This design comes from an exercise in tuning for small area, a short achievable clock period and few clock cycles on the open sky130 flow, not from production work.
RTL that was checked went through simulation tests only; none was proved equivalent to the original.
Not every run is shown, and edits may drop behaviour that the tests do not exercise.
For runs 2 and 4 to 11, only the layout was checked, not whether the RTL still works.

==> flow/design.v <==
`timescale 1ns/10ps
module  SOBEL(clk,reset,busy,ready,iaddr,idata,cdata_rd,cdata_wr,caddr_rd,caddr_wr,cwr,crd,csel	);
input				clk;
input				reset;
output	reg 		busy;	
input				ready;	
output 	reg [16:0]		iaddr;
input  	[7:0]		idata;	
input	[7:0]		cdata_rd;
output	reg [7:0]		cdata_wr;
output 	[15:0]		caddr_rd;
output 	reg [15:0]	caddr_wr;
output	reg         cwr;
output              crd;
output 	reg [1:0]	csel;
parameter STATE_INIT   = 4'b0,
          STATE_REC    = 4'b1,
          STATE_SEND_X = 4'b10,
          STATE_SEND_Y = 4'b100,
          STATE_SEND_F = 4'b101,
          STATE_FIN    = 4'b11,
          STATE_SEC_REC = 4'b110,
          STATE_WAIT_1 = 4'b1000,
          STATE_WAIT = 4'b111,
          STATE_WAIT_2 = 4'b1001,
          STATE_WAIT_3 = 4'b1010,
          STATE_WAIT_4 = 4'b1011;
integer i;
reg [3:0] state;
reg [3:0] nxt_state;
reg [7:0] buffer[8:0];
reg [8:0] row;
reg [8:0] col;
reg [1:0] cnt;
reg act_cnt;
reg [16:0] base_addr;
reg nxt;
reg incr_addr;
reg incr_w_addr;
reg x;
reg data_ok;
reg [7:0]data_x;
reg [7:0]data_y;
reg signed[8:0] t1;
reg signed[9:0] t2;
reg signed[8:0] t3;
reg signed[9:0] t4;
reg signed[9:0] t5;
reg send_x;
reg send_y;
reg busyx;
wire [8:0]combine;
wire next_state;
wire [1:0] cmp_cnt;
wire nxt_col;
wire nxt_row;
wire first_row;
wire first_col;
wire last_row;
wire last_col;
wire [16:0] add_base_addr;
wire [16:0] add_i_addr1;
wire [16:0] add_i_addr2;
wire [7:0] mul1;
wire [7:0] mul2;
wire [7:0] mul3;
wire [7:0] mul4;
wire signed [8:0] add1;
wire signed [9:0] add2;
wire signed [8:0] add3;
wire signed [10:0] result;
wire [7:0] ans;
assign first_row = row == 9'b1;
assign first_col = col == 9'b1;
assign cmp_cnt   = (first_row) ? 2'b01 : 2'b10;
assign next_state = cnt == cmp_cnt;
assign nxt_col   = (next_state & first_col) | nxt;
assign nxt_row   = nxt_col & last_col;
assign last_row  = row == 9'd256; 
assign last_col  = col == 9'd257;
assign add_base_addr = (last_col & next_state) ? 17'd2:17'd1;
assign add_i_addr1 = (nxt_col & next_state) ? 17'd2 : nxt_col ? 17'd1 : 17'd258;
assign add_i_addr2 = (nxt_col & next_state) ? base_addr : nxt_col ? base_addr : iaddr;
assign mul1 = (x) ? buffer[2] : buffer[6];
assign add1 = {1'b0,buffer[8]} - {1'b0,mul1};
assign mul2 = (x) ? buffer[7] : buffer[5];
assign mul3 = (x) ? buffer[1] : buffer[3];
assign add2 = {1'b0,mul2,1'b0} - {1'b0,mul3,1'b0};
assign mul4 = (x) ? buffer[6] : buffer[2];
assign add3 = {1'b0,mul4} - {1'b0,buffer[0]};
assign result = t4 + t5; 
assign ans = result[10] ? 8'b0 : |result[10:8] ? 8'hff : result[7:0];
assign combine = {1'b0,data_x} + {1'b0,data_y};
assign caddr_rd = 16'd0;
assign crd = 1'b0;
always@(posedge clk or posedge reset) begin
    if(reset) begin
       state <= STATE_INIT; 
    end
    else begin
        state <= nxt_state;
    end
end
always@(*)begin
    nxt_state = state;
    case(state)
        STATE_INIT  :nxt_state = (ready)?STATE_WAIT_1:STATE_INIT;
        STATE_WAIT_1 :nxt_state = STATE_WAIT_2;
        STATE_WAIT_2 :nxt_state = STATE_REC;
        STATE_REC   :nxt_state = (next_state & first_col) ? STATE_SEC_REC:(next_state)?STATE_WAIT:STATE_REC;
        STATE_SEC_REC :nxt_state = (next_state) ? STATE_WAIT :STATE_SEC_REC;
        STATE_WAIT  :nxt_state =STATE_WAIT_3;
        STATE_WAIT_3:nxt_state =STATE_SEND_X;
        STATE_SEND_X:nxt_state =STATE_SEND_Y;
        STATE_SEND_Y:nxt_state =STATE_SEND_F;
        STATE_SEND_F:nxt_state =(last_row & nxt_row)?STATE_FIN :STATE_REC;
    endcase
end
always@(*) begin
    act_cnt = 1'b0;
    nxt = 1'b0;
    busyx = 1'b1;
    incr_addr = 1'b0;
    incr_w_addr = 1'b0;
    csel = 2'b0;
    x = 1'b0;
    send_x = 1'b0;
    send_y = 1'b0;
    cwr = 1'b0;
    data_ok = 1'b0;
    cdata_wr = 8'b0;
    case(state)
        STATE_INIT:begin
            busyx = 1'b0;
        end
        STATE_REC:begin
            act_cnt = 1'b1;
            incr_addr = 1'b1;
            data_ok = 1'b1;
        end
        STATE_SEC_REC:begin
            act_cnt = 1'b1;
            incr_addr = 1'b1;
            data_ok = 1'b1;
        end
        STATE_WAIT:begin
            x = 1'b1;
        end
        STATE_SEND_X:begin
            send_x = 1'b1;
            csel = 2'b1;
            cwr = 1'b1;
            cdata_wr = ans;
        end
        STATE_SEND_Y:begin
            send_y = 1'b1;
            cwr = 1'b1;
            csel = 2'b10;
            cdata_wr = ans;
        end
        STATE_SEND_F:begin
            cwr = 1'b1;
            nxt = 1'b1;
            incr_addr = 1'b1;
            incr_w_addr = 1'b1;
            csel = 2'b11;
            cdata_wr = combine[8:1] + {7'b0,combine[0]};
        end
        STATE_FIN:begin
            busyx = 1'b0;
        end
    endcase
end
always@(posedge clk or posedge reset) begin
    if(reset) begin
        col <= 9'b1;
        row <= 9'b1;
        cnt <= 2'b0;
        base_addr <= 17'd258;
        caddr_wr <= 16'd0;
        iaddr <= 17'd259;
        t1 <= 9'b0;
        t2 <= 10'b0;
        t3 <= 9'b0;
        busy <= 1'b0;
        t4 <= 10'b0;
        t5 <= 10'b0;
    end
    else begin
        col <= (nxt_row) ? 9'b1 : (nxt_col) ? col + 9'b1 : col;
        row <= (nxt_row) ? row + 9'b1 : row;
        cnt <= (nxt_row | nxt_col ) ? 2'b0: act_cnt ? cnt + 2'b1 : cnt; 
        base_addr <=  (~next_state)?base_addr : (first_row & last_col)? 17'd258  : base_addr + add_base_addr;
        caddr_wr <= (incr_w_addr) ? caddr_wr + 16'd1 : caddr_wr;
        iaddr <= (~incr_addr)?iaddr: add_i_addr1 + add_i_addr2;
        t1 <= add1;
        t2 <= add2;
        t3 <= add3;
        busy <= busyx;
        t4 <= t1 + t3;
        t5 <= t2;
    end
end
always@(posedge clk) begin
    data_x <= (send_x) ? ans:data_x;
    data_y <= (send_y) ? ans:data_y;
end
always@(posedge clk or posedge reset) begin
    if(reset) begin
        for(i=0;i<9;i=i+1) 
            buffer[i] <= 8'b0;
    end
    else if(nxt_row) begin
        for(i=0;i<9;i=i+1) 
            buffer[i] <= 8'b0;
    end
    else if(data_ok) begin
        if(first_row)begin
            buffer[0] <= idata;
            buffer[1] <= buffer[0];
            buffer[3] <= buffer[1];
            buffer[4] <= buffer[3];
            buffer[6] <= buffer[4];
            buffer[7] <= buffer[6];  
        end
        else begin
            buffer[0] <= idata;
            for(i=0;i<8;i=i+1) 
                buffer[i+1] <= buffer[i];
        end
    end
end
endmodule
==> flow/run.sh <==
#!/bin/bash
# synth_recipe.tcl (not shown) runs the flow's synth.tcl, then flattens the netlist and writes it again
# the make line also repeats each setting of config.mk as NAME=value (left out here)
make -C /OpenROAD-flow-scripts/flow DESIGN_CONFIG=/design/flow/config.mk WORK_HOME=/design/flow/orfs CLKGATE_MAP_FILE= SYNTH_SCRIPT=/design/flow/synth_recipe.tcl finish
==> flow/config.mk <==
export PLATFORM = sky130hd
export DESIGN_NAME = SOBEL
export DESIGN_NICKNAME = SOBEL
export VERILOG_FILES = /design/flow/design.v
export SDC_FILE = /design/flow/constraint.sdc
export NUM_CORES = 4
export LEC_CHECK = 0
export CAP_MARGIN = 20
export CORE_MARGIN = 2
export CORE_UTILIZATION = 40
export SLEW_MARGIN = 20
==> flow/constraint.sdc <==
create_clock -name core_clock -period 5.0 [get_ports {clk}]
set_input_delay 1.0000 -clock core_clock [delete_from_list [all_inputs] [get_ports {clk}]]
set_output_delay 1.0000 -clock core_clock [all_outputs]
set_load 0.01 [all_outputs]
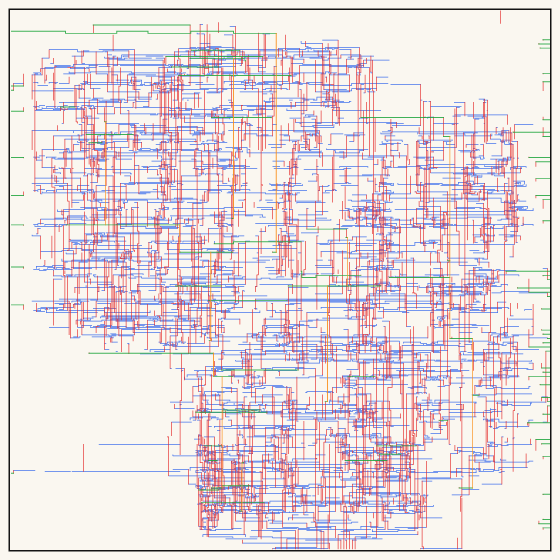
(run_1/layers.png)
- M2: red (wire length 10500 um)
- M1: blue (wire length 12600 um)
- M3: green (wire length 912 um)
- M4: orange (wire length 419 um)
routed wire length per instance: 14.8 um
Tot GR Track Use: 16.5%

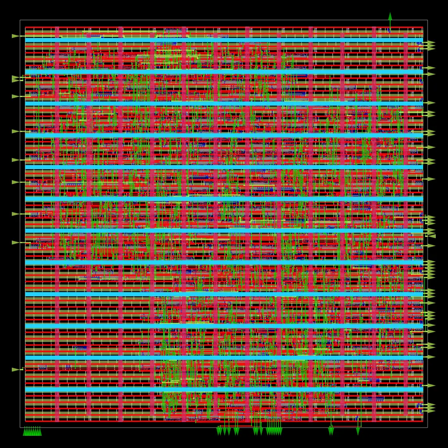
(run_1/top_view.png)
Die X: 175 um
Routed WL: 24.5 mm
post-route cell area: 13400 sq um
post-route core utilization: 46.6%

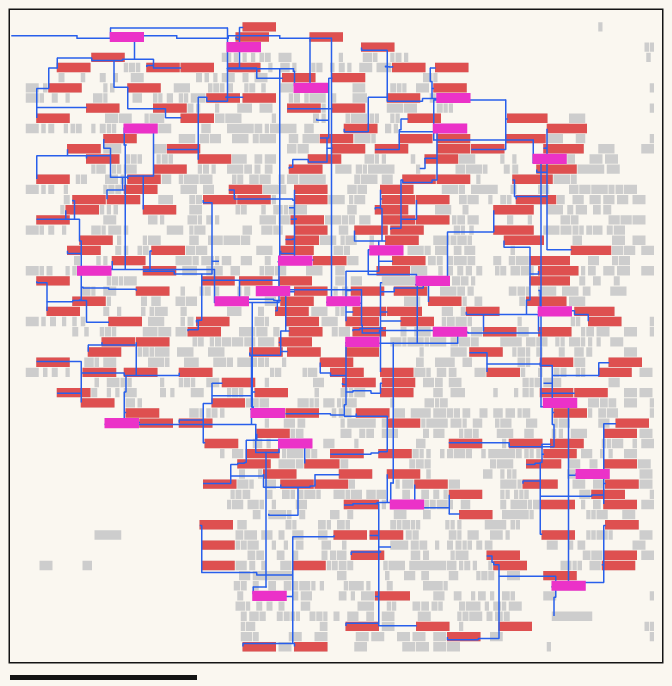
(run_1/clock_wires.png)
The bar under the picture is 50 um long.
- clock-net drivers: magenta (count 25)
- clock wires: blue (length 2900 um)
- flip-flops: red (count 209)
- flops lie: all over the die
- routed clock nets: 26
Worst-Skew Late Latency: 0.51 ns

==> flow_summary.toml, run 1 <==
[setup_path]
crit_top_cell = "nor3_1"
crit_arrival_ns = 3.76
crit_cells = 14
path_cells = "ha_1 > inv_1 > fa_1 > nor2b_1 > o21ai_0 > a21boi_0 > o311a_1 > nor3_1 > mux2i_1 > nor4_1 > nor3_1 > buf_4 > or2_2 > clkdlybuf4s50_1"
max_stage_delay_ns = 0.48
crit_required_ns = 4.00
reg2reg_depth = 21
endpoint_kind = "output port"
reg2reg_from = "row[0]"

[yosys]
synth_xor_xnor_area_share_pct = 6.78
synthTopCellsByCount = "192 x nand2_1, 186 x dfrtp_1, 115 x a21oi_1, 87 x nor2_1, 63 x ha_1"
synth_top_area_share_pct = 40.0
synthFlopType = "dfrtp_1"
synth_edf_count = 16
synthSimpleGateAreaFrac_pct = 16.1
async_reset_ff_share_pct = 92.3
yosysUniqueCellTypes = 75
synth.area.mux_share_pct = 5.12
synth_area_leaders = "dfrtp_1 40%, ha_1 6.8%, nand2_1 6.2%"
yosys.area.top_type = "dfrtp_1"
synth_top_family_by_area = "simple AND/OR/NAND/NOR gates"

[hold_path]
min_path_type = "reg -> reg"
hold_end = "t5[5]"
hp-start = "t2[5]"

[sta]
slew_headroom_pct = 34.2
final-hold-violation-count = 0
finalWorstSetupSlack_ns = 0.245
fmaxAchievable_mhz = 210
holdWs_ns = 0.341

[die]
row_count = 62
dieArea_sq_um = 30500
start_util_pct = 40.5

[clock_tree]
clock_sinks = 209
post_cts.repair.setup_buffers = 0
clockBufferDepth = 3
htreeDepth = 1
cts_hold_buf = 0

[global_route]
antenna_found_initial = 0
top_usage_layer = "met2"
use_met3_pct = 2.14
grtUsageMet1_pct = 25.0
grt_pass1_vias = 8108
grt_max_degree = 179
gr-total-overflow = 0

[detailed_routing]
via_per_inst = 5.06
met3_length_um = 911
drt-initial-drc-count = 381
wl_met2_mm = 10.5
top_layer = "met4"
drc = 0
dr_total_vias = 8363
ant_nets = 0

[final_layout]
clk_share_pct = 6.24
inverters = 56
final_cells = 1653
ff_latch_area_sq_um = 5320
largest_register_ffs = 72
multi_input_area_share_pct = 43.6
dominant_cells = "multi-input combinational cells"
nNonClkBuffers = 73

[placed_design]
place_ws_ns = 0.533
gp_routability_congestion = 0.781

[outcome]
status = "no timing/DRC/antenna violations"
Testbench counts for the RTL of run 1, summed over its fixed seeds: cycles 2,099,216.
==> run_1/ff_map.png <==
Other sequential cells in the stronger gray, the rest of the logic in the fainter gray.
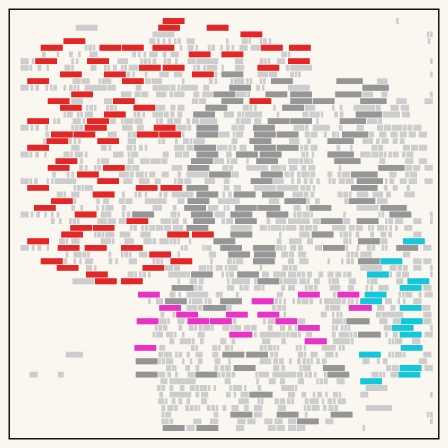

==> run 2: changes to the inputs <==
==> flow/design.v (replaced) <==
`timescale 1ns/10ps
module  SOBEL(clk,reset,busy,ready,iaddr,idata,cdata_rd,cdata_wr,caddr_rd,caddr_wr,cwr,crd,csel	);
input				clk;
input				reset;
output	reg 		busy;
input				ready;
output 	reg [16:0]		iaddr;
input  	[7:0]		idata;
input	[7:0]		cdata_rd;
output	reg [7:0]		cdata_wr;
output 	[15:0]		caddr_rd;
output 	reg [15:0]	caddr_wr;
output	reg         cwr;
output              crd;
output 	reg [1:0]	csel;
function [10:0] radd;
    input [10:0] a;
    input [10:0] b;
    input        ci;
    integer k;
    reg c;
    begin
        c = ci;
        for (k = 0; k < 11; k = k + 1) begin
            radd[k] = a[k] ^ b[k] ^ c;
            c = (a[k] & b[k]) | (c & (a[k] ^ b[k]));
        end
    end
endfunction
function [16:0] radd17;
    input [16:0] a;
    input [16:0] b;
    input        ci;
    integer k;
    reg c;
    begin
        c = ci;
        for (k = 0; k < 17; k = k + 1) begin
            radd17[k] = a[k] ^ b[k] ^ c;
            c = (a[k] & b[k]) | (c & (a[k] ^ b[k]));
        end
    end
endfunction
assign caddr_rd = 16'd0;
assign crd = 1'b0;
wire top = csel == 2'd3;
wire mid = csel == 2'd1;
wire bot = csel == 2'd2;
reg vnext;       
reg init;        
wire rowend = caddr_wr[7:0] == 8'd254;    
wire done   = top & cwr & (&caddr_wr);
reg [10:0] F;    
reg [9:0]  W;    
reg [9:0]  N;    
reg [10:0] G1;   
reg [10:0] G2;   
reg [8:0]  G3;   
reg [7:0]  ybuf;
wire [9:0] pix  = mid ? {1'b0, idata, 1'b0} : {2'b0, idata};
wire [7:0] xc = F[10]  ? 8'd0 : (|F[9:8])  ? 8'hff : F[7:0];
wire [7:0] yc = G1[10] ? 8'd0 : (|G1[9:8]) ? 8'hff : G1[7:0];
wire [10:0] csum = radd({3'b0, cdata_wr}, {3'b0, ybuf}, 1'b1);
always @(posedge clk) begin
    F  <= radd(top ? {1'b0, W} : F, ~{1'b0, pix}, 1'b1);
    N  <= radd({1'b0, top ? 10'd0 : N}, {1'b0, pix}, 1'b0);
    if (top) W <= N;
    if (top) begin
        G1 <= radd(G2, {3'b0, idata}, 1'b0);
        G2 <= radd({{2{G3[8]}}, G3}, {2'b0, idata, 1'b0}, 1'b0);
        G3 <= {1'b0, idata};
    end else if (bot) begin
        G1 <= radd(G1, ~{3'b0, idata}, 1'b1);
        G2 <= radd(G2, ~{2'b0, idata, 1'b0}, 1'b1);
        G3 <= radd({2'b0, G3}, ~{3'b0, idata}, 1'b1);
    end
    cdata_wr <= top ? xc : ybuf;
    ybuf     <= top ? yc : csum[8:1];
end
always @(posedge clk or posedge reset) begin
    if (reset) begin
        busy     <= 1'b0;
        csel     <= 2'd3;
        iaddr    <= 17'd0;
        caddr_wr <= 16'd0;
        cwr      <= 1'b0;
        vnext    <= 1'b0;
        init     <= 1'b1;
    end else if (busy) begin
        csel  <= done ? 2'd0 : {csel[0] ^ csel[1], csel[1]};
        iaddr <= radd17(iaddr, bot ? 17'h1FDFD : 17'd258, bot & rowend);
        if (top) begin
            cwr      <= vnext & ~done;
            vnext    <= ~rowend & ~init;
            init     <= init & ~iaddr[0];
            if (cwr) caddr_wr <= radd17({1'b0, caddr_wr}, 17'd0, 1'b1);
            if (done) busy <= 1'b0;
        end
    end else begin
        busy <= ready & (csel != 2'd0);
    end
end
endmodule
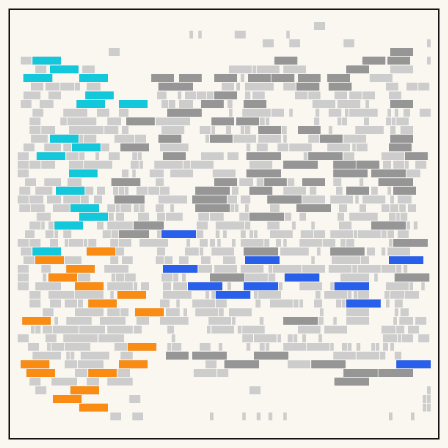
(run_2/ff_map.png)
Other sequential cells in the stronger gray, the rest of the logic in the fainter gray.
- `iaddr`: orange (flops 17)
- `caddr_wr`: cyan (flops 16)
- `G2`: blue (flops 11)
- not colored: 73
post-route core utilization: 50.9%
fraction of area in registers: 34.8%
Reg area: 2940 sq um

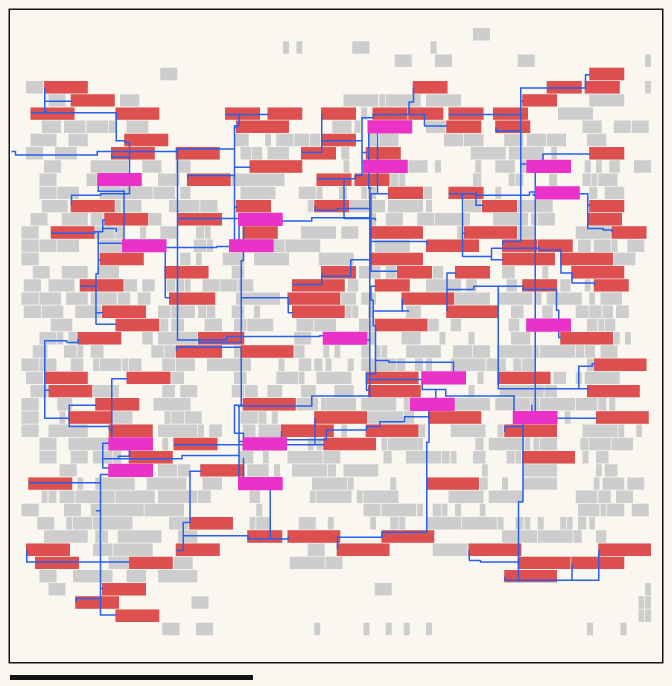
(run_2/clock_wires.png)
The bar under the picture is 50 um long.
- clock-net drivers: magenta (count 17)
- clock wires: blue (length 1710 um)
- flip-flops: red (count 117)
- flops lie: all over the die
Worst-Skew Late Latency: 0.41 ns
skew final: 0.00729 ns

==> run 2 against run 1 <==
  * Sequential share of layout area fell by 4.9 points
  * Now fails the layout checks on setup timing
  * Critical path type is now reg -> reg
  * Area after synthesis shrank 42%
  * Highest routed layer unchanged
==> flow_summary.toml, run 2 <==
[outcome]
status = "failed layout checks"
failed_checks = "setup timing"

[yosys]
ys_ff_latch = 117
syn_area_sq_um = 6780
async_reset_ff_share_pct = 33.3
synth_top_area_share_pct = 21.3
avgSynthCellArea_sq_um = 12.9
synth_compound_area_share_pct = 3.34
netlist_instances = 526
synthSimpleGateAreaFrac_pct = 5.37
synth_edf_count = 40
synth_top_family_by_area = "adder cells"
synthTopCellsByCount = "72 x fa_1, 72 x inv_1, 40 x edfxtp_1, 38 x dfxtp_1, 38 x mux2_2"
yosysUniqueCellTypes = 37
synth_area_leaders = "fa_1 21%, edfxtp_1 18%, dfrtp_1 13%"
yosysWarningCount = 1
synth_xor_xnor_area_share_pct = 1.29
synth.area.mux_share_pct = 11.4
yosys.area.top_type = "fa_1"
synthFlopType = "edfxtp_1"
ys_seq_area_share_pct = 43.4
synth_adder_area_share_pct = 27.7

[setup_path]
r2r_slack_ns = -1.51
path_delay_family = "adder cells"
cp-start-kind = "flip-flop"
crit_path_top_delay_cell = "dfstp_2"
max_stage_delay_ns = 0.53
crit_arrival_ns = 6.81
cp_num_buf_inv = 6
reg2reg_from = "csel[0]"
endpoint = "iaddr[16]"
crit_fanout = 4
crit_required_ns = 5.30
cp-startpoint = "csel[0]"
r2r-end = "iaddr[16]"
path_class = "reg -> reg"
crit_cells = 27
reg2reg_depth = 27
endpoint_kind = "flip-flop"
crit_top_cell = "fa_2"

[detailed_routing]
drc = 0
dr.pass1.iters = 4
met3_length_um = 605
top_layer = "met4"
via_per_inst = 4.67
drt-initial-drc-count = 130
drt-met1-wl_mm = 5.37
wire_per_inst_um = 14.7
ant_nets = 0
wl_met2_mm = 6.44

[final_layout]
multi_input_area_share_pct = 41.4
diodes = 0
n_sequential_cell = 117
reg_top3 = "iaddr: 17 flops, caddr_wr: 16 flops"
layout_commonest_cell = "inv_1"
dominant_cells = "multi-input combinational cells"
fin_area_sq_um = 8450
nets = 745
final_cells = 852
syn_to_final_growth_pct = 24.6
drive_gt1_share_pct = 23.4
clockBufferCount = 19
inverters = 73
nNonClkBuffers = 94
clk_share_pct = 7.20
comb.multi_input.count = 316
area_share_nonclk_buffers_pct = 10.0
multi_input_area_sq_um = 3500
regMostFlops = "iaddr"
fillCellCount = 1462
final_cell_mix = "66 x inv_1, 58 x fa_1, 54 x clkdlybuf4s50_1"
largest_register_ffs = 17

[placed_design]
place_inst = 815
dp_hpwl_mm = 9.21
place_ws_ns = -1.55
gp_routability_congestion = 0.752
portBuffers = 55
dpl_cell_area_sq_um = 7760

[sta]
min_period_ns = 6.51
finalWorstSetupSlack_ns = -1.51
fmaxAchievable_mhz = 154
drv_slew = 0
slew_headroom_pct = 36.2
holdWs_ns = 0.421
fin_crit_sh_pct = 130
rsz0062_at_grt = "true"
setup_viol = 5
worst_pin_slew_ns = 0.958
final-hold-violation-count = 0

[clock_tree]
clock_sinks = 117
cts_made_buffers = 17
tritoncts = "built"
post_cts.repair.setup_buffers = 3
clockBufferDepth = 2
htreeDepth = 4
cts_hold_buf = 0
cts-resized-gates = 8
clk_pin_slew_ns = 0.06

[die]
well_tap_count = 220
dieArea_sq_um = 18000
die_w_um = 134
row_count = 47
core_sq_um = 16600
num_io_pins = 81
start_util_pct = 40.9

[global_route]
track_usage_pct = 15.8
grtUsageMet1_pct = 19.5
grt_pass1_wl_mm = 22.2
grt_pass1_vias = 4592
gr-total-overflow = 0
use_met3_pct = 4.42
use_met2_pct = 26.9
top_usage_layer = "met2"
antenna_found_initial = 0
grt_max_degree = 89

[hold_path]
min_path_type = "reg -> reg"
hold_end = "W[4]"
hp-start = "N[4]"
hold_depth = 0

[job]
max_cap_viol_count = 0
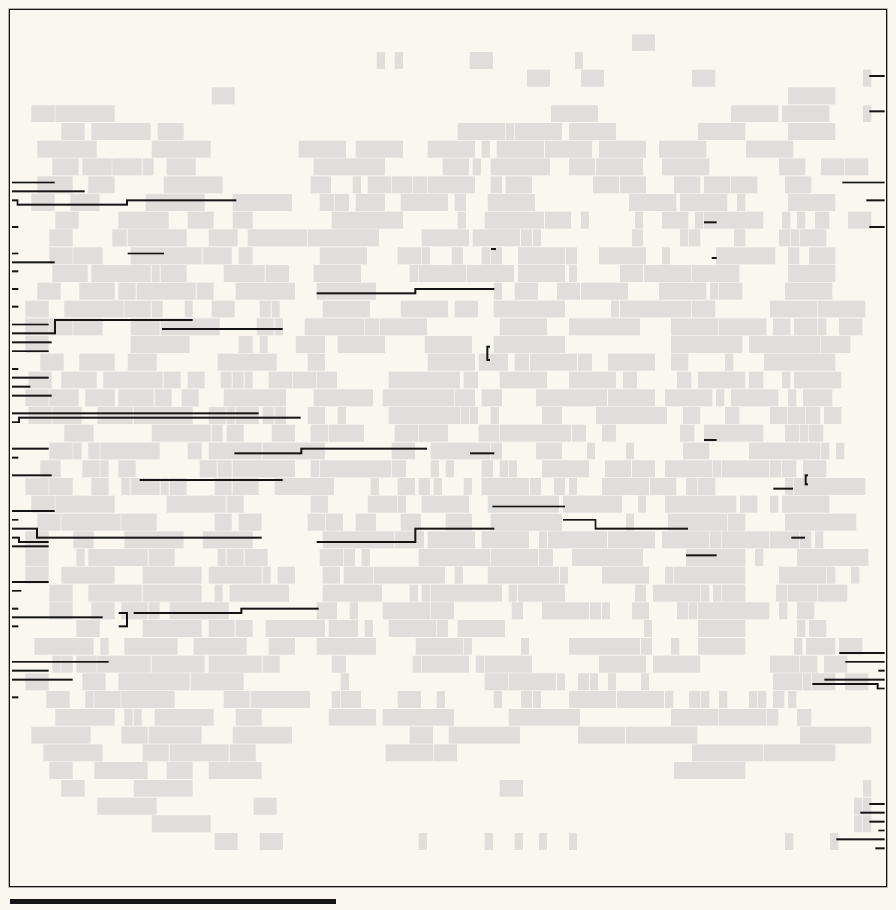
(run_2/m3.png)
The bar under the picture is 50 um long. Cells faint in the background.
- nets with wire on the layer: 59
- share of all routed wire: 4.8%
Routed WL: 12.6 mm
Via Count: 3978

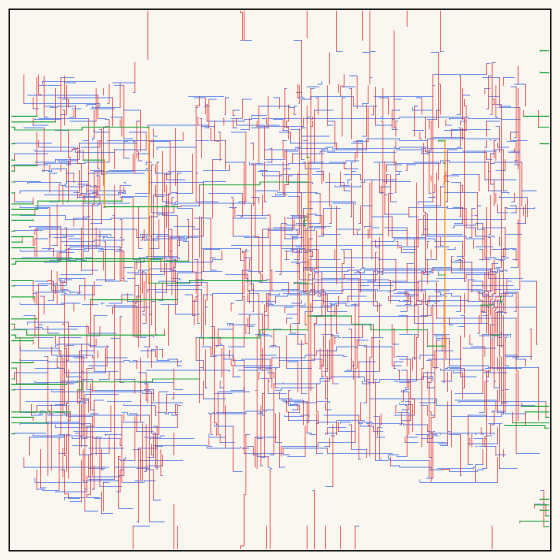
(run_2/layers.png)
- M2: red (wire length 6440 um)
- M4: orange (wire length 144 um)
- M1: blue (wire length 5370 um)
- M3: green (wire length 605 um)

==> run_2/top_view.png <==
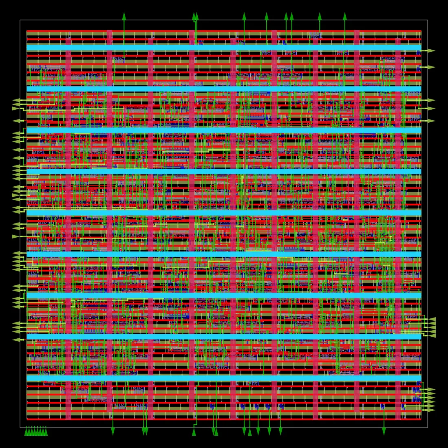

==> run 3: changes to the inputs <==
==> flow/design.v (replaced) <==
`timescale 1ns/10ps
module  SOBEL(clk,reset,busy,ready,iaddr,idata,cdata_rd,cdata_wr,caddr_rd,caddr_wr,cwr,crd,csel	);
input				clk;
input				reset;
output	reg 		busy;
input				ready;
output 	reg [16:0]		iaddr;
input  	[7:0]		idata;
input	[7:0]		cdata_rd;
output	reg [7:0]		cdata_wr;
output 	[15:0]		caddr_rd;
output 	reg [15:0]	caddr_wr;
output	reg         cwr;
output              crd;
output 	reg [1:0]	csel;
assign caddr_rd = 16'd0;
assign crd = 1'b0;
wire top = csel == 2'd3;
wire mid = csel == 2'd1;
wire bot = csel == 2'd2;
reg vnext;       
reg init;        
wire rowend = caddr_wr[7:0] == 8'd254;    
wire done   = top & cwr & (&caddr_wr);
reg [10:0] F;    
reg [9:0]  W;    
reg [9:0]  N;    
reg [10:0] G1;   
reg [10:0] G2;   
reg [8:0]  G3;   
reg [7:0]  ybuf;
wire [9:0] pix  = mid ? {1'b0, idata, 1'b0} : {2'b0, idata};
wire [7:0] xc = F[10]  ? 8'd0 : (|F[9:8])  ? 8'hff : F[7:0];
wire [7:0] yc = G1[10] ? 8'd0 : (|G1[9:8]) ? 8'hff : G1[7:0];
wire [8:0] csum = {1'b0, cdata_wr} + {1'b0, ybuf} + 9'd1;
always @(posedge clk) begin
    F  <= (top ? {1'b0, W} : F) - {1'b0, pix};
    N  <= (top ? 10'd0 : N) + pix;
    if (top) W <= N;
    if (top) begin
        G1 <= G2 + {3'b0, idata};
        G2 <= {{2{G3[8]}}, G3} + {2'b0, idata, 1'b0};
        G3 <= {1'b0, idata};
    end else if (bot) begin
        G1 <= G1 - {3'b0, idata};
        G2 <= G2 - {2'b0, idata, 1'b0};
        G3 <= G3 - {1'b0, idata};
    end
    cdata_wr <= top ? xc : ybuf;
    ybuf     <= top ? yc : csum[8:1];
end
always @(posedge clk or posedge reset) begin
    if (reset) begin
        busy     <= 1'b0;
        csel     <= 2'd3;
        iaddr    <= 17'd0;
        caddr_wr <= 16'd0;
        cwr      <= 1'b0;
        vnext    <= 1'b0;
        init     <= 1'b1;
    end else if (busy) begin
        csel  <= done ? 2'd0 : {csel[0] ^ csel[1], csel[1]};
        iaddr <= iaddr + (bot ? 17'h1FDFD : 17'd258) + {16'd0, bot & rowend};
        if (top) begin
            cwr      <= vnext & ~done;
            vnext    <= ~rowend & ~init;
            init     <= init & ~iaddr[0];
            if (cwr) caddr_wr <= caddr_wr + 16'd1;
            if (done) busy <= 1'b0;
        end
    end else begin
        busy <= ready & (csel != 2'd0);
    end
end
endmodule
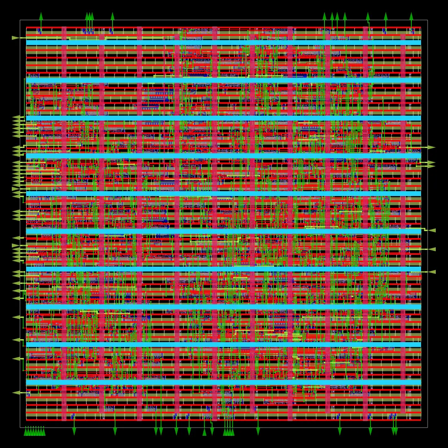
(run_3/top_view.png)
I/O pin total: 81
post-route cell area: 9560 sq um
Die Ht: 147 um
post-route core utilization: 47.6%
Routed WL: 18.1 mm

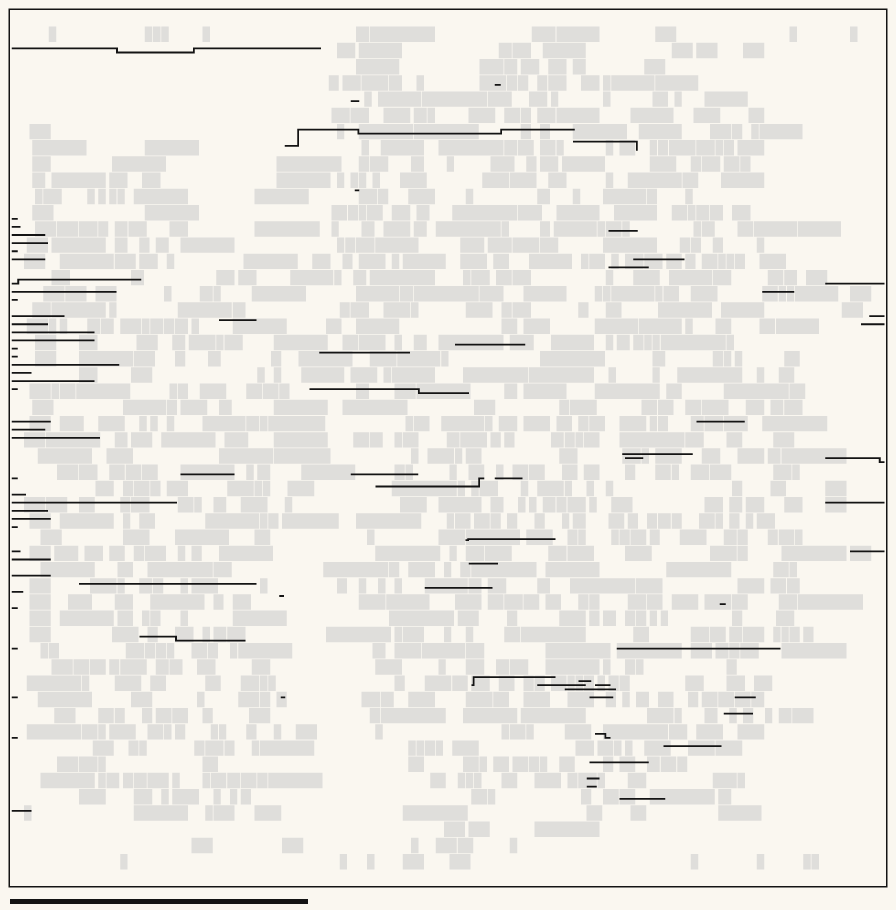
(run_3/m3.png)
The bar under the picture is 50 um long. Cells faint in the background.
- wire length on this layer: 722 um
- longest straight run: 29.4 um
- main direction: horizontal

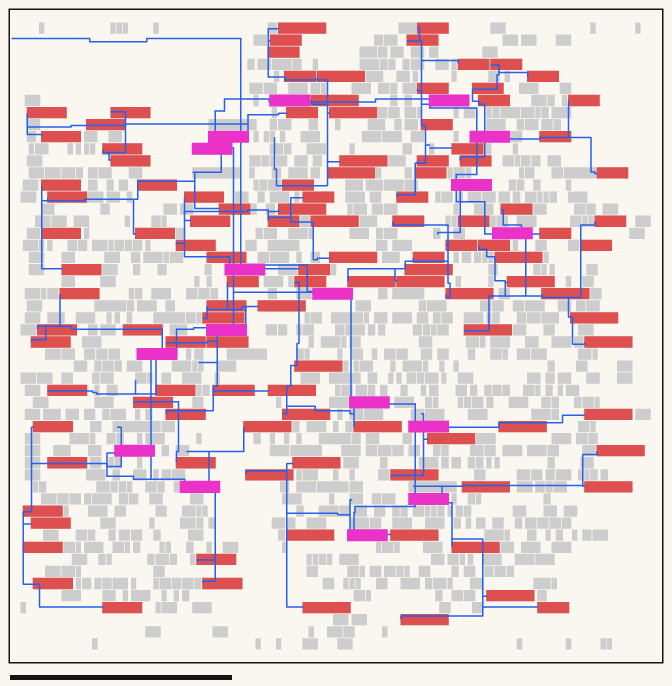
(run_3/clock_wires.png)
The bar under the picture is 50 um long.
- flip-flops: red (count 117)
- clock-net drivers: magenta (count 17)
- clock wires: blue (length 1890 um)
- flops lie: all over the die

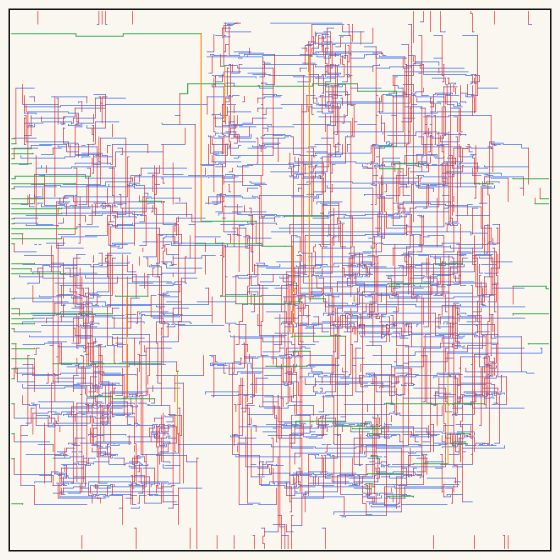
(run_3/layers.png)
- M1: blue (wire length 8980 um)
- M3: green (wire length 722 um)
- M2: red (wire length 8170 um)
- M4: orange (wire length 225 um)

==> run 3 against run 2 <==
  * Now clean on timing, DRC and antenna
  * Sequential share of layout area down 4.1 points
  * Clock-buffer cell count unchanged
  * Critical endpoint is now iaddr[14]
  * Largest cell class unchanged
==> flow_summary.toml, run 3 <==
[setup_path]
crit_required_ns = 5.27
path_cells = "inv_1 > ha_1 > and3_1 > fa_1 > inv_1 > fa_1 > nor2b_1 > o31a_1 > o21ba_2 > o31ai_1 > mux2i_1 > o311ai_0"
cp_num_buf_inv = 2
endpoint = "iaddr[14]"
cp-start-kind = "flip-flop"
endpoint_kind = "flip-flop"
crit_fanout = 18
path_delay_family = "adder cells"
r2r-end = "iaddr[14]"
max_stage_delay_ns = 0.58
path_class = "reg -> reg"
crit_path_top_delay_cell = "dfstp_2"
r2r_slack_ns = 1.40
crit_cells = 12
reg2reg_depth = 12
crit_arrival_ns = 3.87
cp-startpoint = "csel[0]"
reg2reg_from = "csel[0]"

[detailed_routing]
drt-initial-drc-count = 342
top_layer = "met4"
dr.pass1.iters = 7
ant_nets = 0
drc = 0
via_per_inst = 5.18
dr_total_vias = 6234
met3_length_um = 721
wl_met2_mm = 8.17
wire_per_inst_um = 15.0
drt-met1-wl_mm = 8.98

[clock_tree]
cts-resized-gates = 0
post_cts.repair.setup_buffers = 0
cts_root_buf = "clkbuf_16"
clockBufferDepth = 2
clock_latency_ns = 0.42
clk_pin_slew_ns = 0.06
htreeDepth = 4
cts_made_buffers = 17
cts_hold_buf = 0
clock_sinks = 117
tritoncts = "built"

[sta]
setup_viol = 0
fin_worst_skew_ns = 0.0140
finalWorstSetupSlack_ns = 1.40
holdWs_ns = 0.421
fmaxAchievable_mhz = 278
drv_slew = 0
rsz0062_at_grt = "false"
fin_crit_sh_pct = 72.0
min_period_ns = 3.60
slew_headroom_pct = 45.8
final-hold-violation-count = 0
tns_ns = 0
worst_pin_slew_ns = 0.812

[final_layout]
multi_input_area_sq_um = 4880
sh_seq_area_pct = 30.8
final_cell_mix = "84 x ha_1, 72 x nand2_1, 57 x nor2_1"
final_cells = 1203
syn_to_final_growth_pct = 17.1
nNonClkBuffers = 60
layout_commonest_cell = "ha_1"
inverters = 53
diodes = 0
clockBufferCount = 19
multi_input_area_share_pct = 51.1
clk_share_pct = 6.41
nets = 1034
ff_latch_area_sq_um = 2940
n_sequential_cell = 117
regMostFlops = "iaddr"
fillCellCount = 1918
area_share_nonclk_buffers_pct = 6.15
drive_gt1_share_pct = 7.07
reg_top3 = "iaddr: 17 flops, caddr_wr: 16 flops"
dominant_cells = "multi-input combinational cells"
comb.multi_input.count = 671
largest_register_ffs = 17

[yosys]
ys_ff_latch = 117
ys_seq_area_share_pct = 36.0
syn_area_sq_um = 8160
synth_edf_count = 40
yosysWarningCount = 1
avgSynthCellArea_sq_um = 9.44
synthSimpleGateAreaFrac_pct = 14.3
yosys.area.top_type = "edfxtp_1"
netlist_instances = 865
yosysUniqueCellTypes = 62
synth_top_area_share_pct = 14.7
synth_area_leaders = "edfxtp_1 15%, ha_1 13%, dfrtp_1 11%"
synth.area.mux_share_pct = 3.40
synthFlopType = "edfxtp_1"
synth_top_family_by_area = "compound AO/OA/AOI/OAI gates"
synth_most_common_cell = "ha_1"
synth_xor_xnor_area_share_pct = 6.65
synth_compound_area_share_pct = 19.0
synth_adder_area_share_pct = 15.5
async_reset_ff_share_pct = 33.3
synthTopCellsByCount = "85 x ha_1, 72 x nand2_1, 57 x nor2_1, 51 x inv_1, 44 x o21ai_0"

[die]
core_sq_um = 20100
well_tap_count = 270
start_util_pct = 40.6
die_w_um = 147
dieArea_sq_um = 21600
row_count = 52

[global_route]
grt_pass1_vias = 6096
grtUsageMet1_pct = 24.2
use_met3_pct = 3.98
use_met2_pct = 27.4
track_usage_pct = 17.6
grt_max_degree = 50
top_usage_layer = "met2"
grt_pass1_wl_mm = 30.5
antenna_found_initial = 0
gr-total-overflow = 0

[placed_design]
gp_routability_congestion = 0.804
dp_hpwl_mm = 12.9
place_inst = 1171
portBuffers = 55
dpl_cell_area_sq_um = 8950
place_ws_ns = 0.989

[outcome]
status = "no timing/DRC/antenna violations"

[hold_path]
hold_depth = 0
hp-start = "N[2]"
min_path_type = "reg -> reg"
hold_end = "W[2]"

[job]
max_cap_viol_count = 0
Testbench counts for the RTL of run 3, summed over its fixed seeds: cycles 789,540.
==> run_3/ff_map.png <==
Other sequential cells in the stronger gray, the rest of the logic in the fainter gray.
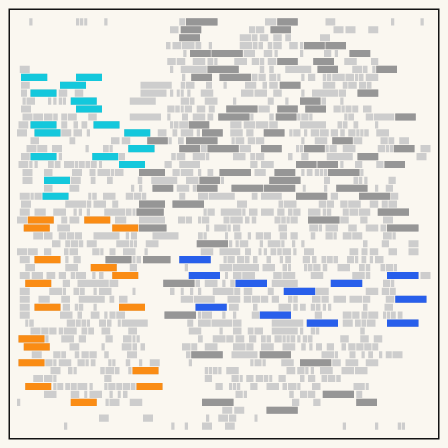

==> run 4: changes to the inputs <==
--- a/flow/design.v
+++ b/flow/design.v
@@ -15,2 +15,26 @@
 output 	reg [1:0]	csel;
+function [16:0] add;
+    input [16:0] a;
+    input [16:0] b;
+    input        ci;
+    integer i, j;
+    reg [16:0] p, g, x;
+    begin
+        x = a ^ b;
+        p = x;
+        g = a & b;
+        g[0] = g[0] | (p[0] & ci);
+        for (i = 1; i <= 5; i = i + 1)
+            for (j = 2**i - 1; j < 17; j = j + 2**i) begin
+                g[j] = g[j] | (p[j] & g[j - 2**(i-1)]);
+                p[j] = p[j] & p[j - 2**(i-1)];
+            end
+        for (i = 5; i > 0; i = i - 1)
+            for (j = 2**i + 2**(i-1) - 1; j < 17; j = j + 2**i) begin
+                g[j] = g[j] | (p[j] & g[j - 2**(i-1)]);
+                p[j] = p[j] & p[j - 2**(i-1)];
+            end
+        add = x ^ {g[15:0], ci};
+    end
+endfunction
 assign caddr_rd = 16'd0;
@@ -24,25 +48,29 @@
 wire done   = top & cwr & (&caddr_wr);
-reg [10:0] F;    
-reg [9:0]  W;    
-reg [9:0]  N;    
-reg [10:0] G1;   
-reg [10:0] G2;   
-reg [8:0]  G3;   
+reg [9:0]  N;     
+reg [9:0]  S1;    
+reg [9:0]  S2;    
+reg [8:0]  K;     
+reg [8:0]  D1;    
+reg [10:0] G2;    
 reg [7:0]  ybuf;
-wire [9:0] pix  = mid ? {1'b0, idata, 1'b0} : {2'b0, idata};
-wire [7:0] xc = F[10]  ? 8'd0 : (|F[9:8])  ? 8'hff : F[7:0];
-wire [7:0] yc = G1[10] ? 8'd0 : (|G1[9:8]) ? 8'hff : G1[7:0];
-wire [8:0] csum = {1'b0, cdata_wr} + {1'b0, ybuf} + 9'd1;
+wire [9:0]  pix = mid ? {1'b0, idata, 1'b0} : {2'b0, idata};
+wire [8:0]  d0  = ~K;                                    
+wire [16:0] nsum = add({7'd0, top ? 10'd0 : N}, {7'd0, pix}, 1'b0);
+wire [16:0] ksum = add({8'd0, K}, {9'd0, idata}, 1'b0);
+wire [16:0] gx   = add({7'd0, S2}, ~{7'd0, N}, 1'b1);    
+wire [16:0] gy   = add({6'd0, G2}, {{8{d0[8]}}, d0}, 1'b0);
+wire [16:0] g2n  = add({{8{D1[8]}}, D1}, {{7{d0[8]}}, d0, 1'b0}, 1'b0);
+wire [16:0] csum = add({9'd0, cdata_wr}, {9'd0, ybuf}, 1'b1);
+wire [7:0] xc = gx[10] ? 8'd0 : (|gx[9:8]) ? 8'hff : gx[7:0];
+wire [7:0] yc = gy[10] ? 8'd0 : (|gy[9:8]) ? 8'hff : gy[7:0];
 always @(posedge clk) begin
-    F  <= (top ? {1'b0, W} : F) - {1'b0, pix};
-    N  <= (top ? 10'd0 : N) + pix;
-    if (top) W <= N;
+    N <= nsum[9:0];
     if (top) begin
-        G1 <= G2 + {3'b0, idata};
-        G2 <= {{2{G3[8]}}, G3} + {2'b0, idata, 1'b0};
-        G3 <= {1'b0, idata};
+        S1 <= N;
+        S2 <= S1;
+        D1 <= d0;
+        G2 <= g2n[10:0];
+        K  <= ~{1'b0, idata};
     end else if (bot) begin
-        G1 <= G1 - {3'b0, idata};
-        G2 <= G2 - {2'b0, idata, 1'b0};
-        G3 <= G3 - {1'b0, idata};
+        K  <= ksum[8:0];
     end
@@ -62,3 +90,3 @@
         csel  <= done ? 2'd0 : {csel[0] ^ csel[1], csel[1]};
-        iaddr <= iaddr + (bot ? 17'h1FDFD : 17'd258) + {16'd0, bot & rowend};
+        iaddr <= add(iaddr, bot ? 17'h1FDFD : 17'd258, bot & rowend);
         if (top) begin
@@ -67,3 +95,3 @@
             init     <= init & ~iaddr[0];
-            if (cwr) caddr_wr <= caddr_wr + 16'd1;
+            if (cwr) caddr_wr <= add({1'b0, caddr_wr}, 17'd1, 1'b0);
             if (done) busy <= 1'b0;
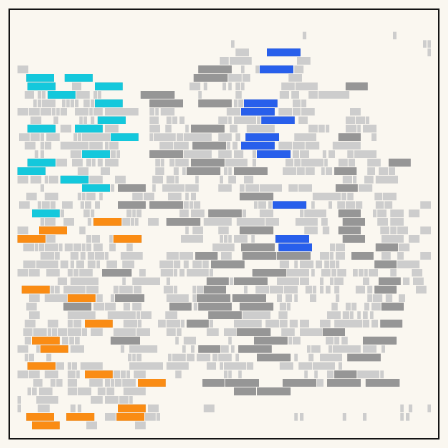
(run_4/ff_map.png)
Other sequential cells in the stronger gray, the rest of the logic in the fainter gray.
- `iaddr`: orange (flops 17)
- `caddr_wr`: cyan (flops 16; where upper left)
- `G2`: blue (flops 11)

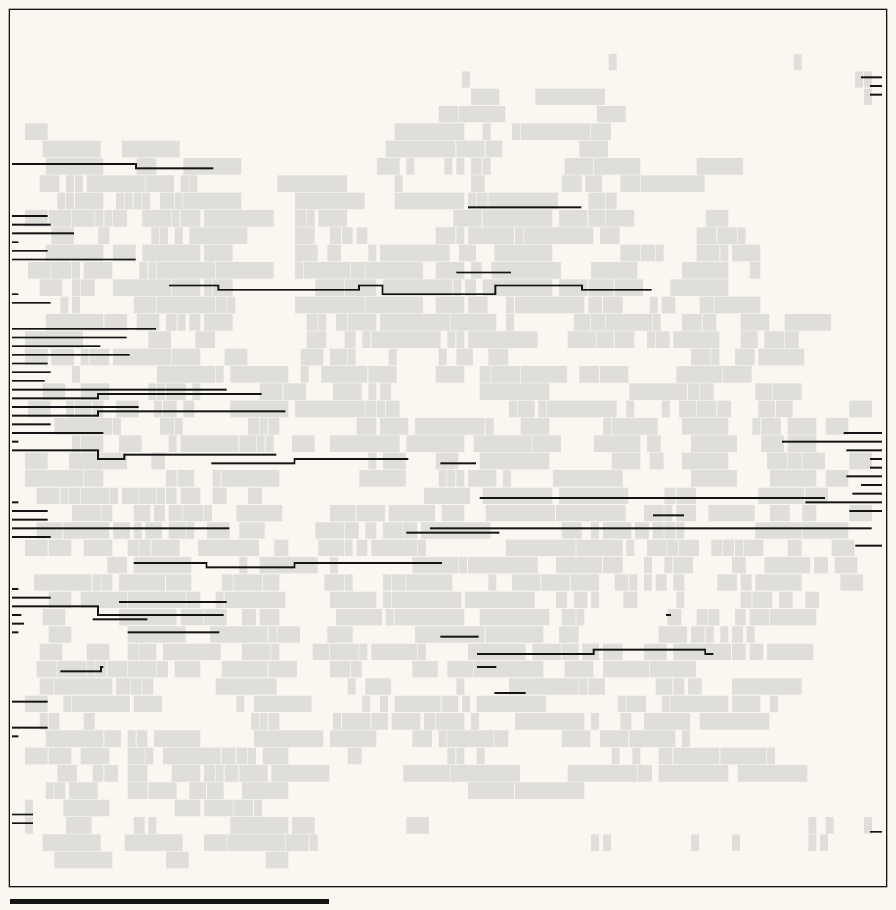
(run_4/m3.png)
The bar under the picture is 50 um long. Cells faint in the background.
- longest straight run: 69.0 um
- wire length on this layer: 985 um
- main direction: horizontal
- nets with wire on the layer: 67
GR Util met3: 6.11%
Via Count: 4600

==> run 4 against run 3 <==
  * Clock skew is 0.0072 ns lower
  * Worst setup slack got worse by 0.37 ns
  * Critical endpoint unchanged
  * Final cell count fell by 21%
  * Largest cell class unchanged
  * Still clean on timing, DRC and antenna
  * First-iteration DRC count shrank 71%
==> flow_summary.toml, run 4 <==
[setup_path]
crit_path_top_delay_cell = "dfstp_2"
crit_cells = 13
path_class = "reg -> reg"
crit_required_ns = 5.30
cp-start-kind = "flip-flop"
endpoint_kind = "flip-flop"
cp_num_buf_inv = 1
endpoint = "iaddr[14]"
path_delay_family = "adder cells"
crit_fanout = 13
reg2reg_depth = 13
reg2reg_from = "csel[1]"
crit_arrival_ns = 4.27
r2r_slack_ns = 1.03

[outcome]
status = "no timing/DRC/antenna violations"

[global_route]
gr-total-overflow = 0
grtUsageMet1_pct = 19.7
antenna_found_initial = 0
grt_pass1_wl_mm = 22.6

[sta]
min_period_ns = 3.97
worst_pin_slew_ns = 0.859
fmaxAchievable_mhz = 252
rsz0062_at_grt = "false"
slew_headroom_pct = 42.7
fin_worst_skew_ns = 0.00683
holdWs_ns = 0.417
tns_ns = 0
setup_viol = 0
final-hold-violation-count = 0
fin_crit_sh_pct = 79.5

[placed_design]
place_inst = 917
portBuffers = 55
gp_routability_congestion = 0.781
dpl_cell_area_sq_um = 7850
place_ws_ns = 1.01

[job]
max_cap_viol_count = 0

[yosys]
synth_top_area_share_pct = 20.7
synthSimpleGateAreaFrac_pct = 11.0
async_reset_ff_share_pct = 34.2
yosysWarningCount = 1
synth_most_common_cell = "ha_1"
ys_ff_latch = 114
synthFlopType = "edfxtp_1"
synth_top_family_by_area = "adder cells"
ys_seq_area_share_pct = 41.8
avgSynthCellArea_sq_um = 11.0
synthTopCellsByCount = "73 x ha_1, 67 x inv_1, 50 x nand2_1, 49 x edfxtp_1, 37 x nor2_1"
yosys.area.top_type = "edfxtp_1"
synth_edf_count = 49
synth_adder_area_share_pct = 22.7
synth.area.mux_share_pct = 3.18
synth_area_leaders = "edfxtp_1 21%, ha_1 13%, dfrtp_1 13%"

[final_layout]
final_cell_mix = "72 x ha_1, 67 x inv_1, 55 x clkdlybuf4s50_1"
reg_top3 = "iaddr: 17 flops, caddr_wr: 16 flops, G2: 11 flops"
inverters = 67
layout_commonest_cell = "ha_1"
clk_share_pct = 6.69
area_share_nonclk_buffers_pct = 6.90
drive_gt1_share_pct = 8.56
multi_input_area_share_pct = 44.8
n_sequential_cell = 114
sh_seq_area_pct = 35.3
nets = 838
fillCellCount = 1551
dominant_cells = "multi-input combinational cells"
regMostFlops = "iaddr"
syn_to_final_growth_pct = 18.2

[detailed_routing]
drt-met1-wl_mm = 5.95
drt-initial-drc-count = 99
drc = 0
via_per_inst = 4.85
dr.pass1.iters = 4

[clock_tree]
tritoncts = "built"
clockBufferDepth = 2
cts-resized-gates = 0
post_cts.repair.setup_buffers = 0
cts_root_buf = "clkbuf_16"
clock_latency_ns = 0.41

[hold_path]
hold_end = "G2[0]"
min_path_type = "reg -> reg"
hp-start = "D1[0]"
hold_depth = 0

[die]
row_count = 48
well_tap_count = 225
start_util_pct = 41.0
dieArea_sq_um = 18900
num_io_pins = 81
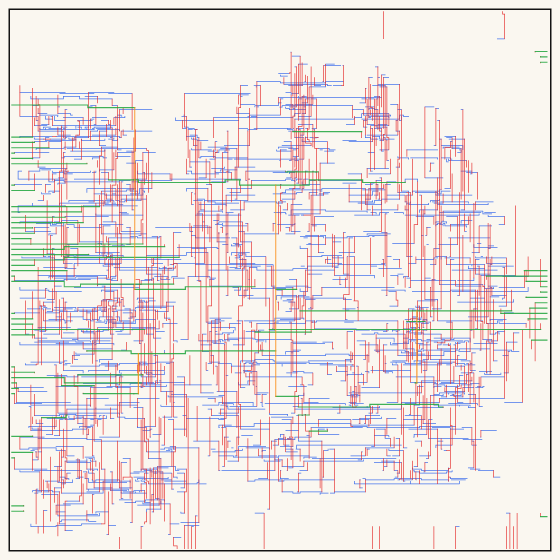
(run_4/layers.png)
- M3: green (wire length 985 um)
- M2: red (wire length 6200 um)
- M1: blue (wire length 5950 um)
- M4: orange (wire length 129 um)
Tot GR Track Use: 15.5%
Routed WL: 13.3 mm
routed wire length per instance: 14.0 um

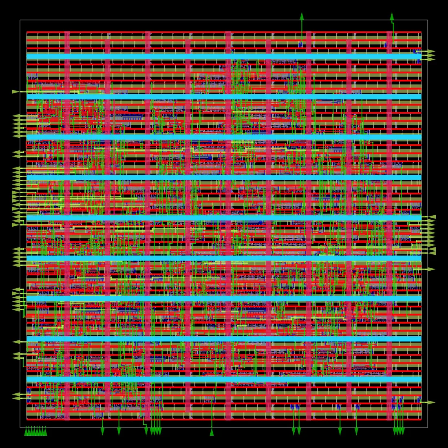
(run_4/top_view.png)
post-route core utilization: 48.5%
Die X: 137 um
post-route cell area: 8420 sq um

==> run_4/clock_wires.png <==
The bar under the picture is 50 um long.
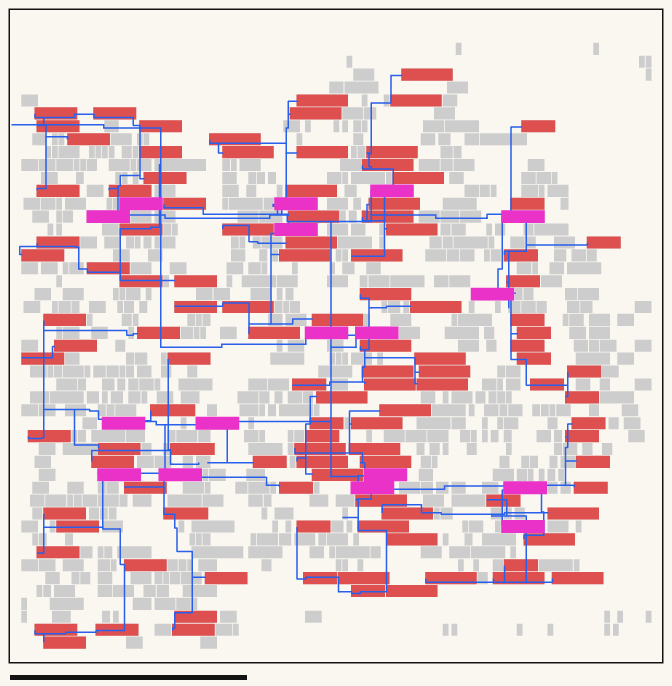

==> run 5: changes to the inputs <==
--- a/flow/config.mk
+++ b/flow/config.mk
@@ -10,2 +10,3 @@
 export CORE_UTILIZATION = 40
+export SETUP_SLACK_MARGIN = 2.0
 export SLEW_MARGIN = 20
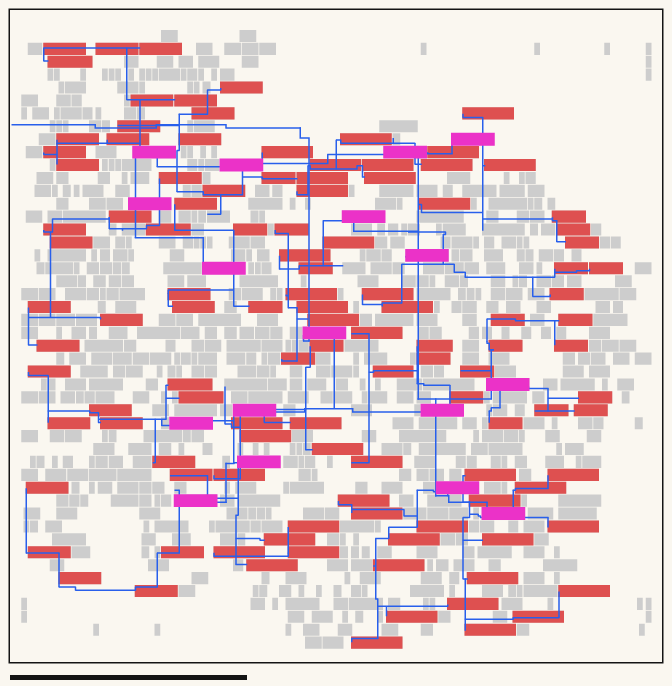
(run_5/clock_wires.png)
The bar under the picture is 50 um long.
- clock wires: blue (length 1710 um)
- flip-flops: red (count 114)
- clock-net drivers: magenta (count 17)
- routed clock nets: 18
- flops lie: all over the die
skew final: 0.00762 ns

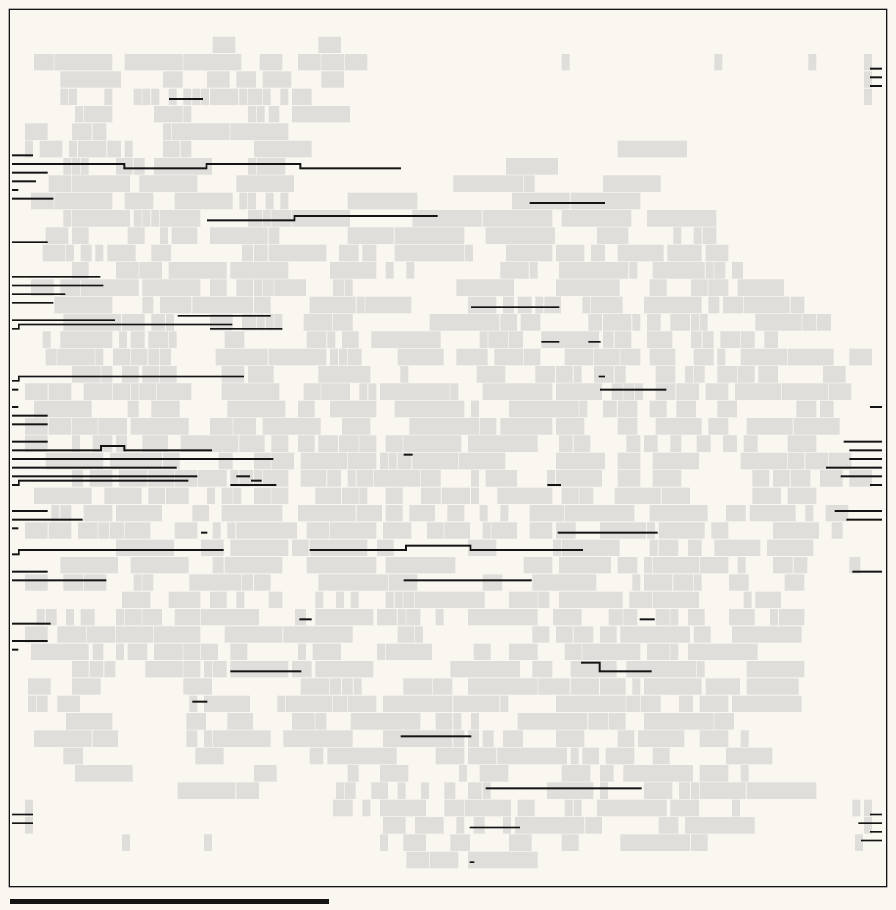
(run_5/m3.png)
The bar under the picture is 50 um long. Cells faint in the background.
- share of all routed wire: 5.5%
- wire length on this layer: 813 um
- nets with wire on the layer: 65
Routed WL: 14.7 mm
Via Count: 4909

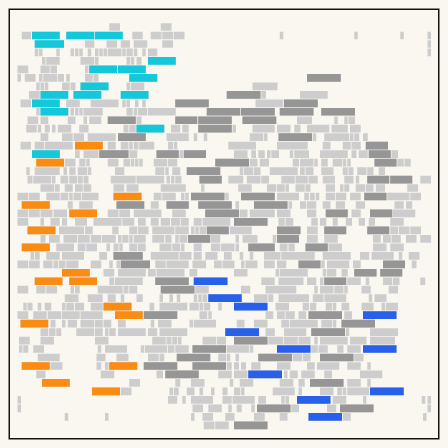
(run_5/ff_map.png)
Other sequential cells in the stronger gray, the rest of the logic in the fainter gray.
- `caddr_wr`: cyan (flops 16; where upper left)
- `G2`: blue (flops 11)
- `iaddr`: orange (flops 17)
- not colored: 70

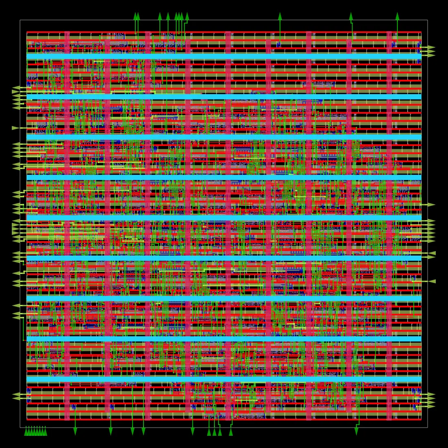
(run_5/top_view.png)
row count: 48
non-filler cells, final: 993
post-route cell area: 9150 sq um
die area: 18900 sq um

==> run 5 against run 4 <==
  * Still clean on timing, DRC and antenna
  * Via count increased by 6.7%
  * Global-route usage increased by 1.4 points
  * Worst setup slack better by 0.83 ns
  * Worst hold slack hardly changed
  * Area after synthesis did not move
  * Design area increased by 8.7%
  * Sequential cell count stayed put
==> flow_summary.toml, run 5 <==
[final_layout]
sh_seq_area_pct = 32.6
multi_input_area_share_pct = 44.6
drive_gt1_share_pct = 22.4
area_share_nonclk_buffers_pct = 10.1
layout_commonest_cell = "ha_1"
clockBufferCount = 26
fillCellCount = 1496
ff_latch_area_sq_um = 2980

[setup_path]
endpoint = "iaddr[14]"
crit_fanout = 2
r2r-end = "iaddr[14]"
path_delay_family = "adder cells"
reg2reg_from = "caddr_wr[0]"
cp-startpoint = "caddr_wr[0]"
max_stage_delay_ns = 0.43
reg2reg_depth = 16
crit_required_ns = 5.30
cp_num_buf_inv = 2
crit_arrival_ns = 3.44

[yosys]
synth_compound_area_share_pct = 9.97
yosysUniqueCellTypes = 56
synth_top_family_by_area = "adder cells"
async_reset_ff_share_pct = 34.2
synthSimpleGateAreaFrac_pct = 11.0
synth_adder_area_share_pct = 22.7
synth_area_leaders = "edfxtp_1 21%, ha_1 13%, dfrtp_1 13%"
synth_xor_xnor_area_share_pct = 5.06
netlist_instances = 649
synthTopCellsByCount = "73 x ha_1, 67 x inv_1, 50 x nand2_1, 49 x edfxtp_1, 37 x nor2_1"
synth.area.mux_share_pct = 3.18
ys_seq_area_share_pct = 41.8

[placed_design]
place_ws_ns = 1.25
place_inst = 916
gp_routability_congestion = 0.781

[hold_path]
hp-start = "S1[3]"

[global_route]
top_usage_layer = "met2"
gr-total-overflow = 0
grt_pass1_vias = 5129
grt_pass1_wl_mm = 24.6
grt_max_degree = 40

[sta]
tns_ns = 0
fin_crit_sh_pct = 62.8
worst_pin_slew_ns = 0.741
holdWs_ns = 0.416
setup_viol = 0
final-hold-violation-count = 0

[die]
start_util_pct = 41.0
die_h_um = 137
core_sq_um = 17400
die_w_um = 137

[detailed_routing]
dr.pass1.iters = 4
drt-initial-drc-count = 217
drc = 0
via_per_inst = 4.94

[clock_tree]
tritoncts = "built"
cts_hold_buf = 0
post_cts.repair.setup_buffers = 14
clockBufferDepth = 2
clk_pin_slew_ns = 0.06
clock_sinks = 114

[outcome]
status = "no timing/DRC/antenna violations"
==> run_5/layers.png <==
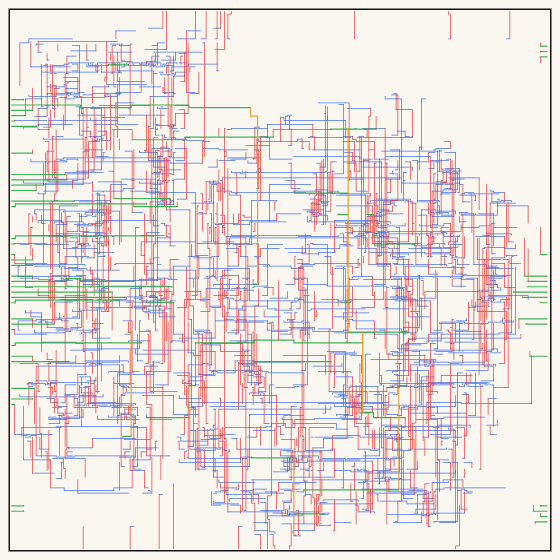

==> run 6: changes to the inputs <==
--- a/flow/config.mk
+++ b/flow/config.mk
@@ -10,3 +10,3 @@
 export CORE_UTILIZATION = 40
-export SETUP_SLACK_MARGIN = 2.0
+export SETUP_SLACK_MARGIN = 2.8
 export SLEW_MARGIN = 20
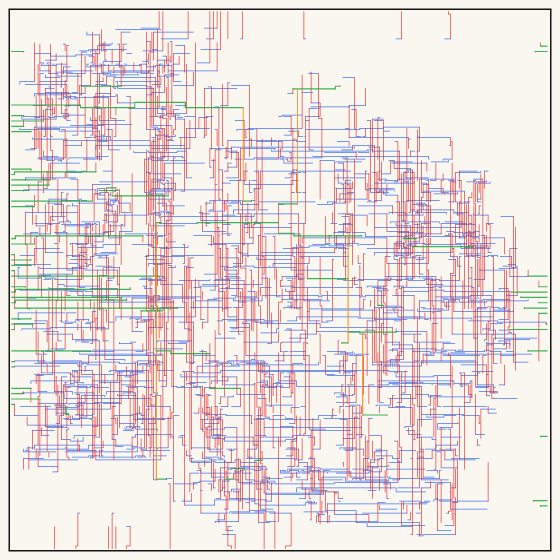
(run_6/layers.png)
- M3: green (wire length 674 um)
- M1: blue (wire length 6810 um)
- M2: red (wire length 8230 um)
- M4: orange (wire length 167 um)

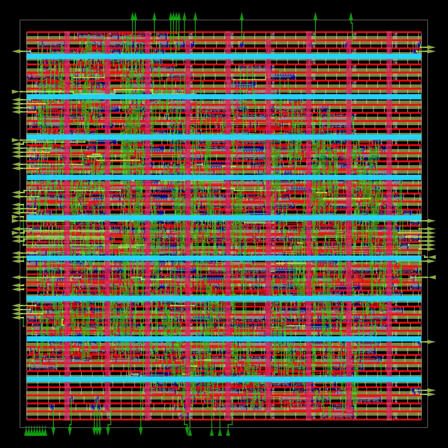
(run_6/top_view.png)
non-filler cells, final: 1016
post-route cell area: 9510 sq um
post-route core utilization: 54.8%
Die Ht: 137 um
Routed WL: 15.9 mm

==> run 6 against run 5 <==
  * Area after synthesis did not move
  * Design area grew 4.0%
  * Register-to-register slack is essentially flat
  * Wire length is 8.2% higher
  * Global-route usage shrank 0.19 points
  * Synthesized cell count unchanged
==> flow_summary.toml, run 6 <==
[final_layout]
multi_input_area_sq_um = 4260
clockBufferCount = 23
nets = 905
reg_top3 = "iaddr: 17 flops, caddr_wr: 16 flops, G2: 11 flops"
drive_gt1_share_pct = 31.1
syn_to_final_growth_pct = 33.6
inverters = 67
fillCellCount = 1489
regMostFlops = "iaddr"
area_share_nonclk_buffers_pct = 12.4
layout_commonest_cell = "ha_1"
dominant_cells = "multi-input combinational cells"
final_cell_mix = "63 x ha_1, 53 x inv_1, 49 x edfxtp_1"
n_sequential_cell = 114

[yosys]
synthFlopType = "edfxtp_1"
synth_area_leaders = "edfxtp_1 21%, ha_1 13%, dfrtp_1 13%"
netlist_instances = 649
synth.area.mux_share_pct = 3.18
synth_top_family_by_area = "adder cells"
avgSynthCellArea_sq_um = 11.0
synth_adder_area_share_pct = 22.7
synthSimpleGateAreaFrac_pct = 11.0
synth_compound_area_share_pct = 9.97
synthTopCellsByCount = "73 x ha_1, 67 x inv_1, 50 x nand2_1, 49 x edfxtp_1, 37 x nor2_1"
synth_xor_xnor_area_share_pct = 5.06
async_reset_ff_share_pct = 34.2

[setup_path]
endpoint = "iaddr[14]"
path_class = "reg -> reg"
crit_fanout = 12
path_cells = "inv_2 > ha_4 > buf_4 > ha_1 > a211oi_1 > nand2_1 > o21ai_4 > o21ai_4 > a21o_1 > a21o_1 > fa_1 > mux2_2"
cp-start-kind = "flip-flop"
cp_num_buf_inv = 2
max_stage_delay_ns = 0.55
cp-startpoint = "csel[0]"
path_delay_family = "adder cells"
reg2reg_from = "csel[0]"

[detailed_routing]
drt-met1-wl_mm = 6.81
drt-initial-drc-count = 157
dr_total_vias = 5100
wl_met2_mm = 8.23
met3_length_um = 673
wire_per_inst_um = 15.6
top_layer = "met4"

[die]
row_count = 48
die_w_um = 137
core_sq_um = 17400
start_util_pct = 41.0
dieArea_sq_um = 18900
num_io_pins = 81

[outcome]
status = "no timing/DRC/antenna violations"

[hold_path]
hp-start = "S1[2]"
hold_depth = 0

[clock_tree]
tritoncts = "built"
clk_pin_slew_ns = 0.06
clock_sinks = 114
cts_root_buf = "clkbuf_16"
clockBufferDepth = 2

[global_route]
grt_pass1_vias = 5087
gr-total-overflow = 0
top_usage_layer = "met2"
track_usage_pct = 16.7
grtUsageMet1_pct = 19.8

[sta]
worst_pin_slew_ns = 0.830
tns_ns = 0
fin_crit_sh_pct = 62.8
finalWorstSetupSlack_ns = 1.86
drv_slew = 0
fin_worst_skew_ns = 0.0122
fmaxAchievable_mhz = 318

[placed_design]
place_inst = 916
place_ws_ns = 1.32
dpl_cell_area_sq_um = 8030
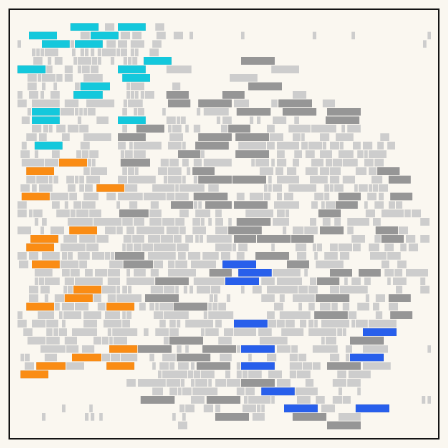
(run_6/ff_map.png)
Other sequential cells in the stronger gray, the rest of the logic in the fainter gray.
- `caddr_wr`: cyan (flops 16; where upper left)
- `iaddr`: orange (flops 17)
- `G2`: blue (flops 11; where bottom center)
fraction of area in registers: 31.4%
Reg area: 2980 sq um

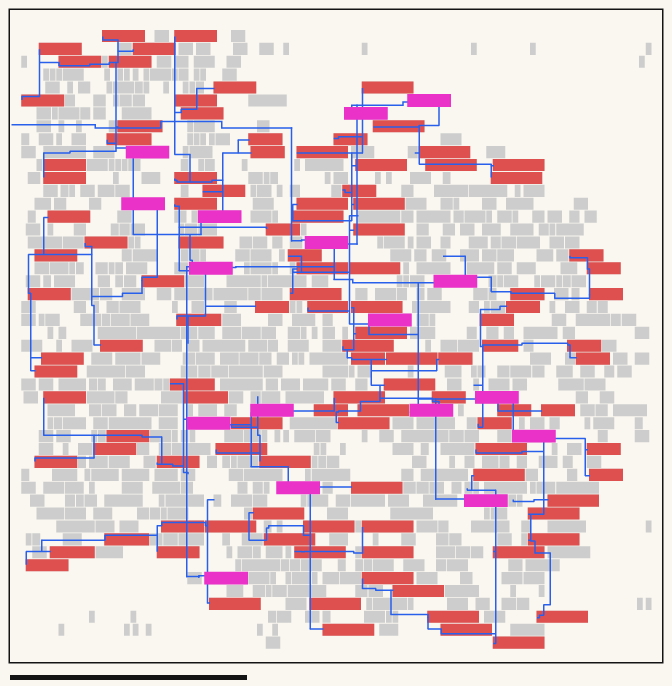
(run_6/clock_wires.png)
The bar under the picture is 50 um long.
- flip-flops: red (count 114)
- clock-net drivers: magenta (count 17)
- clock wires: blue (length 1690 um)
- routed clock nets: 18

==> run_6/m3.png <==
The bar under the picture is 50 um long. Cells faint in the background.
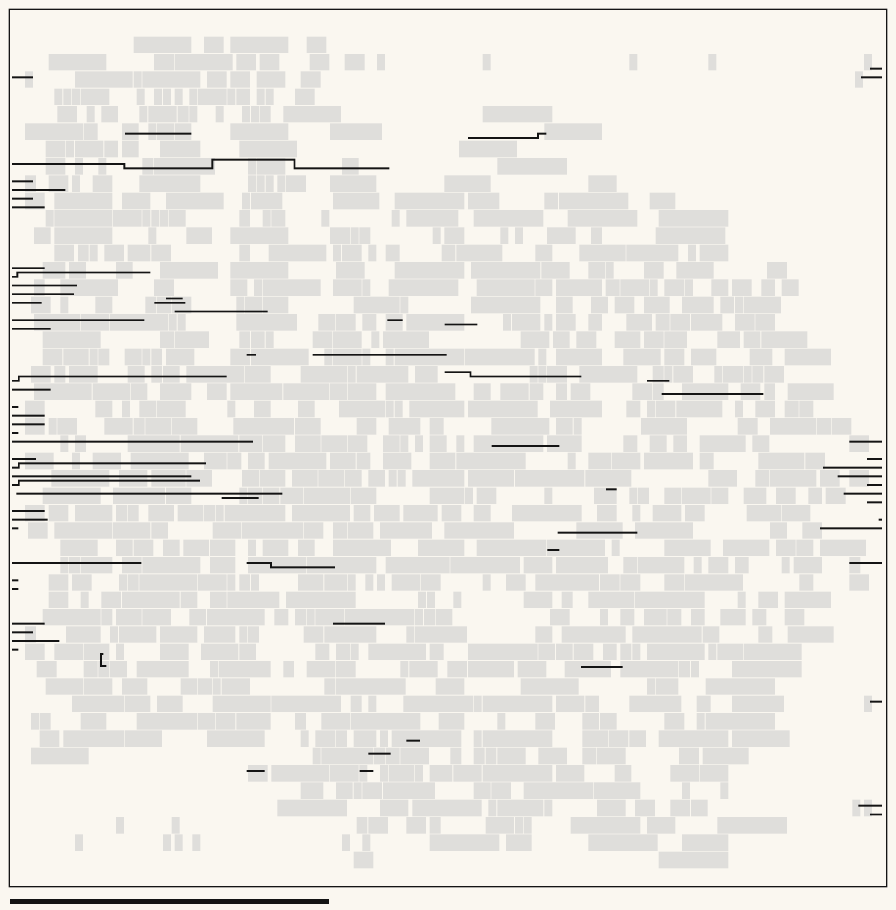

==> run 7: changes to the inputs <==
--- a/flow/design.v
+++ b/flow/design.v
@@ -19,21 +19,3 @@
     input        ci;
-    integer i, j;
-    reg [16:0] p, g, x;
-    begin
-        x = a ^ b;
-        p = x;
-        g = a & b;
-        g[0] = g[0] | (p[0] & ci);
-        for (i = 1; i <= 5; i = i + 1)
-            for (j = 2**i - 1; j < 17; j = j + 2**i) begin
-                g[j] = g[j] | (p[j] & g[j - 2**(i-1)]);
-                p[j] = p[j] & p[j - 2**(i-1)];
-            end
-        for (i = 5; i > 0; i = i - 1)
-            for (j = 2**i + 2**(i-1) - 1; j < 17; j = j + 2**i) begin
-                g[j] = g[j] | (p[j] & g[j - 2**(i-1)]);
-                p[j] = p[j] & p[j - 2**(i-1)];
-            end
-        add = x ^ {g[15:0], ci};
-    end
+    add = a + b + {16'd0, ci};
 endfunction
--- a/flow/config.mk
+++ b/flow/config.mk
@@ -10,3 +10,3 @@
 export CORE_UTILIZATION = 40
-export SETUP_SLACK_MARGIN = 2.8
+export SETUP_SLACK_MARGIN = 2.0
 export SLEW_MARGIN = 20
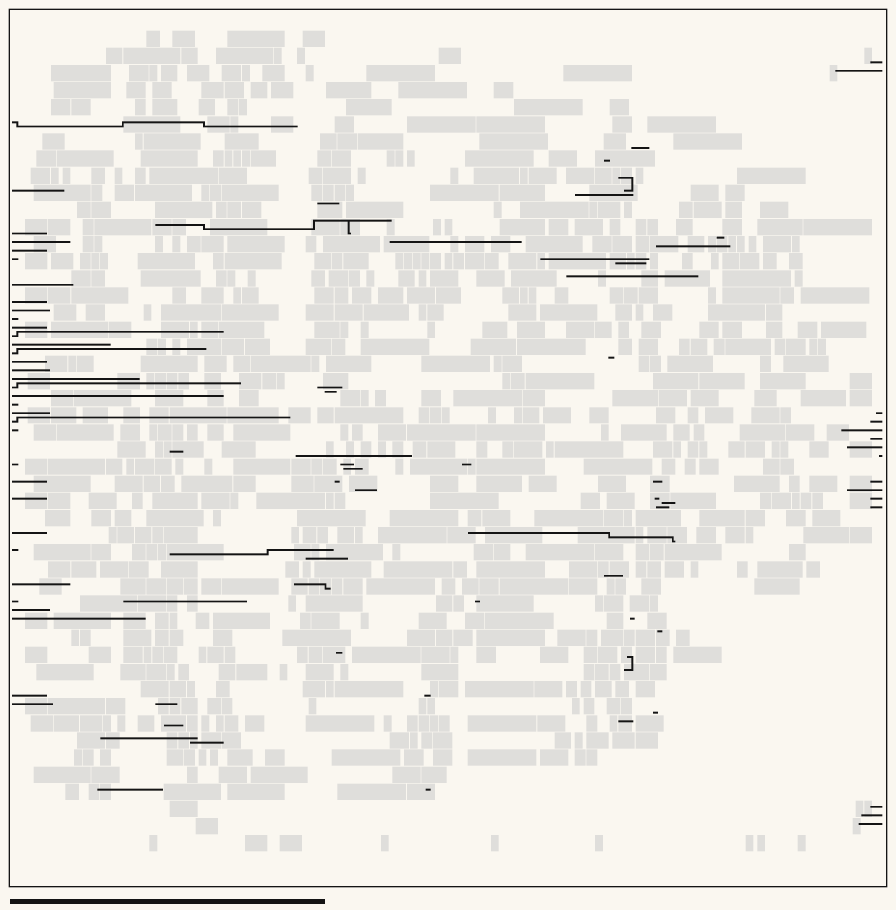
(run_7/m3.png)
The bar under the picture is 50 um long. Cells faint in the background.
- wire length on this layer: 761 um
- nets with wire on the layer: 79
- longest straight run: 43.2 um
- main direction: horizontal
- share of all routed wire: 4.7%
GR Util met3: 4.92%
Routed WL: 16.2 mm

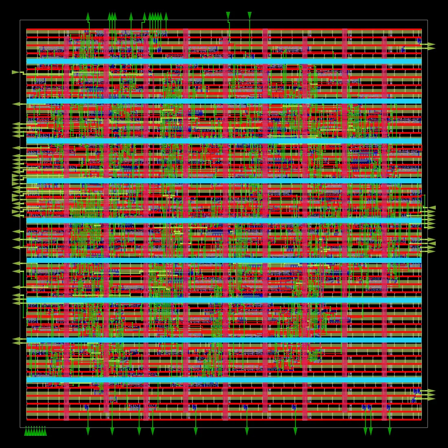
(run_7/top_view.png)
Die X: 139 um
row count: 49
non-filler cells, final: 1034

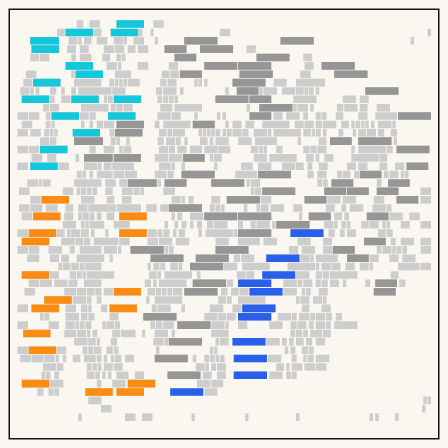
(run_7/ff_map.png)
Other sequential cells in the stronger gray, the rest of the logic in the fainter gray.
- `iaddr`: orange (flops 17)
- `caddr_wr`: cyan (flops 16; where upper left)
- `G2`: blue (flops 11)
- not colored: 70

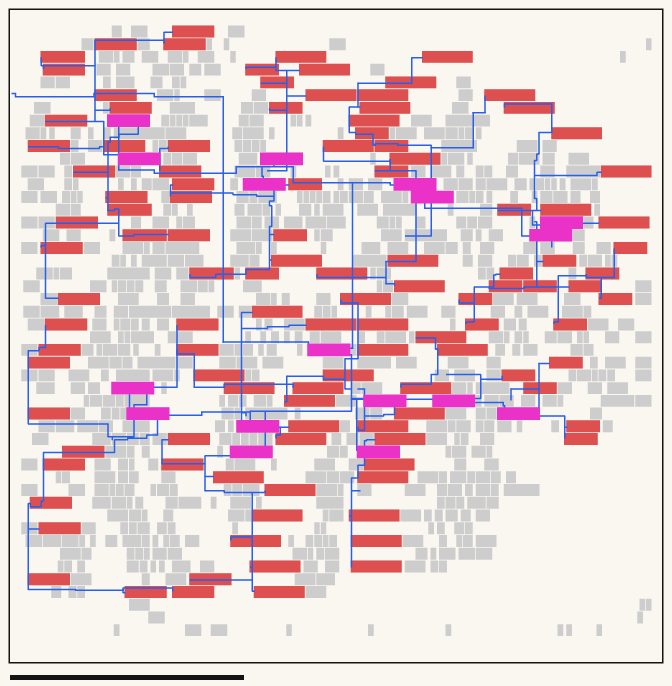
(run_7/clock_wires.png)
The bar under the picture is 50 um long.
- clock wires: blue (length 1650 um)
- flip-flops: red (count 114)
- clock-net drivers: magenta (count 17)
- flops lie: all over the die
- routed clock nets: 18

==> run 7 against run 6 <==
  * Worst setup slack better by 0.23 ns
  * Highest routed layer unchanged
  * First-iteration DRC count up 87%
  * Wire length up 2.3%
  * Maximum frequency up 7.9%
  * Clock skew down 0.0013 ns
  * Sequential share of layout area up 2.2 points
  * Synthesized cell count up 9.9%
  * Still clean
  * Die area up 2.7%
==> flow_summary.toml, run 7 <==
[hold_path]
hp-start = "S1[8]"
hold_end = "S2[8]"
hold_depth = 0
min_path_type = "reg -> reg"

[outcome]
status = "no timing/DRC/antenna violations"

[final_layout]
inverters = 53
largest_register_ffs = 17
layout_commonest_cell = "ha_1"
nets = 891
n_sequential_cell = 114
multi_input_area_sq_um = 4100
finalCoreUtilization_pct = 49.3
sh_seq_area_pct = 33.6
clk_share_pct = 6.74
regMostFlops = "iaddr"
diodes = 0
dominant_cells = "multi-input combinational cells"
drive_gt1_share_pct = 13.3
fillCellCount = 1639
reg_top3 = "iaddr: 17 flops, caddr_wr: 16 flops, G2: 11 flops"
nNonClkBuffers = 72
area_share_nonclk_buffers_pct = 7.85
multi_input_area_share_pct = 46.3

[detailed_routing]
via_per_inst = 5.38
wl_met2_mm = 7.81
wire_per_inst_um = 15.7
drt-initial-drc-count = 294
met3_length_um = 761
drc = 0
top_layer = "met4"
dr.pass1.iters = 6
ant_nets = 0
dr_total_vias = 5562

[global_route]
grtUsageMet1_pct = 20.9
grt_max_degree = 40
gr-total-overflow = 0
top_usage_layer = "met2"
grt_pass1_vias = 5662
antenna_found_initial = 0
grt_pass1_wl_mm = 26.8

[setup_path]
r2r-end = "iaddr[16]"
path_class = "in -> reg"
r2r_slack_ns = 2.10
max_stage_delay_ns = 0.50
path_cells = "clkdlybuf4s50_1 > mux2_2 > ha_1 > nand2_1 > o21ai_1 > or4_4 > a2111o_1 > o211ai_1"
cp-start-kind = "primary input"
crit_required_ns = 5.33
reg2reg_from = "csel[0]"
crit_cells = 8
reg2reg_depth = 13
crit_arrival_ns = 3.24

[clock_tree]
clk_pin_slew_ns = 0.06
cts_hold_buf = 0
htreeDepth = 4
tritoncts = "built"

[die]
num_io_pins = 81
dieArea_sq_um = 19400
well_tap_count = 229

[placed_design]
gp_routability_congestion = 0.832
place_ws_ns = 1.36
dp_hpwl_mm = 11.7
portBuffers = 55

[sta]
fmaxAchievable_mhz = 343
setup_viol = 0
drv_slew = 0
min_period_ns = 2.91
tns_ns = 0
fin_worst_skew_ns = 0.0109
finalWorstSetupSlack_ns = 2.09

[yosys]
synthTopCellsByCount = "72 x ha_1, 52 x inv_1, 49 x edfxtp_1, 45 x nand2_1, 44 x nor2_1"
yosysWarningCount = 1
ys_seq_area_share_pct = 40.6
yosys.area.top_type = "edfxtp_1"
yosysUniqueCellTypes = 75
synth_top_family_by_area = "compound AO/OA/AOI/OAI gates"
synth_edf_count = 49
async_reset_ff_share_pct = 34.2
netlist_instances = 713
avgSynthCellArea_sq_um = 10.3
synth_compound_area_share_pct = 16.5
synth_xor_xnor_area_share_pct = 7.07
synth_top_area_share_pct = 20.1
synth_area_leaders = "edfxtp_1 20%, dfrtp_1 12%, ha_1 12%"
synth.area.mux_share_pct = 3.13

[job]
max_cap_viol_count = 0
==> run_7/layers.png <==
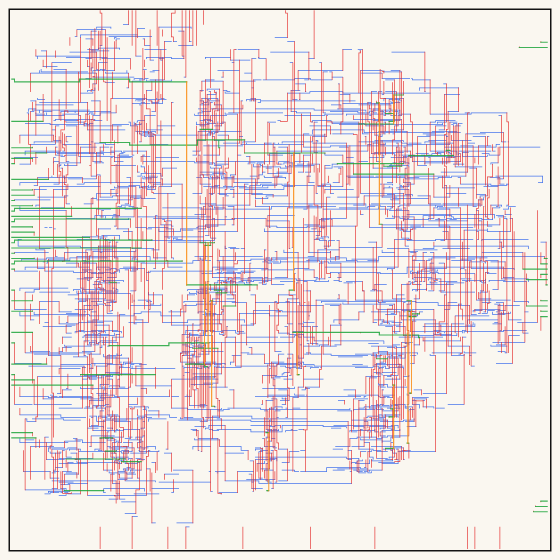

==> run 8: changes to the inputs <==
==> flow/design.v (replaced) <==
`timescale 1ns/10ps
module  SOBEL(clk,reset,busy,ready,iaddr,idata,cdata_rd,cdata_wr,caddr_rd,caddr_wr,cwr,crd,csel	);
input				clk;
input				reset;
output	reg 		busy;
input				ready;
output 	reg [16:0]		iaddr;
input  	[7:0]		idata;
input	[7:0]		cdata_rd;
output	reg [7:0]		cdata_wr;
output 	[15:0]		caddr_rd;
output 	reg [15:0]	caddr_wr;
output	reg         cwr;
output              crd;
output 	reg [1:0]	csel;
assign caddr_rd = 16'd0;
assign crd = 1'b0;
wire rtop = csel == 2'd2;
wire rbot = csel == 2'd1;
wire top  = csel == 2'd3;
wire mid  = csel == 2'd1;
wire bot  = csel == 2'd2;
reg vnext;       
reg init;        
wire rowend = caddr_wr[7:0] == 8'd254;    
wire done   = top & cwr & (&caddr_wr);
reg [7:0]  idr;   
reg [9:0]  N;     
reg [9:0]  S1;    
reg [9:0]  S2;    
reg [8:0]  K;     
reg [8:0]  D1;    
reg [10:0] G2;    
reg [7:0]  ybuf;
wire [9:0]  pix = mid ? {1'b0, idr, 1'b0} : {2'b0, idr};
wire [8:0]  d0  = ~K;                                    
wire [9:0]  nsum = (top ? 10'd0 : N) + pix;
wire [8:0]  ksum = K + {1'b0, idr};
wire [10:0] gx   = {1'b0, S2} - {1'b0, N};               
wire [10:0] gy   = G2 + {{2{d0[8]}}, d0};
wire [10:0] g2n  = {{2{D1[8]}}, D1} + {d0[8], d0, 1'b0};
wire [8:0]  csum = {1'b0, cdata_wr} + {1'b0, ybuf} + 9'd1;
wire [7:0] xc = gx[10] ? 8'd0 : (|gx[9:8]) ? 8'hff : gx[7:0];
wire [7:0] yc = gy[10] ? 8'd0 : (|gy[9:8]) ? 8'hff : gy[7:0];
always @(posedge clk) begin
    idr <= idata;
    N <= nsum;
    if (top) begin
        S1 <= N;
        S2 <= S1;
        D1 <= d0;
        G2 <= g2n;
        K  <= ~{1'b0, idr};
    end else if (bot) begin
        K  <= ksum;
    end
    cdata_wr <= top ? xc : ybuf;
    ybuf     <= top ? yc : csum[8:1];
end
always @(posedge clk or posedge reset) begin
    if (reset) begin
        busy     <= 1'b0;
        csel     <= 2'd2;
        iaddr    <= 17'd0;
        caddr_wr <= 16'd0;
        cwr      <= 1'b0;
        vnext    <= 1'b0;
        init     <= 1'b1;
    end else if (busy) begin
        csel  <= done ? 2'd0 : {~csel[1] | ~csel[0], csel[1]};
        iaddr <= rbot ? iaddr + 17'h1FDFD + {16'd0, rowend} : iaddr + 17'd258;
        if (top) begin
            cwr      <= vnext & ~done;
            vnext    <= ~rowend & ~init;
            init     <= init & ~iaddr[0];
            if (cwr) caddr_wr <= caddr_wr + 16'd1;
            if (done) busy <= 1'b0;
        end
    end else begin
        busy <= ready & (csel != 2'd0);
    end
end
endmodule
--- a/flow/config.mk
+++ b/flow/config.mk
@@ -10,3 +10,3 @@
 export CORE_UTILIZATION = 40
-export SETUP_SLACK_MARGIN = 2.0
+export SETUP_SLACK_MARGIN = 2.2
 export SLEW_MARGIN = 20
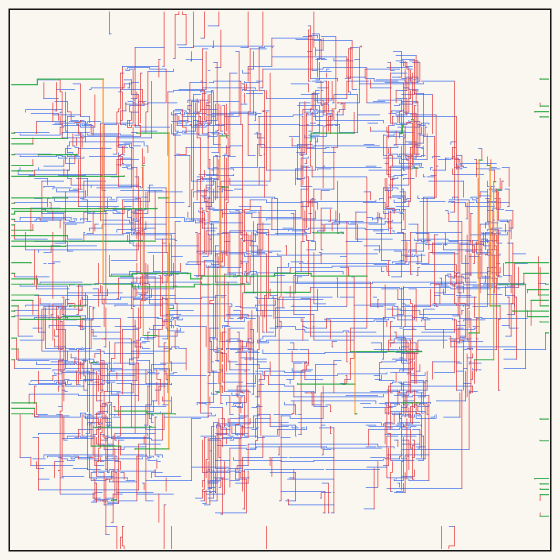
(run_8/layers.png)
- M4: orange (wire length 414 um)
- M2: red (wire length 7060 um)
- M1: blue (wire length 6940 um)
- M3: green (wire length 683 um)
Routed WL: 15.1 mm
Via Count: 5217
routed wire length per instance: 15.0 um

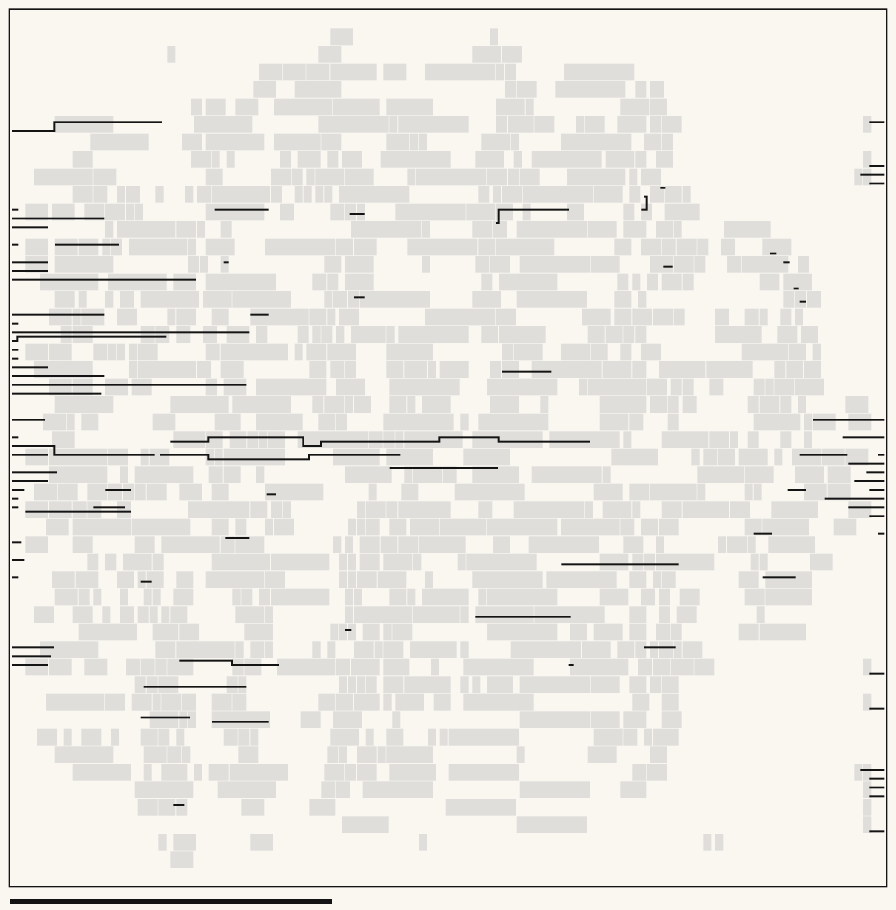
(run_8/m3.png)
The bar under the picture is 50 um long. Cells faint in the background.
- wire length on this layer: 683 um
- main direction: horizontal
GR Util met3: 4.55%

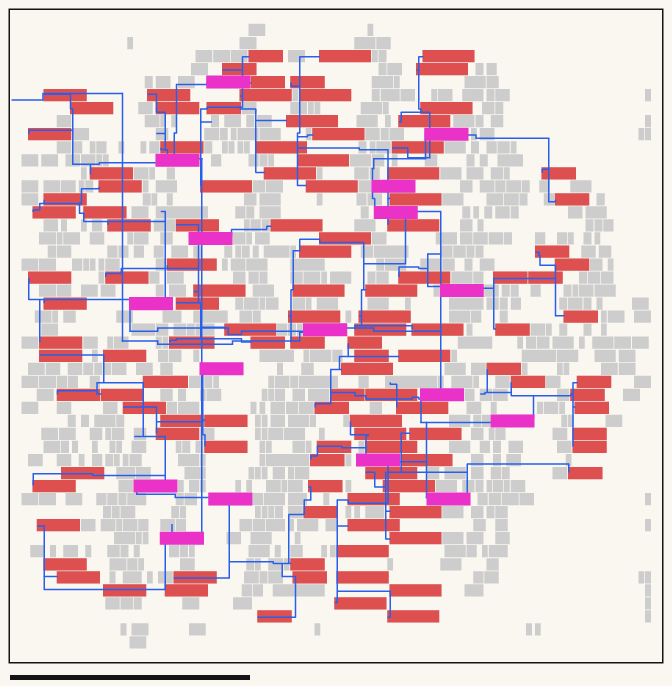
(run_8/clock_wires.png)
The bar under the picture is 50 um long.
- clock-net drivers: magenta (count 17)
- clock wires: blue (length 1720 um)
- flip-flops: red (count 122)
- routed clock nets: 18

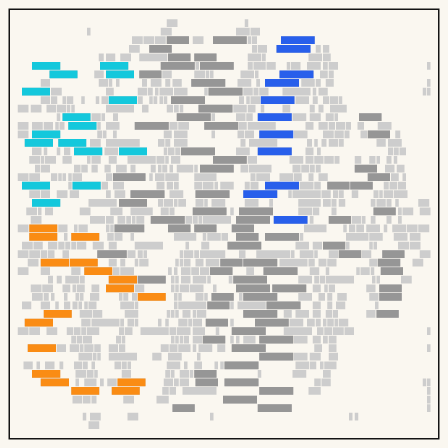
(run_8/ff_map.png)
Other sequential cells in the stronger gray, the rest of the logic in the fainter gray.
- `G2`: blue (flops 11)
- `caddr_wr`: cyan (flops 16)
- `iaddr`: orange (flops 17)

==> run 8 against run 7 <==
  * Critical path depth increased by 2
  * Critical path type is now reg -> reg
  * Design area decreased by 3.6%
  * Highest routed layer unchanged
  * Still clean
==> flow_summary.toml, run 8 <==
[setup_path]
crit_fanout = 7
crit_cells = 10
crit_arrival_ns = 3.03
path_cells = "nand2_8 > and2_1 > ha_2 > fa_2 > a21o_1 > a21oi_2 > nor2b_1 > o21a_1 > o41a_1 > xor2_1"
endpoint = "N[8]"
cp_num_buf_inv = 0
endpoint_kind = "flip-flop"
path_delay_family = "compound AO/OA/AOI/OAI gates"
reg2reg_from = "csel[1]"
reg2reg_depth = 10
max_stage_delay_ns = 0.69
cp-start-kind = "flip-flop"
r2r_slack_ns = 2.27
crit_required_ns = 5.30
crit_path_top_delay_cell = "dfstp_4"
cp-startpoint = "csel[1]"
r2r-end = "N[8]"
path_class = "reg -> reg"

[final_layout]
final_cell_mix = "64 x nand2_1, 57 x nor2_1, 57 x ha_1"
clk_share_pct = 6.76
regMostFlops = "iaddr"
nets = 852
area_share_nonclk_buffers_pct = 8.08
multi_input_area_share_pct = 42.9
layout_commonest_cell = "nand2_1"
sh_seq_area_pct = 36.8
comb.multi_input.count = 515
inverters = 40
diodes = 0
reg_top3 = "iaddr: 17 flops, caddr_wr: 16 flops, G2: 11 flops"
fillCellCount = 1557
multi_input_area_sq_um = 3660
finalCoreUtilization_pct = 49.7
clockBufferCount = 17
final_cells = 1006
dominant_cells = "multi-input combinational cells"
n_sequential_cell = 122
nNonClkBuffers = 72
largest_register_ffs = 17
drive_gt1_share_pct = 10.9
fin_area_sq_um = 8530
ff_latch_area_sq_um = 3140
syn_to_final_growth_pct = 22.2

[hold_path]
hp-start = "S1[6]"
hold_end = "S2[6]"
min_path_type = "reg -> reg"
hold_depth = 0

[sta]
worst_pin_slew_ns = 0.667
final-hold-violation-count = 0
slew_headroom_pct = 55.5
min_period_ns = 2.73
fmaxAchievable_mhz = 367
fin_crit_sh_pct = 54.6
drv_slew = 0
setup_viol = 0
tns_ns = 0
fin_worst_skew_ns = 0.00794
holdWs_ns = 0.417
rsz0062_at_grt = "false"

[yosys]
avgSynthCellArea_sq_um = 10.1
synth_top_family_by_area = "compound AO/OA/AOI/OAI gates"
ys_seq_area_share_pct = 44.9
synth_most_common_cell = "nand2_1"
synth_top_area_share_pct = 21.1
synth_edf_count = 49
netlist_instances = 691
synthTopCellsByCount = "65 x nand2_1, 59 x ha_1, 59 x nor2_1, 49 x edfxtp_1, 46 x xnor2_1"
synth_area_leaders = "edfxtp_1 21%, dfrtp_1 13%, ha_1 11%"
yosysWarningCount = 1
synthSimpleGateAreaFrac_pct = 14.6
synthFlopType = "edfxtp_1"
async_reset_ff_share_pct = 32.0
synth_xor_xnor_area_share_pct = 7.91
synth_compound_area_share_pct = 14.8
ys_ff_latch = 122
syn_area_sq_um = 6980
yosys.area.top_type = "edfxtp_1"
synth.area.mux_share_pct = 0.574
yosysUniqueCellTypes = 69
synth_adder_area_share_pct = 12.3

[die]
well_tap_count = 225
dieArea_sq_um = 18500
die_h_um = 136
die_w_um = 136
core_sq_um = 17200
start_util_pct = 40.6
num_io_pins = 81
row_count = 48

[placed_design]
dp_hpwl_mm = 10.6
place_ws_ns = 1.59
dpl_cell_area_sq_um = 7720
gp_routability_congestion = 0.818
portBuffers = 55
place_inst = 957

[clock_tree]
clock_latency_ns = 0.42
cts_hold_buf = 0
clockBufferDepth = 2
cts_made_buffers = 17
cts-resized-gates = 9
htreeDepth = 4
clock_sinks = 122
post_cts.repair.setup_buffers = 7
tritoncts = "built"
clk_pin_slew_ns = 0.06
cts_root_buf = "clkbuf_16"

[job]
max_cap_viol_count = 0

[global_route]
grtUsageMet1_pct = 21.7
track_usage_pct = 17.1
grt_pass1_vias = 5065
gr-total-overflow = 0
top_usage_layer = "met2"
antenna_found_initial = 1
grt_max_degree = 61
grt_pass1_wl_mm = 24.6
use_met2_pct = 26.7

[detailed_routing]
drt-met1-wl_mm = 6.94
dr.pass1.iters = 5
drc = 0
met3_length_um = 683
ant_nets = 0
drt-initial-drc-count = 249
wl_met2_mm = 7.06
via_per_inst = 5.19
top_layer = "met4"

[outcome]
status = "no timing/DRC/antenna violations"
==> run_8/top_view.png <==
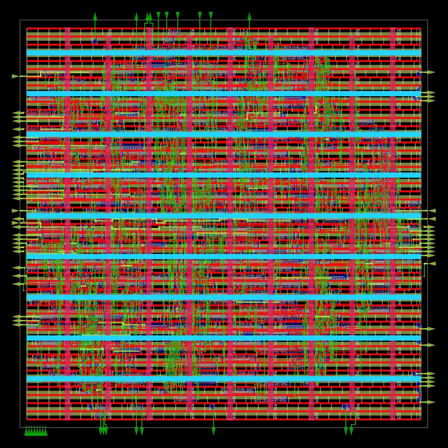

==> run 9: changes to the inputs <==
--- a/flow/config.mk
+++ b/flow/config.mk
@@ -10,3 +10,3 @@
 export CORE_UTILIZATION = 40
-export SETUP_SLACK_MARGIN = 2.2
+export SETUP_SLACK_MARGIN = 2.8
 export SLEW_MARGIN = 20
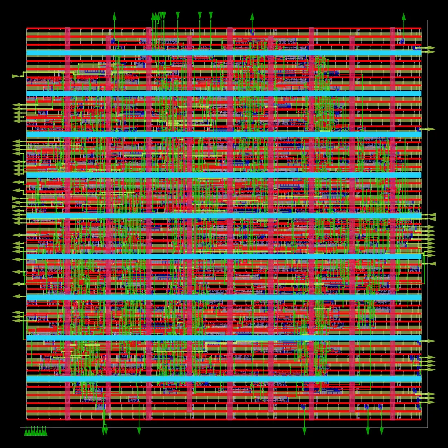
(run_9/top_view.png)
Die X: 136 um
die area: 18500 sq um
Routed WL: 16.6 mm
non-filler cells, final: 1068
row count: 48

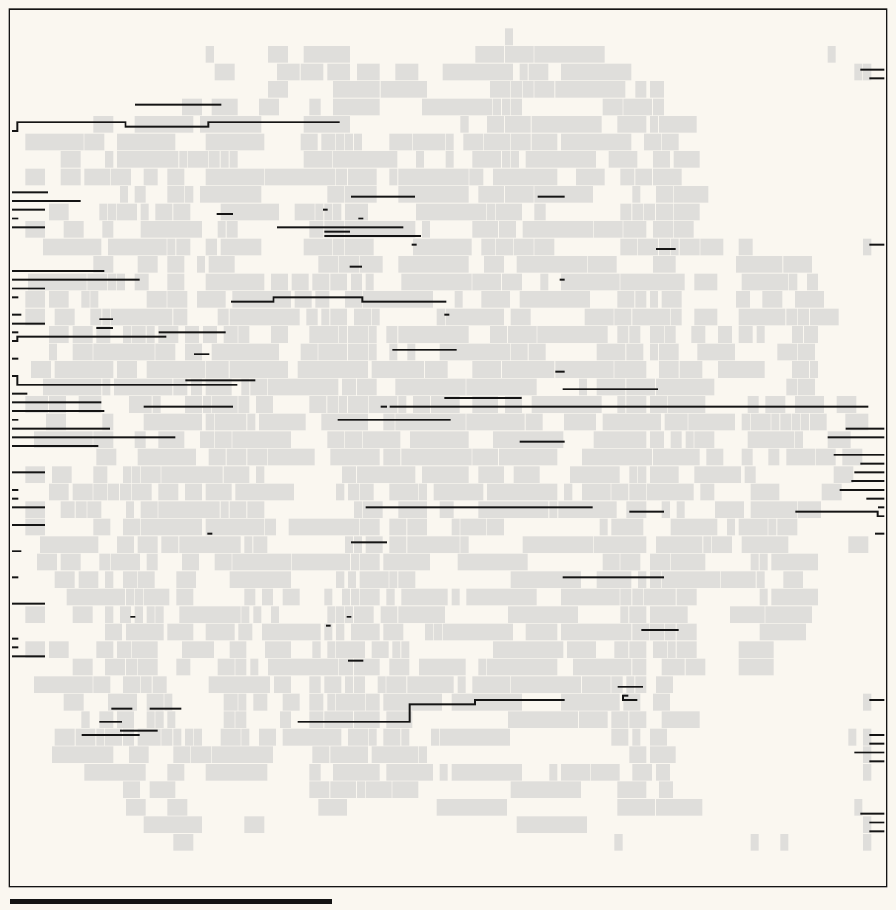
(run_9/m3.png)
The bar under the picture is 50 um long. Cells faint in the background.
- main direction: horizontal
- share of all routed wire: 4.9%
- wire length on this layer: 815 um
- longest straight run: 74.1 um
Via Count: 5584
GR Util met3: 4.85%

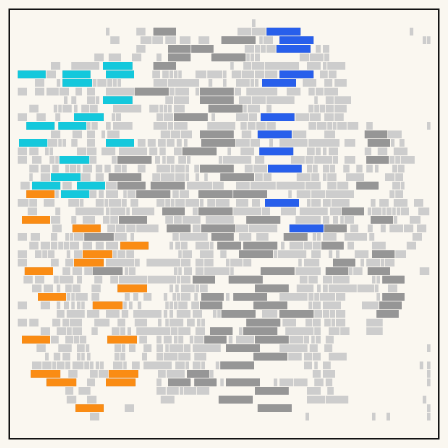
(run_9/ff_map.png)
Other sequential cells in the stronger gray, the rest of the logic in the fainter gray.
- `iaddr`: orange (flops 17)
- `G2`: blue (flops 11)
- `caddr_wr`: cyan (flops 16; where upper left)
fraction of area in registers: 33.2%

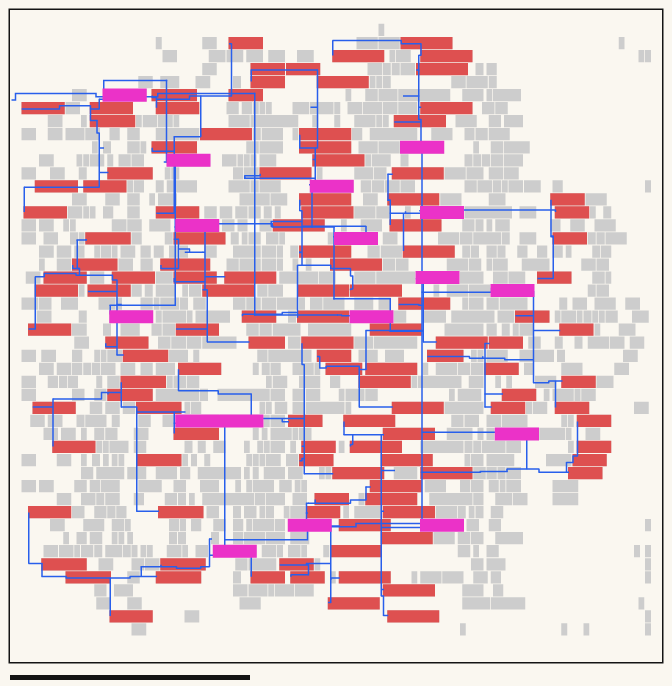
(run_9/clock_wires.png)
The bar under the picture is 50 um long.
- clock wires: blue (length 1640 um)
- clock-net drivers: magenta (count 17)
- flip-flops: red (count 122)
- routed clock nets: 18

==> run 9 against run 8 <==
  * Non-clock buffer count up 62
  * Worst hold slack worse by 0.0025 ns
  * Utilization up 5.7 points
  * Synthesized cell count unchanged
  * Highest routed layer unchanged
  * Largest cell class unchanged
==> flow_summary.toml, run 9 <==
[global_route]
top_usage_layer = "met2"
track_usage_pct = 18.3
grt_max_degree = 59
antenna_found_initial = 0
gr-total-overflow = 0
use_met2_pct = 29.8
grtUsageMet1_pct = 22.8
grt_pass1_vias = 5506

[placed_design]
dp_hpwl_mm = 10.5
dpl_cell_area_sq_um = 7740
place_inst = 957

[yosys]
synth_xor_xnor_area_share_pct = 7.91
synthFlopType = "edfxtp_1"
avgSynthCellArea_sq_um = 10.1
yosys.area.top_type = "edfxtp_1"
synth_edf_count = 49
synth.area.mux_share_pct = 0.574
ys_ff_latch = 122
ys_seq_area_share_pct = 44.9
synth_most_common_cell = "nand2_1"
syn_area_sq_um = 6980
synthTopCellsByCount = "65 x nand2_1, 59 x ha_1, 59 x nor2_1, 49 x edfxtp_1, 46 x xnor2_1"

[outcome]
status = "no timing/DRC/antenna violations"

[job]
max_cap_viol_count = 0

[hold_path]
min_path_type = "reg -> reg"
hp-start = "S1[6]"
hold_depth = 0

[clock_tree]
cts_made_buffers = 17
clockBufferDepth = 2
htreeDepth = 4
clock_latency_ns = 0.41
post_cts.repair.setup_buffers = 48
clk_pin_slew_ns = 0.05
cts_hold_buf = 0
clock_sinks = 122

[setup_path]
crit_required_ns = 5.30
cp-start-kind = "flip-flop"
cp-startpoint = "csel[1]"
r2r-end = "N[8]"
path_delay_family = "compound AO/OA/AOI/OAI gates"
endpoint = "N[8]"
crit_path_top_delay_cell = "dfstp_4"
crit_fanout = 5
crit_arrival_ns = 2.93
endpoint_kind = "flip-flop"
cp_num_buf_inv = 0

[die]
well_tap_count = 225
num_io_pins = 81
core_sq_um = 17200

[final_layout]
multi_input_area_sq_um = 4120
inverters = 40
clockBufferCount = 23
nNonClkBuffers = 134
multi_input_area_share_pct = 43.3
fillCellCount = 1476
reg_top3 = "iaddr: 17 flops, caddr_wr: 16 flops, G2: 11 flops"
fin_area_sq_um = 9510
comb.multi_input.count = 515
nets = 914
drive_gt1_share_pct = 26.7
layout_commonest_cell = "nand2_1"
n_sequential_cell = 122
syn_to_final_growth_pct = 36.2
area_share_nonclk_buffers_pct = 12.4
ff_latch_area_sq_um = 3160

[sta]
slew_headroom_pct = 64.8
fin_crit_sh_pct = 52.7
tns_ns = 0
min_period_ns = 2.63
drv_slew = 0
rsz0062_at_grt = "true"
holdWs_ns = 0.415
finalWorstSetupSlack_ns = 2.37
final-hold-violation-count = 0

[detailed_routing]
wire_per_inst_um = 15.5
met3_length_um = 814
drc = 0
via_per_inst = 5.23
drt-initial-drc-count = 293
wl_met2_mm = 7.95
==> run_9/layers.png <==
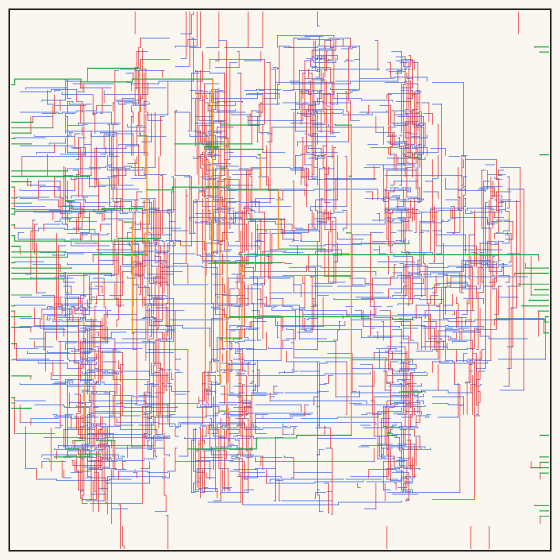

==> run 10: changes to the inputs <==
--- a/flow/config.mk
+++ b/flow/config.mk
@@ -10,3 +10,4 @@
 export CORE_UTILIZATION = 40
-export SETUP_SLACK_MARGIN = 2.8
+export CTS_BUF_LIST = sky130_fd_sc_hd__clkbuf_4
+export SETUP_SLACK_MARGIN = 2.2
 export SLEW_MARGIN = 20
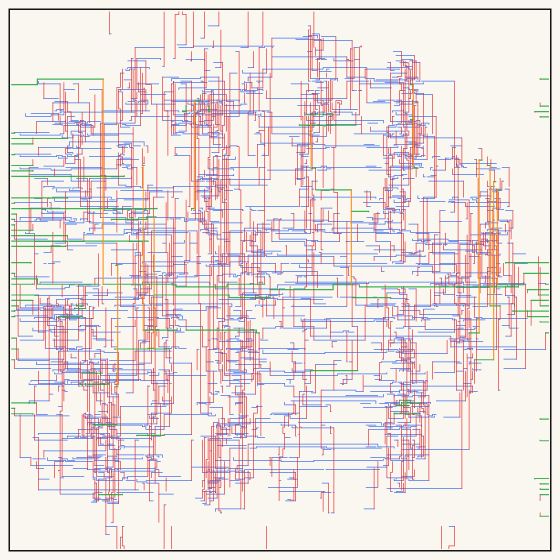
(run_10/layers.png)
- M3: green (wire length 677 um)
- M4: orange (wire length 388 um)
- M2: red (wire length 7030 um)
- M1: blue (wire length 6840 um)
Via Count: 5211
routed wire length per instance: 14.9 um
Routed WL: 14.9 mm
Tot GR Track Use: 17.1%

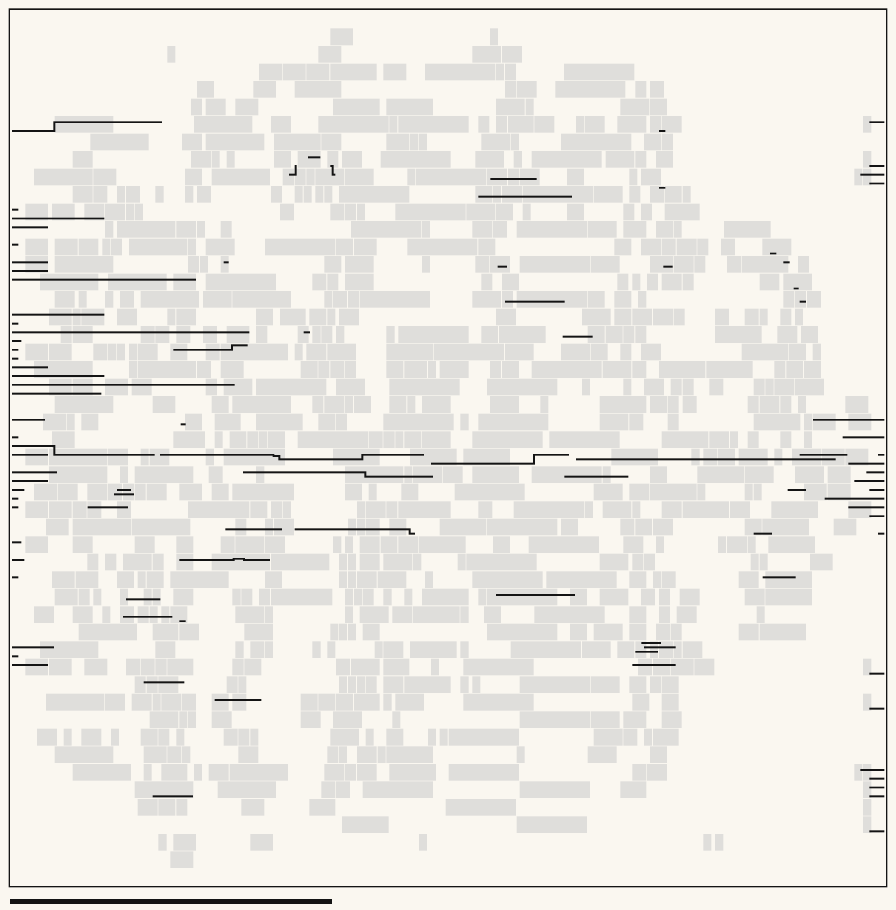
(run_10/m3.png)
The bar under the picture is 50 um long. Cells faint in the background.
- longest straight run: 40.0 um
- main direction: horizontal
- nets with wire on the layer: 79
- wire length on this layer: 677 um
GR Util met3: 4.66%

==> run 10 against run 9 <==
  * Still clean
  * Register-to-register slack worse by 0.11 ns
  * First-iteration DRC count up 5.8%
  * Wire length down 10%
  * Non-clock buffer count down 64
  * Global-route usage down 1.2 points
  * Highest routed layer unchanged
==> flow_summary.toml, run 10 <==
[outcome]
status = "no timing/DRC/antenna violations"

[clock_tree]
cts_root_buf = "clkbuf_4"
cts_made_buffers = 17
post_cts.repair.setup_buffers = 9
tritoncts = "built"
cts_hold_buf = 0
clock_sinks = 122
clk_pin_slew_ns = 0.12
htreeDepth = 4
clockBufferDepth = 2
cts-resized-gates = 10

[sta]
min_period_ns = 2.75
tns_ns = 0
fin_crit_sh_pct = 55.0
rsz0062_at_grt = "true"
setup_viol = 0
finalWorstSetupSlack_ns = 2.25
worst_pin_slew_ns = 0.669
fmaxAchievable_mhz = 364
slew_headroom_pct = 55.4
drv_slew = 0
holdWs_ns = 0.425
final-hold-violation-count = 0

[yosys]
ys_ff_latch = 122
synth_most_common_cell = "nand2_1"
netlist_instances = 691
synth_top_area_share_pct = 21.1
synthSimpleGateAreaFrac_pct = 14.6
synth_adder_area_share_pct = 12.3
synthTopCellsByCount = "65 x nand2_1, 59 x ha_1, 59 x nor2_1, 49 x edfxtp_1, 46 x xnor2_1"
synth_xor_xnor_area_share_pct = 7.91
synth.area.mux_share_pct = 0.574
avgSynthCellArea_sq_um = 10.1
syn_area_sq_um = 6980
yosysUniqueCellTypes = 69
synth_compound_area_share_pct = 14.8
yosysWarningCount = 1
synth_edf_count = 49
async_reset_ff_share_pct = 32.0
synthFlopType = "edfxtp_1"
ys_seq_area_share_pct = 44.9
synth_area_leaders = "edfxtp_1 21%, dfrtp_1 13%, ha_1 11%"
yosys.area.top_type = "edfxtp_1"
synth_top_family_by_area = "compound AO/OA/AOI/OAI gates"

[die]
die_h_um = 136
well_tap_count = 225
row_count = 48
dieArea_sq_um = 18500
core_sq_um = 17200
die_w_um = 136
num_io_pins = 81
start_util_pct = 40.6

[final_layout]
layout_commonest_cell = "nand2_1"
inverters = 39
fin_area_sq_um = 8200
regMostFlops = "iaddr"
largest_register_ffs = 17
comb.multi_input.count = 515
reg_top3 = "iaddr: 17 flops, caddr_wr: 16 flops, G2: 11 flops"
diodes = 1
multi_input_area_sq_um = 3660
multi_input_area_share_pct = 44.6
nNonClkBuffers = 70
final_cell_mix = "64 x nand2_1, 58 x ha_1, 57 x nor2_1"
clockBufferCount = 17
clk_share_pct = 3.40
nets = 849
fillCellCount = 1602
final_cells = 1004
drive_gt1_share_pct = 10.7
syn_to_final_growth_pct = 17.5
dominant_cells = "multi-input combinational cells"
area_share_nonclk_buffers_pct = 8.12
n_sequential_cell = 122

[placed_design]
place_inst = 957
portBuffers = 55
dp_hpwl_mm = 10.6
gp_routability_congestion = 0.818
place_ws_ns = 1.59
dpl_cell_area_sq_um = 7720

[detailed_routing]
drt-met1-wl_mm = 6.84
wl_met2_mm = 7.03
ant_nets = 0
drc = 0
via_per_inst = 5.19
met3_length_um = 676
dr.pass1.iters = 4
drt-initial-drc-count = 310
top_layer = "met4"

[hold_path]
hold_end = "S2[1]"
min_path_type = "reg -> reg"
hp-start = "S1[1]"
hold_depth = 0

[setup_path]
r2r-end = "N[8]"
endpoint = "N[8]"
crit_required_ns = 5.42
endpoint_kind = "flip-flop"
cp-start-kind = "flip-flop"
path_delay_family = "compound AO/OA/AOI/OAI gates"
path_cells = "nand2_8 > and2_4 > ha_4 > fa_2 > a21o_1 > a21oi_2 > nor2b_1 > o21a_1 > o41a_1 > xor2_1"
max_stage_delay_ns = 0.70
crit_fanout = 5
cp-startpoint = "csel[1]"
crit_cells = 10
reg2reg_from = "csel[1]"
crit_path_top_delay_cell = "dfstp_4"
crit_arrival_ns = 3.17
path_class = "reg -> reg"
reg2reg_depth = 10
r2r_slack_ns = 2.25
cp_num_buf_inv = 0

[job]
max_cap_viol_count = 0

[global_route]
grt_pass1_vias = 5108
use_met2_pct = 27.4
grt_pass1_wl_mm = 24.7
grt_max_degree = 61
antenna_found_initial = 2
gr-total-overflow = 0
grtUsageMet1_pct = 21.2
top_usage_layer = "met2"
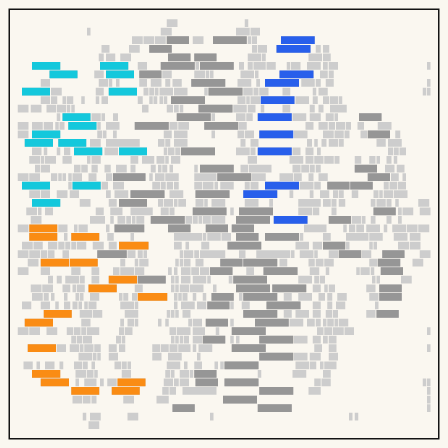
(run_10/ff_map.png)
Other sequential cells in the stronger gray, the rest of the logic in the fainter gray.
- `caddr_wr`: cyan (flops 16)
- `G2`: blue (flops 11)
- `iaddr`: orange (flops 17)
fraction of area in registers: 38.3%
Reg area: 3140 sq um
post-route core utilization: 47.7%

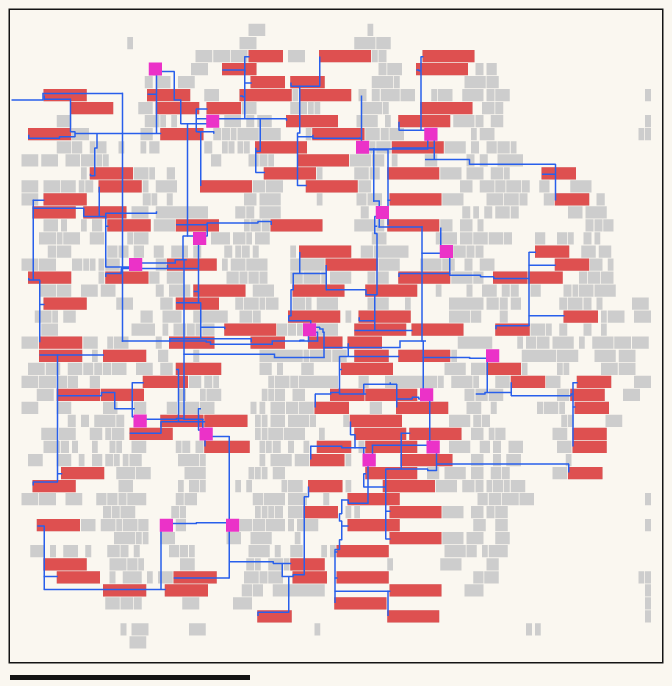
(run_10/clock_wires.png)
The bar under the picture is 50 um long.
- clock wires: blue (length 1630 um)
- clock-net drivers: magenta (count 17)
- flip-flops: red (count 122)
- routed clock nets: 18
Worst-Skew Late Latency: 0.53 ns
skew final: 0.0187 ns

==> run_10/top_view.png <==
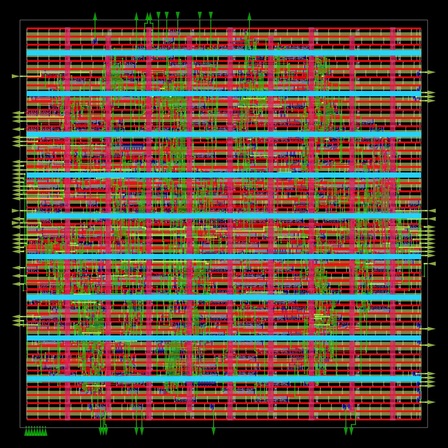

==> run 11: changes to the inputs <==
--- a/flow/config.mk
+++ b/flow/config.mk
@@ -10,3 +10,4 @@
 export CORE_UTILIZATION = 40
-export CTS_BUF_LIST = sky130_fd_sc_hd__clkbuf_4
+export CTS_BUF_LIST = sky130_fd_sc_hd__clkbuf_8
+export CTS_CLUSTER_SIZE = 30
 export SETUP_SLACK_MARGIN = 2.2
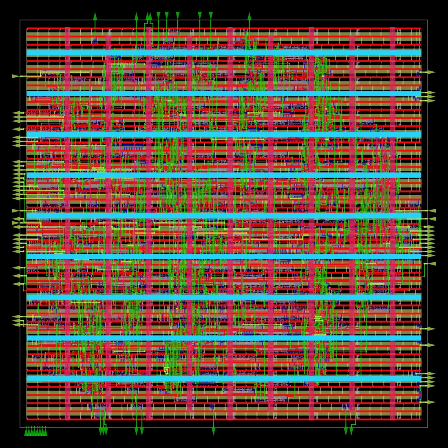
(run_11/top_view.png)
post-route cell area: 8360 sq um
Routed WL: 15.0 mm
Die Ht: 136 um

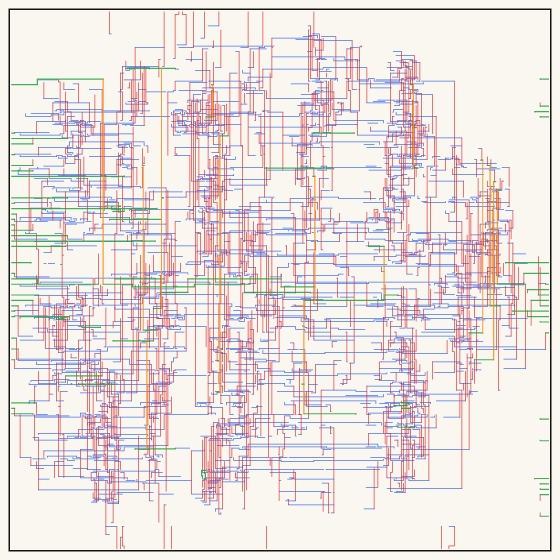
(run_11/layers.png)
- M2: red (wire length 7000 um)
- M3: green (wire length 661 um)
- M4: orange (wire length 494 um)
- M1: blue (wire length 6880 um)

==> run 11 against run 10 <==
  * Worst hold slack worse by 0.0045 ns
  * Non-clock buffer count increased by 5
  * Sequential cell count did not move
  * Largest cell class unchanged
  * Die area unchanged
  * First-iteration DRC count shrank 11%
  * Still clean on timing, DRC and antenna
==> flow_summary.toml, run 11 <==
[sta]
final-hold-violation-count = 0
setup_viol = 0
min_period_ns = 2.75
fin_worst_skew_ns = 0.0111
fin_crit_sh_pct = 54.9
drv_slew = 0
slew_headroom_pct = 55.8
fmaxAchievable_mhz = 364
worst_pin_slew_ns = 0.662
tns_ns = 0
rsz0062_at_grt = "true"

[global_route]
use_met3_pct = 4.55
grt_pass1_wl_mm = 24.6
grt_max_degree = 61
use_met2_pct = 26.7
top_usage_layer = "met2"
track_usage_pct = 17.1

[clock_tree]
tritoncts = "built"
cts_hold_buf = 0
post_cts.repair.setup_buffers = 7
clockBufferDepth = 2
cts_root_buf = "clkbuf_8"
htreeDepth = 4
cts_made_buffers = 17
cts-resized-gates = 10
clock_sinks = 122

[final_layout]
multi_input_area_share_pct = 43.8
final_cell_mix = "64 x nand2_1, 57 x nor2_1, 57 x ha_1"
layout_commonest_cell = "nand2_1"
area_share_nonclk_buffers_pct = 8.51
multi_input_area_sq_um = 3660
dominant_cells = "multi-input combinational cells"
final_cells = 1009
n_sequential_cell = 122
clk_share_pct = 4.61
inverters = 40
regMostFlops = "iaddr"
reg_top3 = "iaddr: 17 flops, caddr_wr: 16 flops, G2: 11 flops"
sh_seq_area_pct = 37.5
diodes = 0

[yosys]
netlist_instances = 691
avgSynthCellArea_sq_um = 10.1
synthSimpleGateAreaFrac_pct = 14.6
ys_seq_area_share_pct = 44.9
synth_most_common_cell = "nand2_1"
yosysWarningCount = 1
synth.area.mux_share_pct = 0.574
synth_top_family_by_area = "compound AO/OA/AOI/OAI gates"
synth_edf_count = 49
synth_adder_area_share_pct = 12.3
yosysUniqueCellTypes = 69
synthFlopType = "edfxtp_1"
ys_ff_latch = 122
synth_area_leaders = "edfxtp_1 21%, dfrtp_1 13%, ha_1 11%"
synthTopCellsByCount = "65 x nand2_1, 59 x ha_1, 59 x nor2_1, 49 x edfxtp_1, 46 x xnor2_1"

[setup_path]
endpoint_kind = "flip-flop"
cp_num_buf_inv = 0
crit_cells = 9
crit_arrival_ns = 3.10
endpoint = "N[9]"
crit_required_ns = 5.36
path_cells = "nand2_8 > and2_1 > ha_2 > a21o_1 > a21oi_2 > o21ai_2 > or4_4 > a2111o_1 > o211ai_1"
r2r-end = "N[9]"
cp-start-kind = "flip-flop"
path_class = "reg -> reg"
reg2reg_depth = 9
reg2reg_from = "csel[1]"

[placed_design]
portBuffers = 55
dpl_cell_area_sq_um = 7720
place_inst = 957
gp_routability_congestion = 0.818
place_ws_ns = 1.59

[die]
die_w_um = 136
num_io_pins = 81
dieArea_sq_um = 18500
well_tap_count = 225
start_util_pct = 40.6

[detailed_routing]
drc = 0
top_layer = "met4"
wire_per_inst_um = 14.9
ant_nets = 0
dr.pass1.iters = 4

[hold_path]
hp-start = "S1[6]"
hold_depth = 0

[outcome]
status = "no timing/DRC/antenna violations"

[job]
max_cap_viol_count = 0
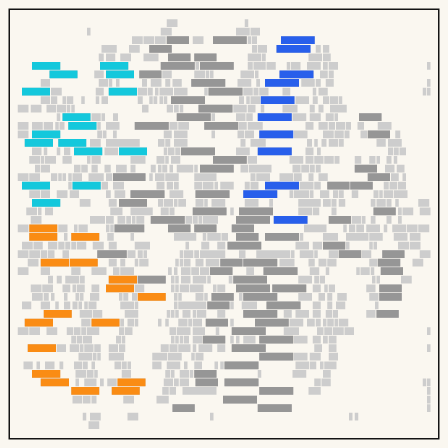
(run_11/ff_map.png)
Other sequential cells in the stronger gray, the rest of the logic in the fainter gray.
- `caddr_wr`: cyan (flops 16)
- `G2`: blue (flops 11)
- `iaddr`: orange (flops 17)

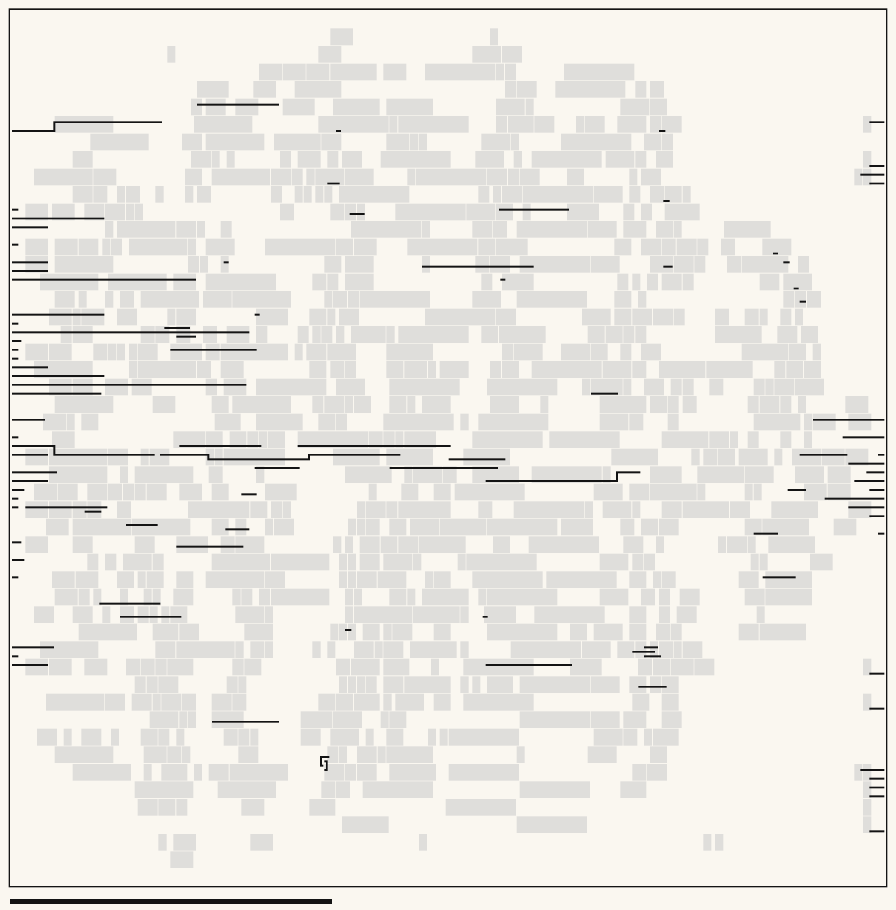
(run_11/m3.png)
The bar under the picture is 50 um long. Cells faint in the background.
- wire length on this layer: 661 um
- longest straight run: 36.6 um
- main direction: horizontal
- share of all routed wire: 4.4%

[static timing again, ports no longer ideal]
In the flow no input, the clock included, has a driving cell. The finished layouts below were timed again as built, in two steps.
Step 1, drivers: a clkbuf_16 drives clk and a buf_2 each remaining input, both assumed.
Step 2 times the ports against the registers' clock, not the clock port: input delays grow and output delays shrink by t, the midpoint of the rising clock arrivals with the driver on.
a / b / c = ideal / step 1 / step 2; a / b = the first two.
run | t, ns | setup slack, ns | worst setup path at the end
run 1 | 0.553 | 0.245 / 0.197 / 0.504 | register to register
run 2 | 0.449 | -1.512 / -1.512 / -1.512 | register to register
run 3 | 0.455 | 1.402 / 1.402 / 0.996 | input to register
run 4 | 0.447 | 1.027 / 1.027 / 1.027 | register to register
run 5 | 0.452 | 1.858 / 1.858 / 1.736 | input to register
run 6 | 0.450 | 1.859 / 1.859 / 1.808 | input to register
run 7 | 0.448 | 2.089 / 2.096 / 1.660 | input to register
run 8 | 0.454 | 2.272 / 2.272 / 2.272 | register to register
run 9 | 0.456 | 2.367 / 2.367 / 2.367 | register to register
run 10 | 0.560 | 2.252 / 2.252 / 2.252 | register to register
run 11 | 0.478 | 2.254 / 2.254 / 2.254 | register to register
The setup slack of run 7, which loses most, moves by +0.007 ns with the drivers and by -0.429 ns with both steps.
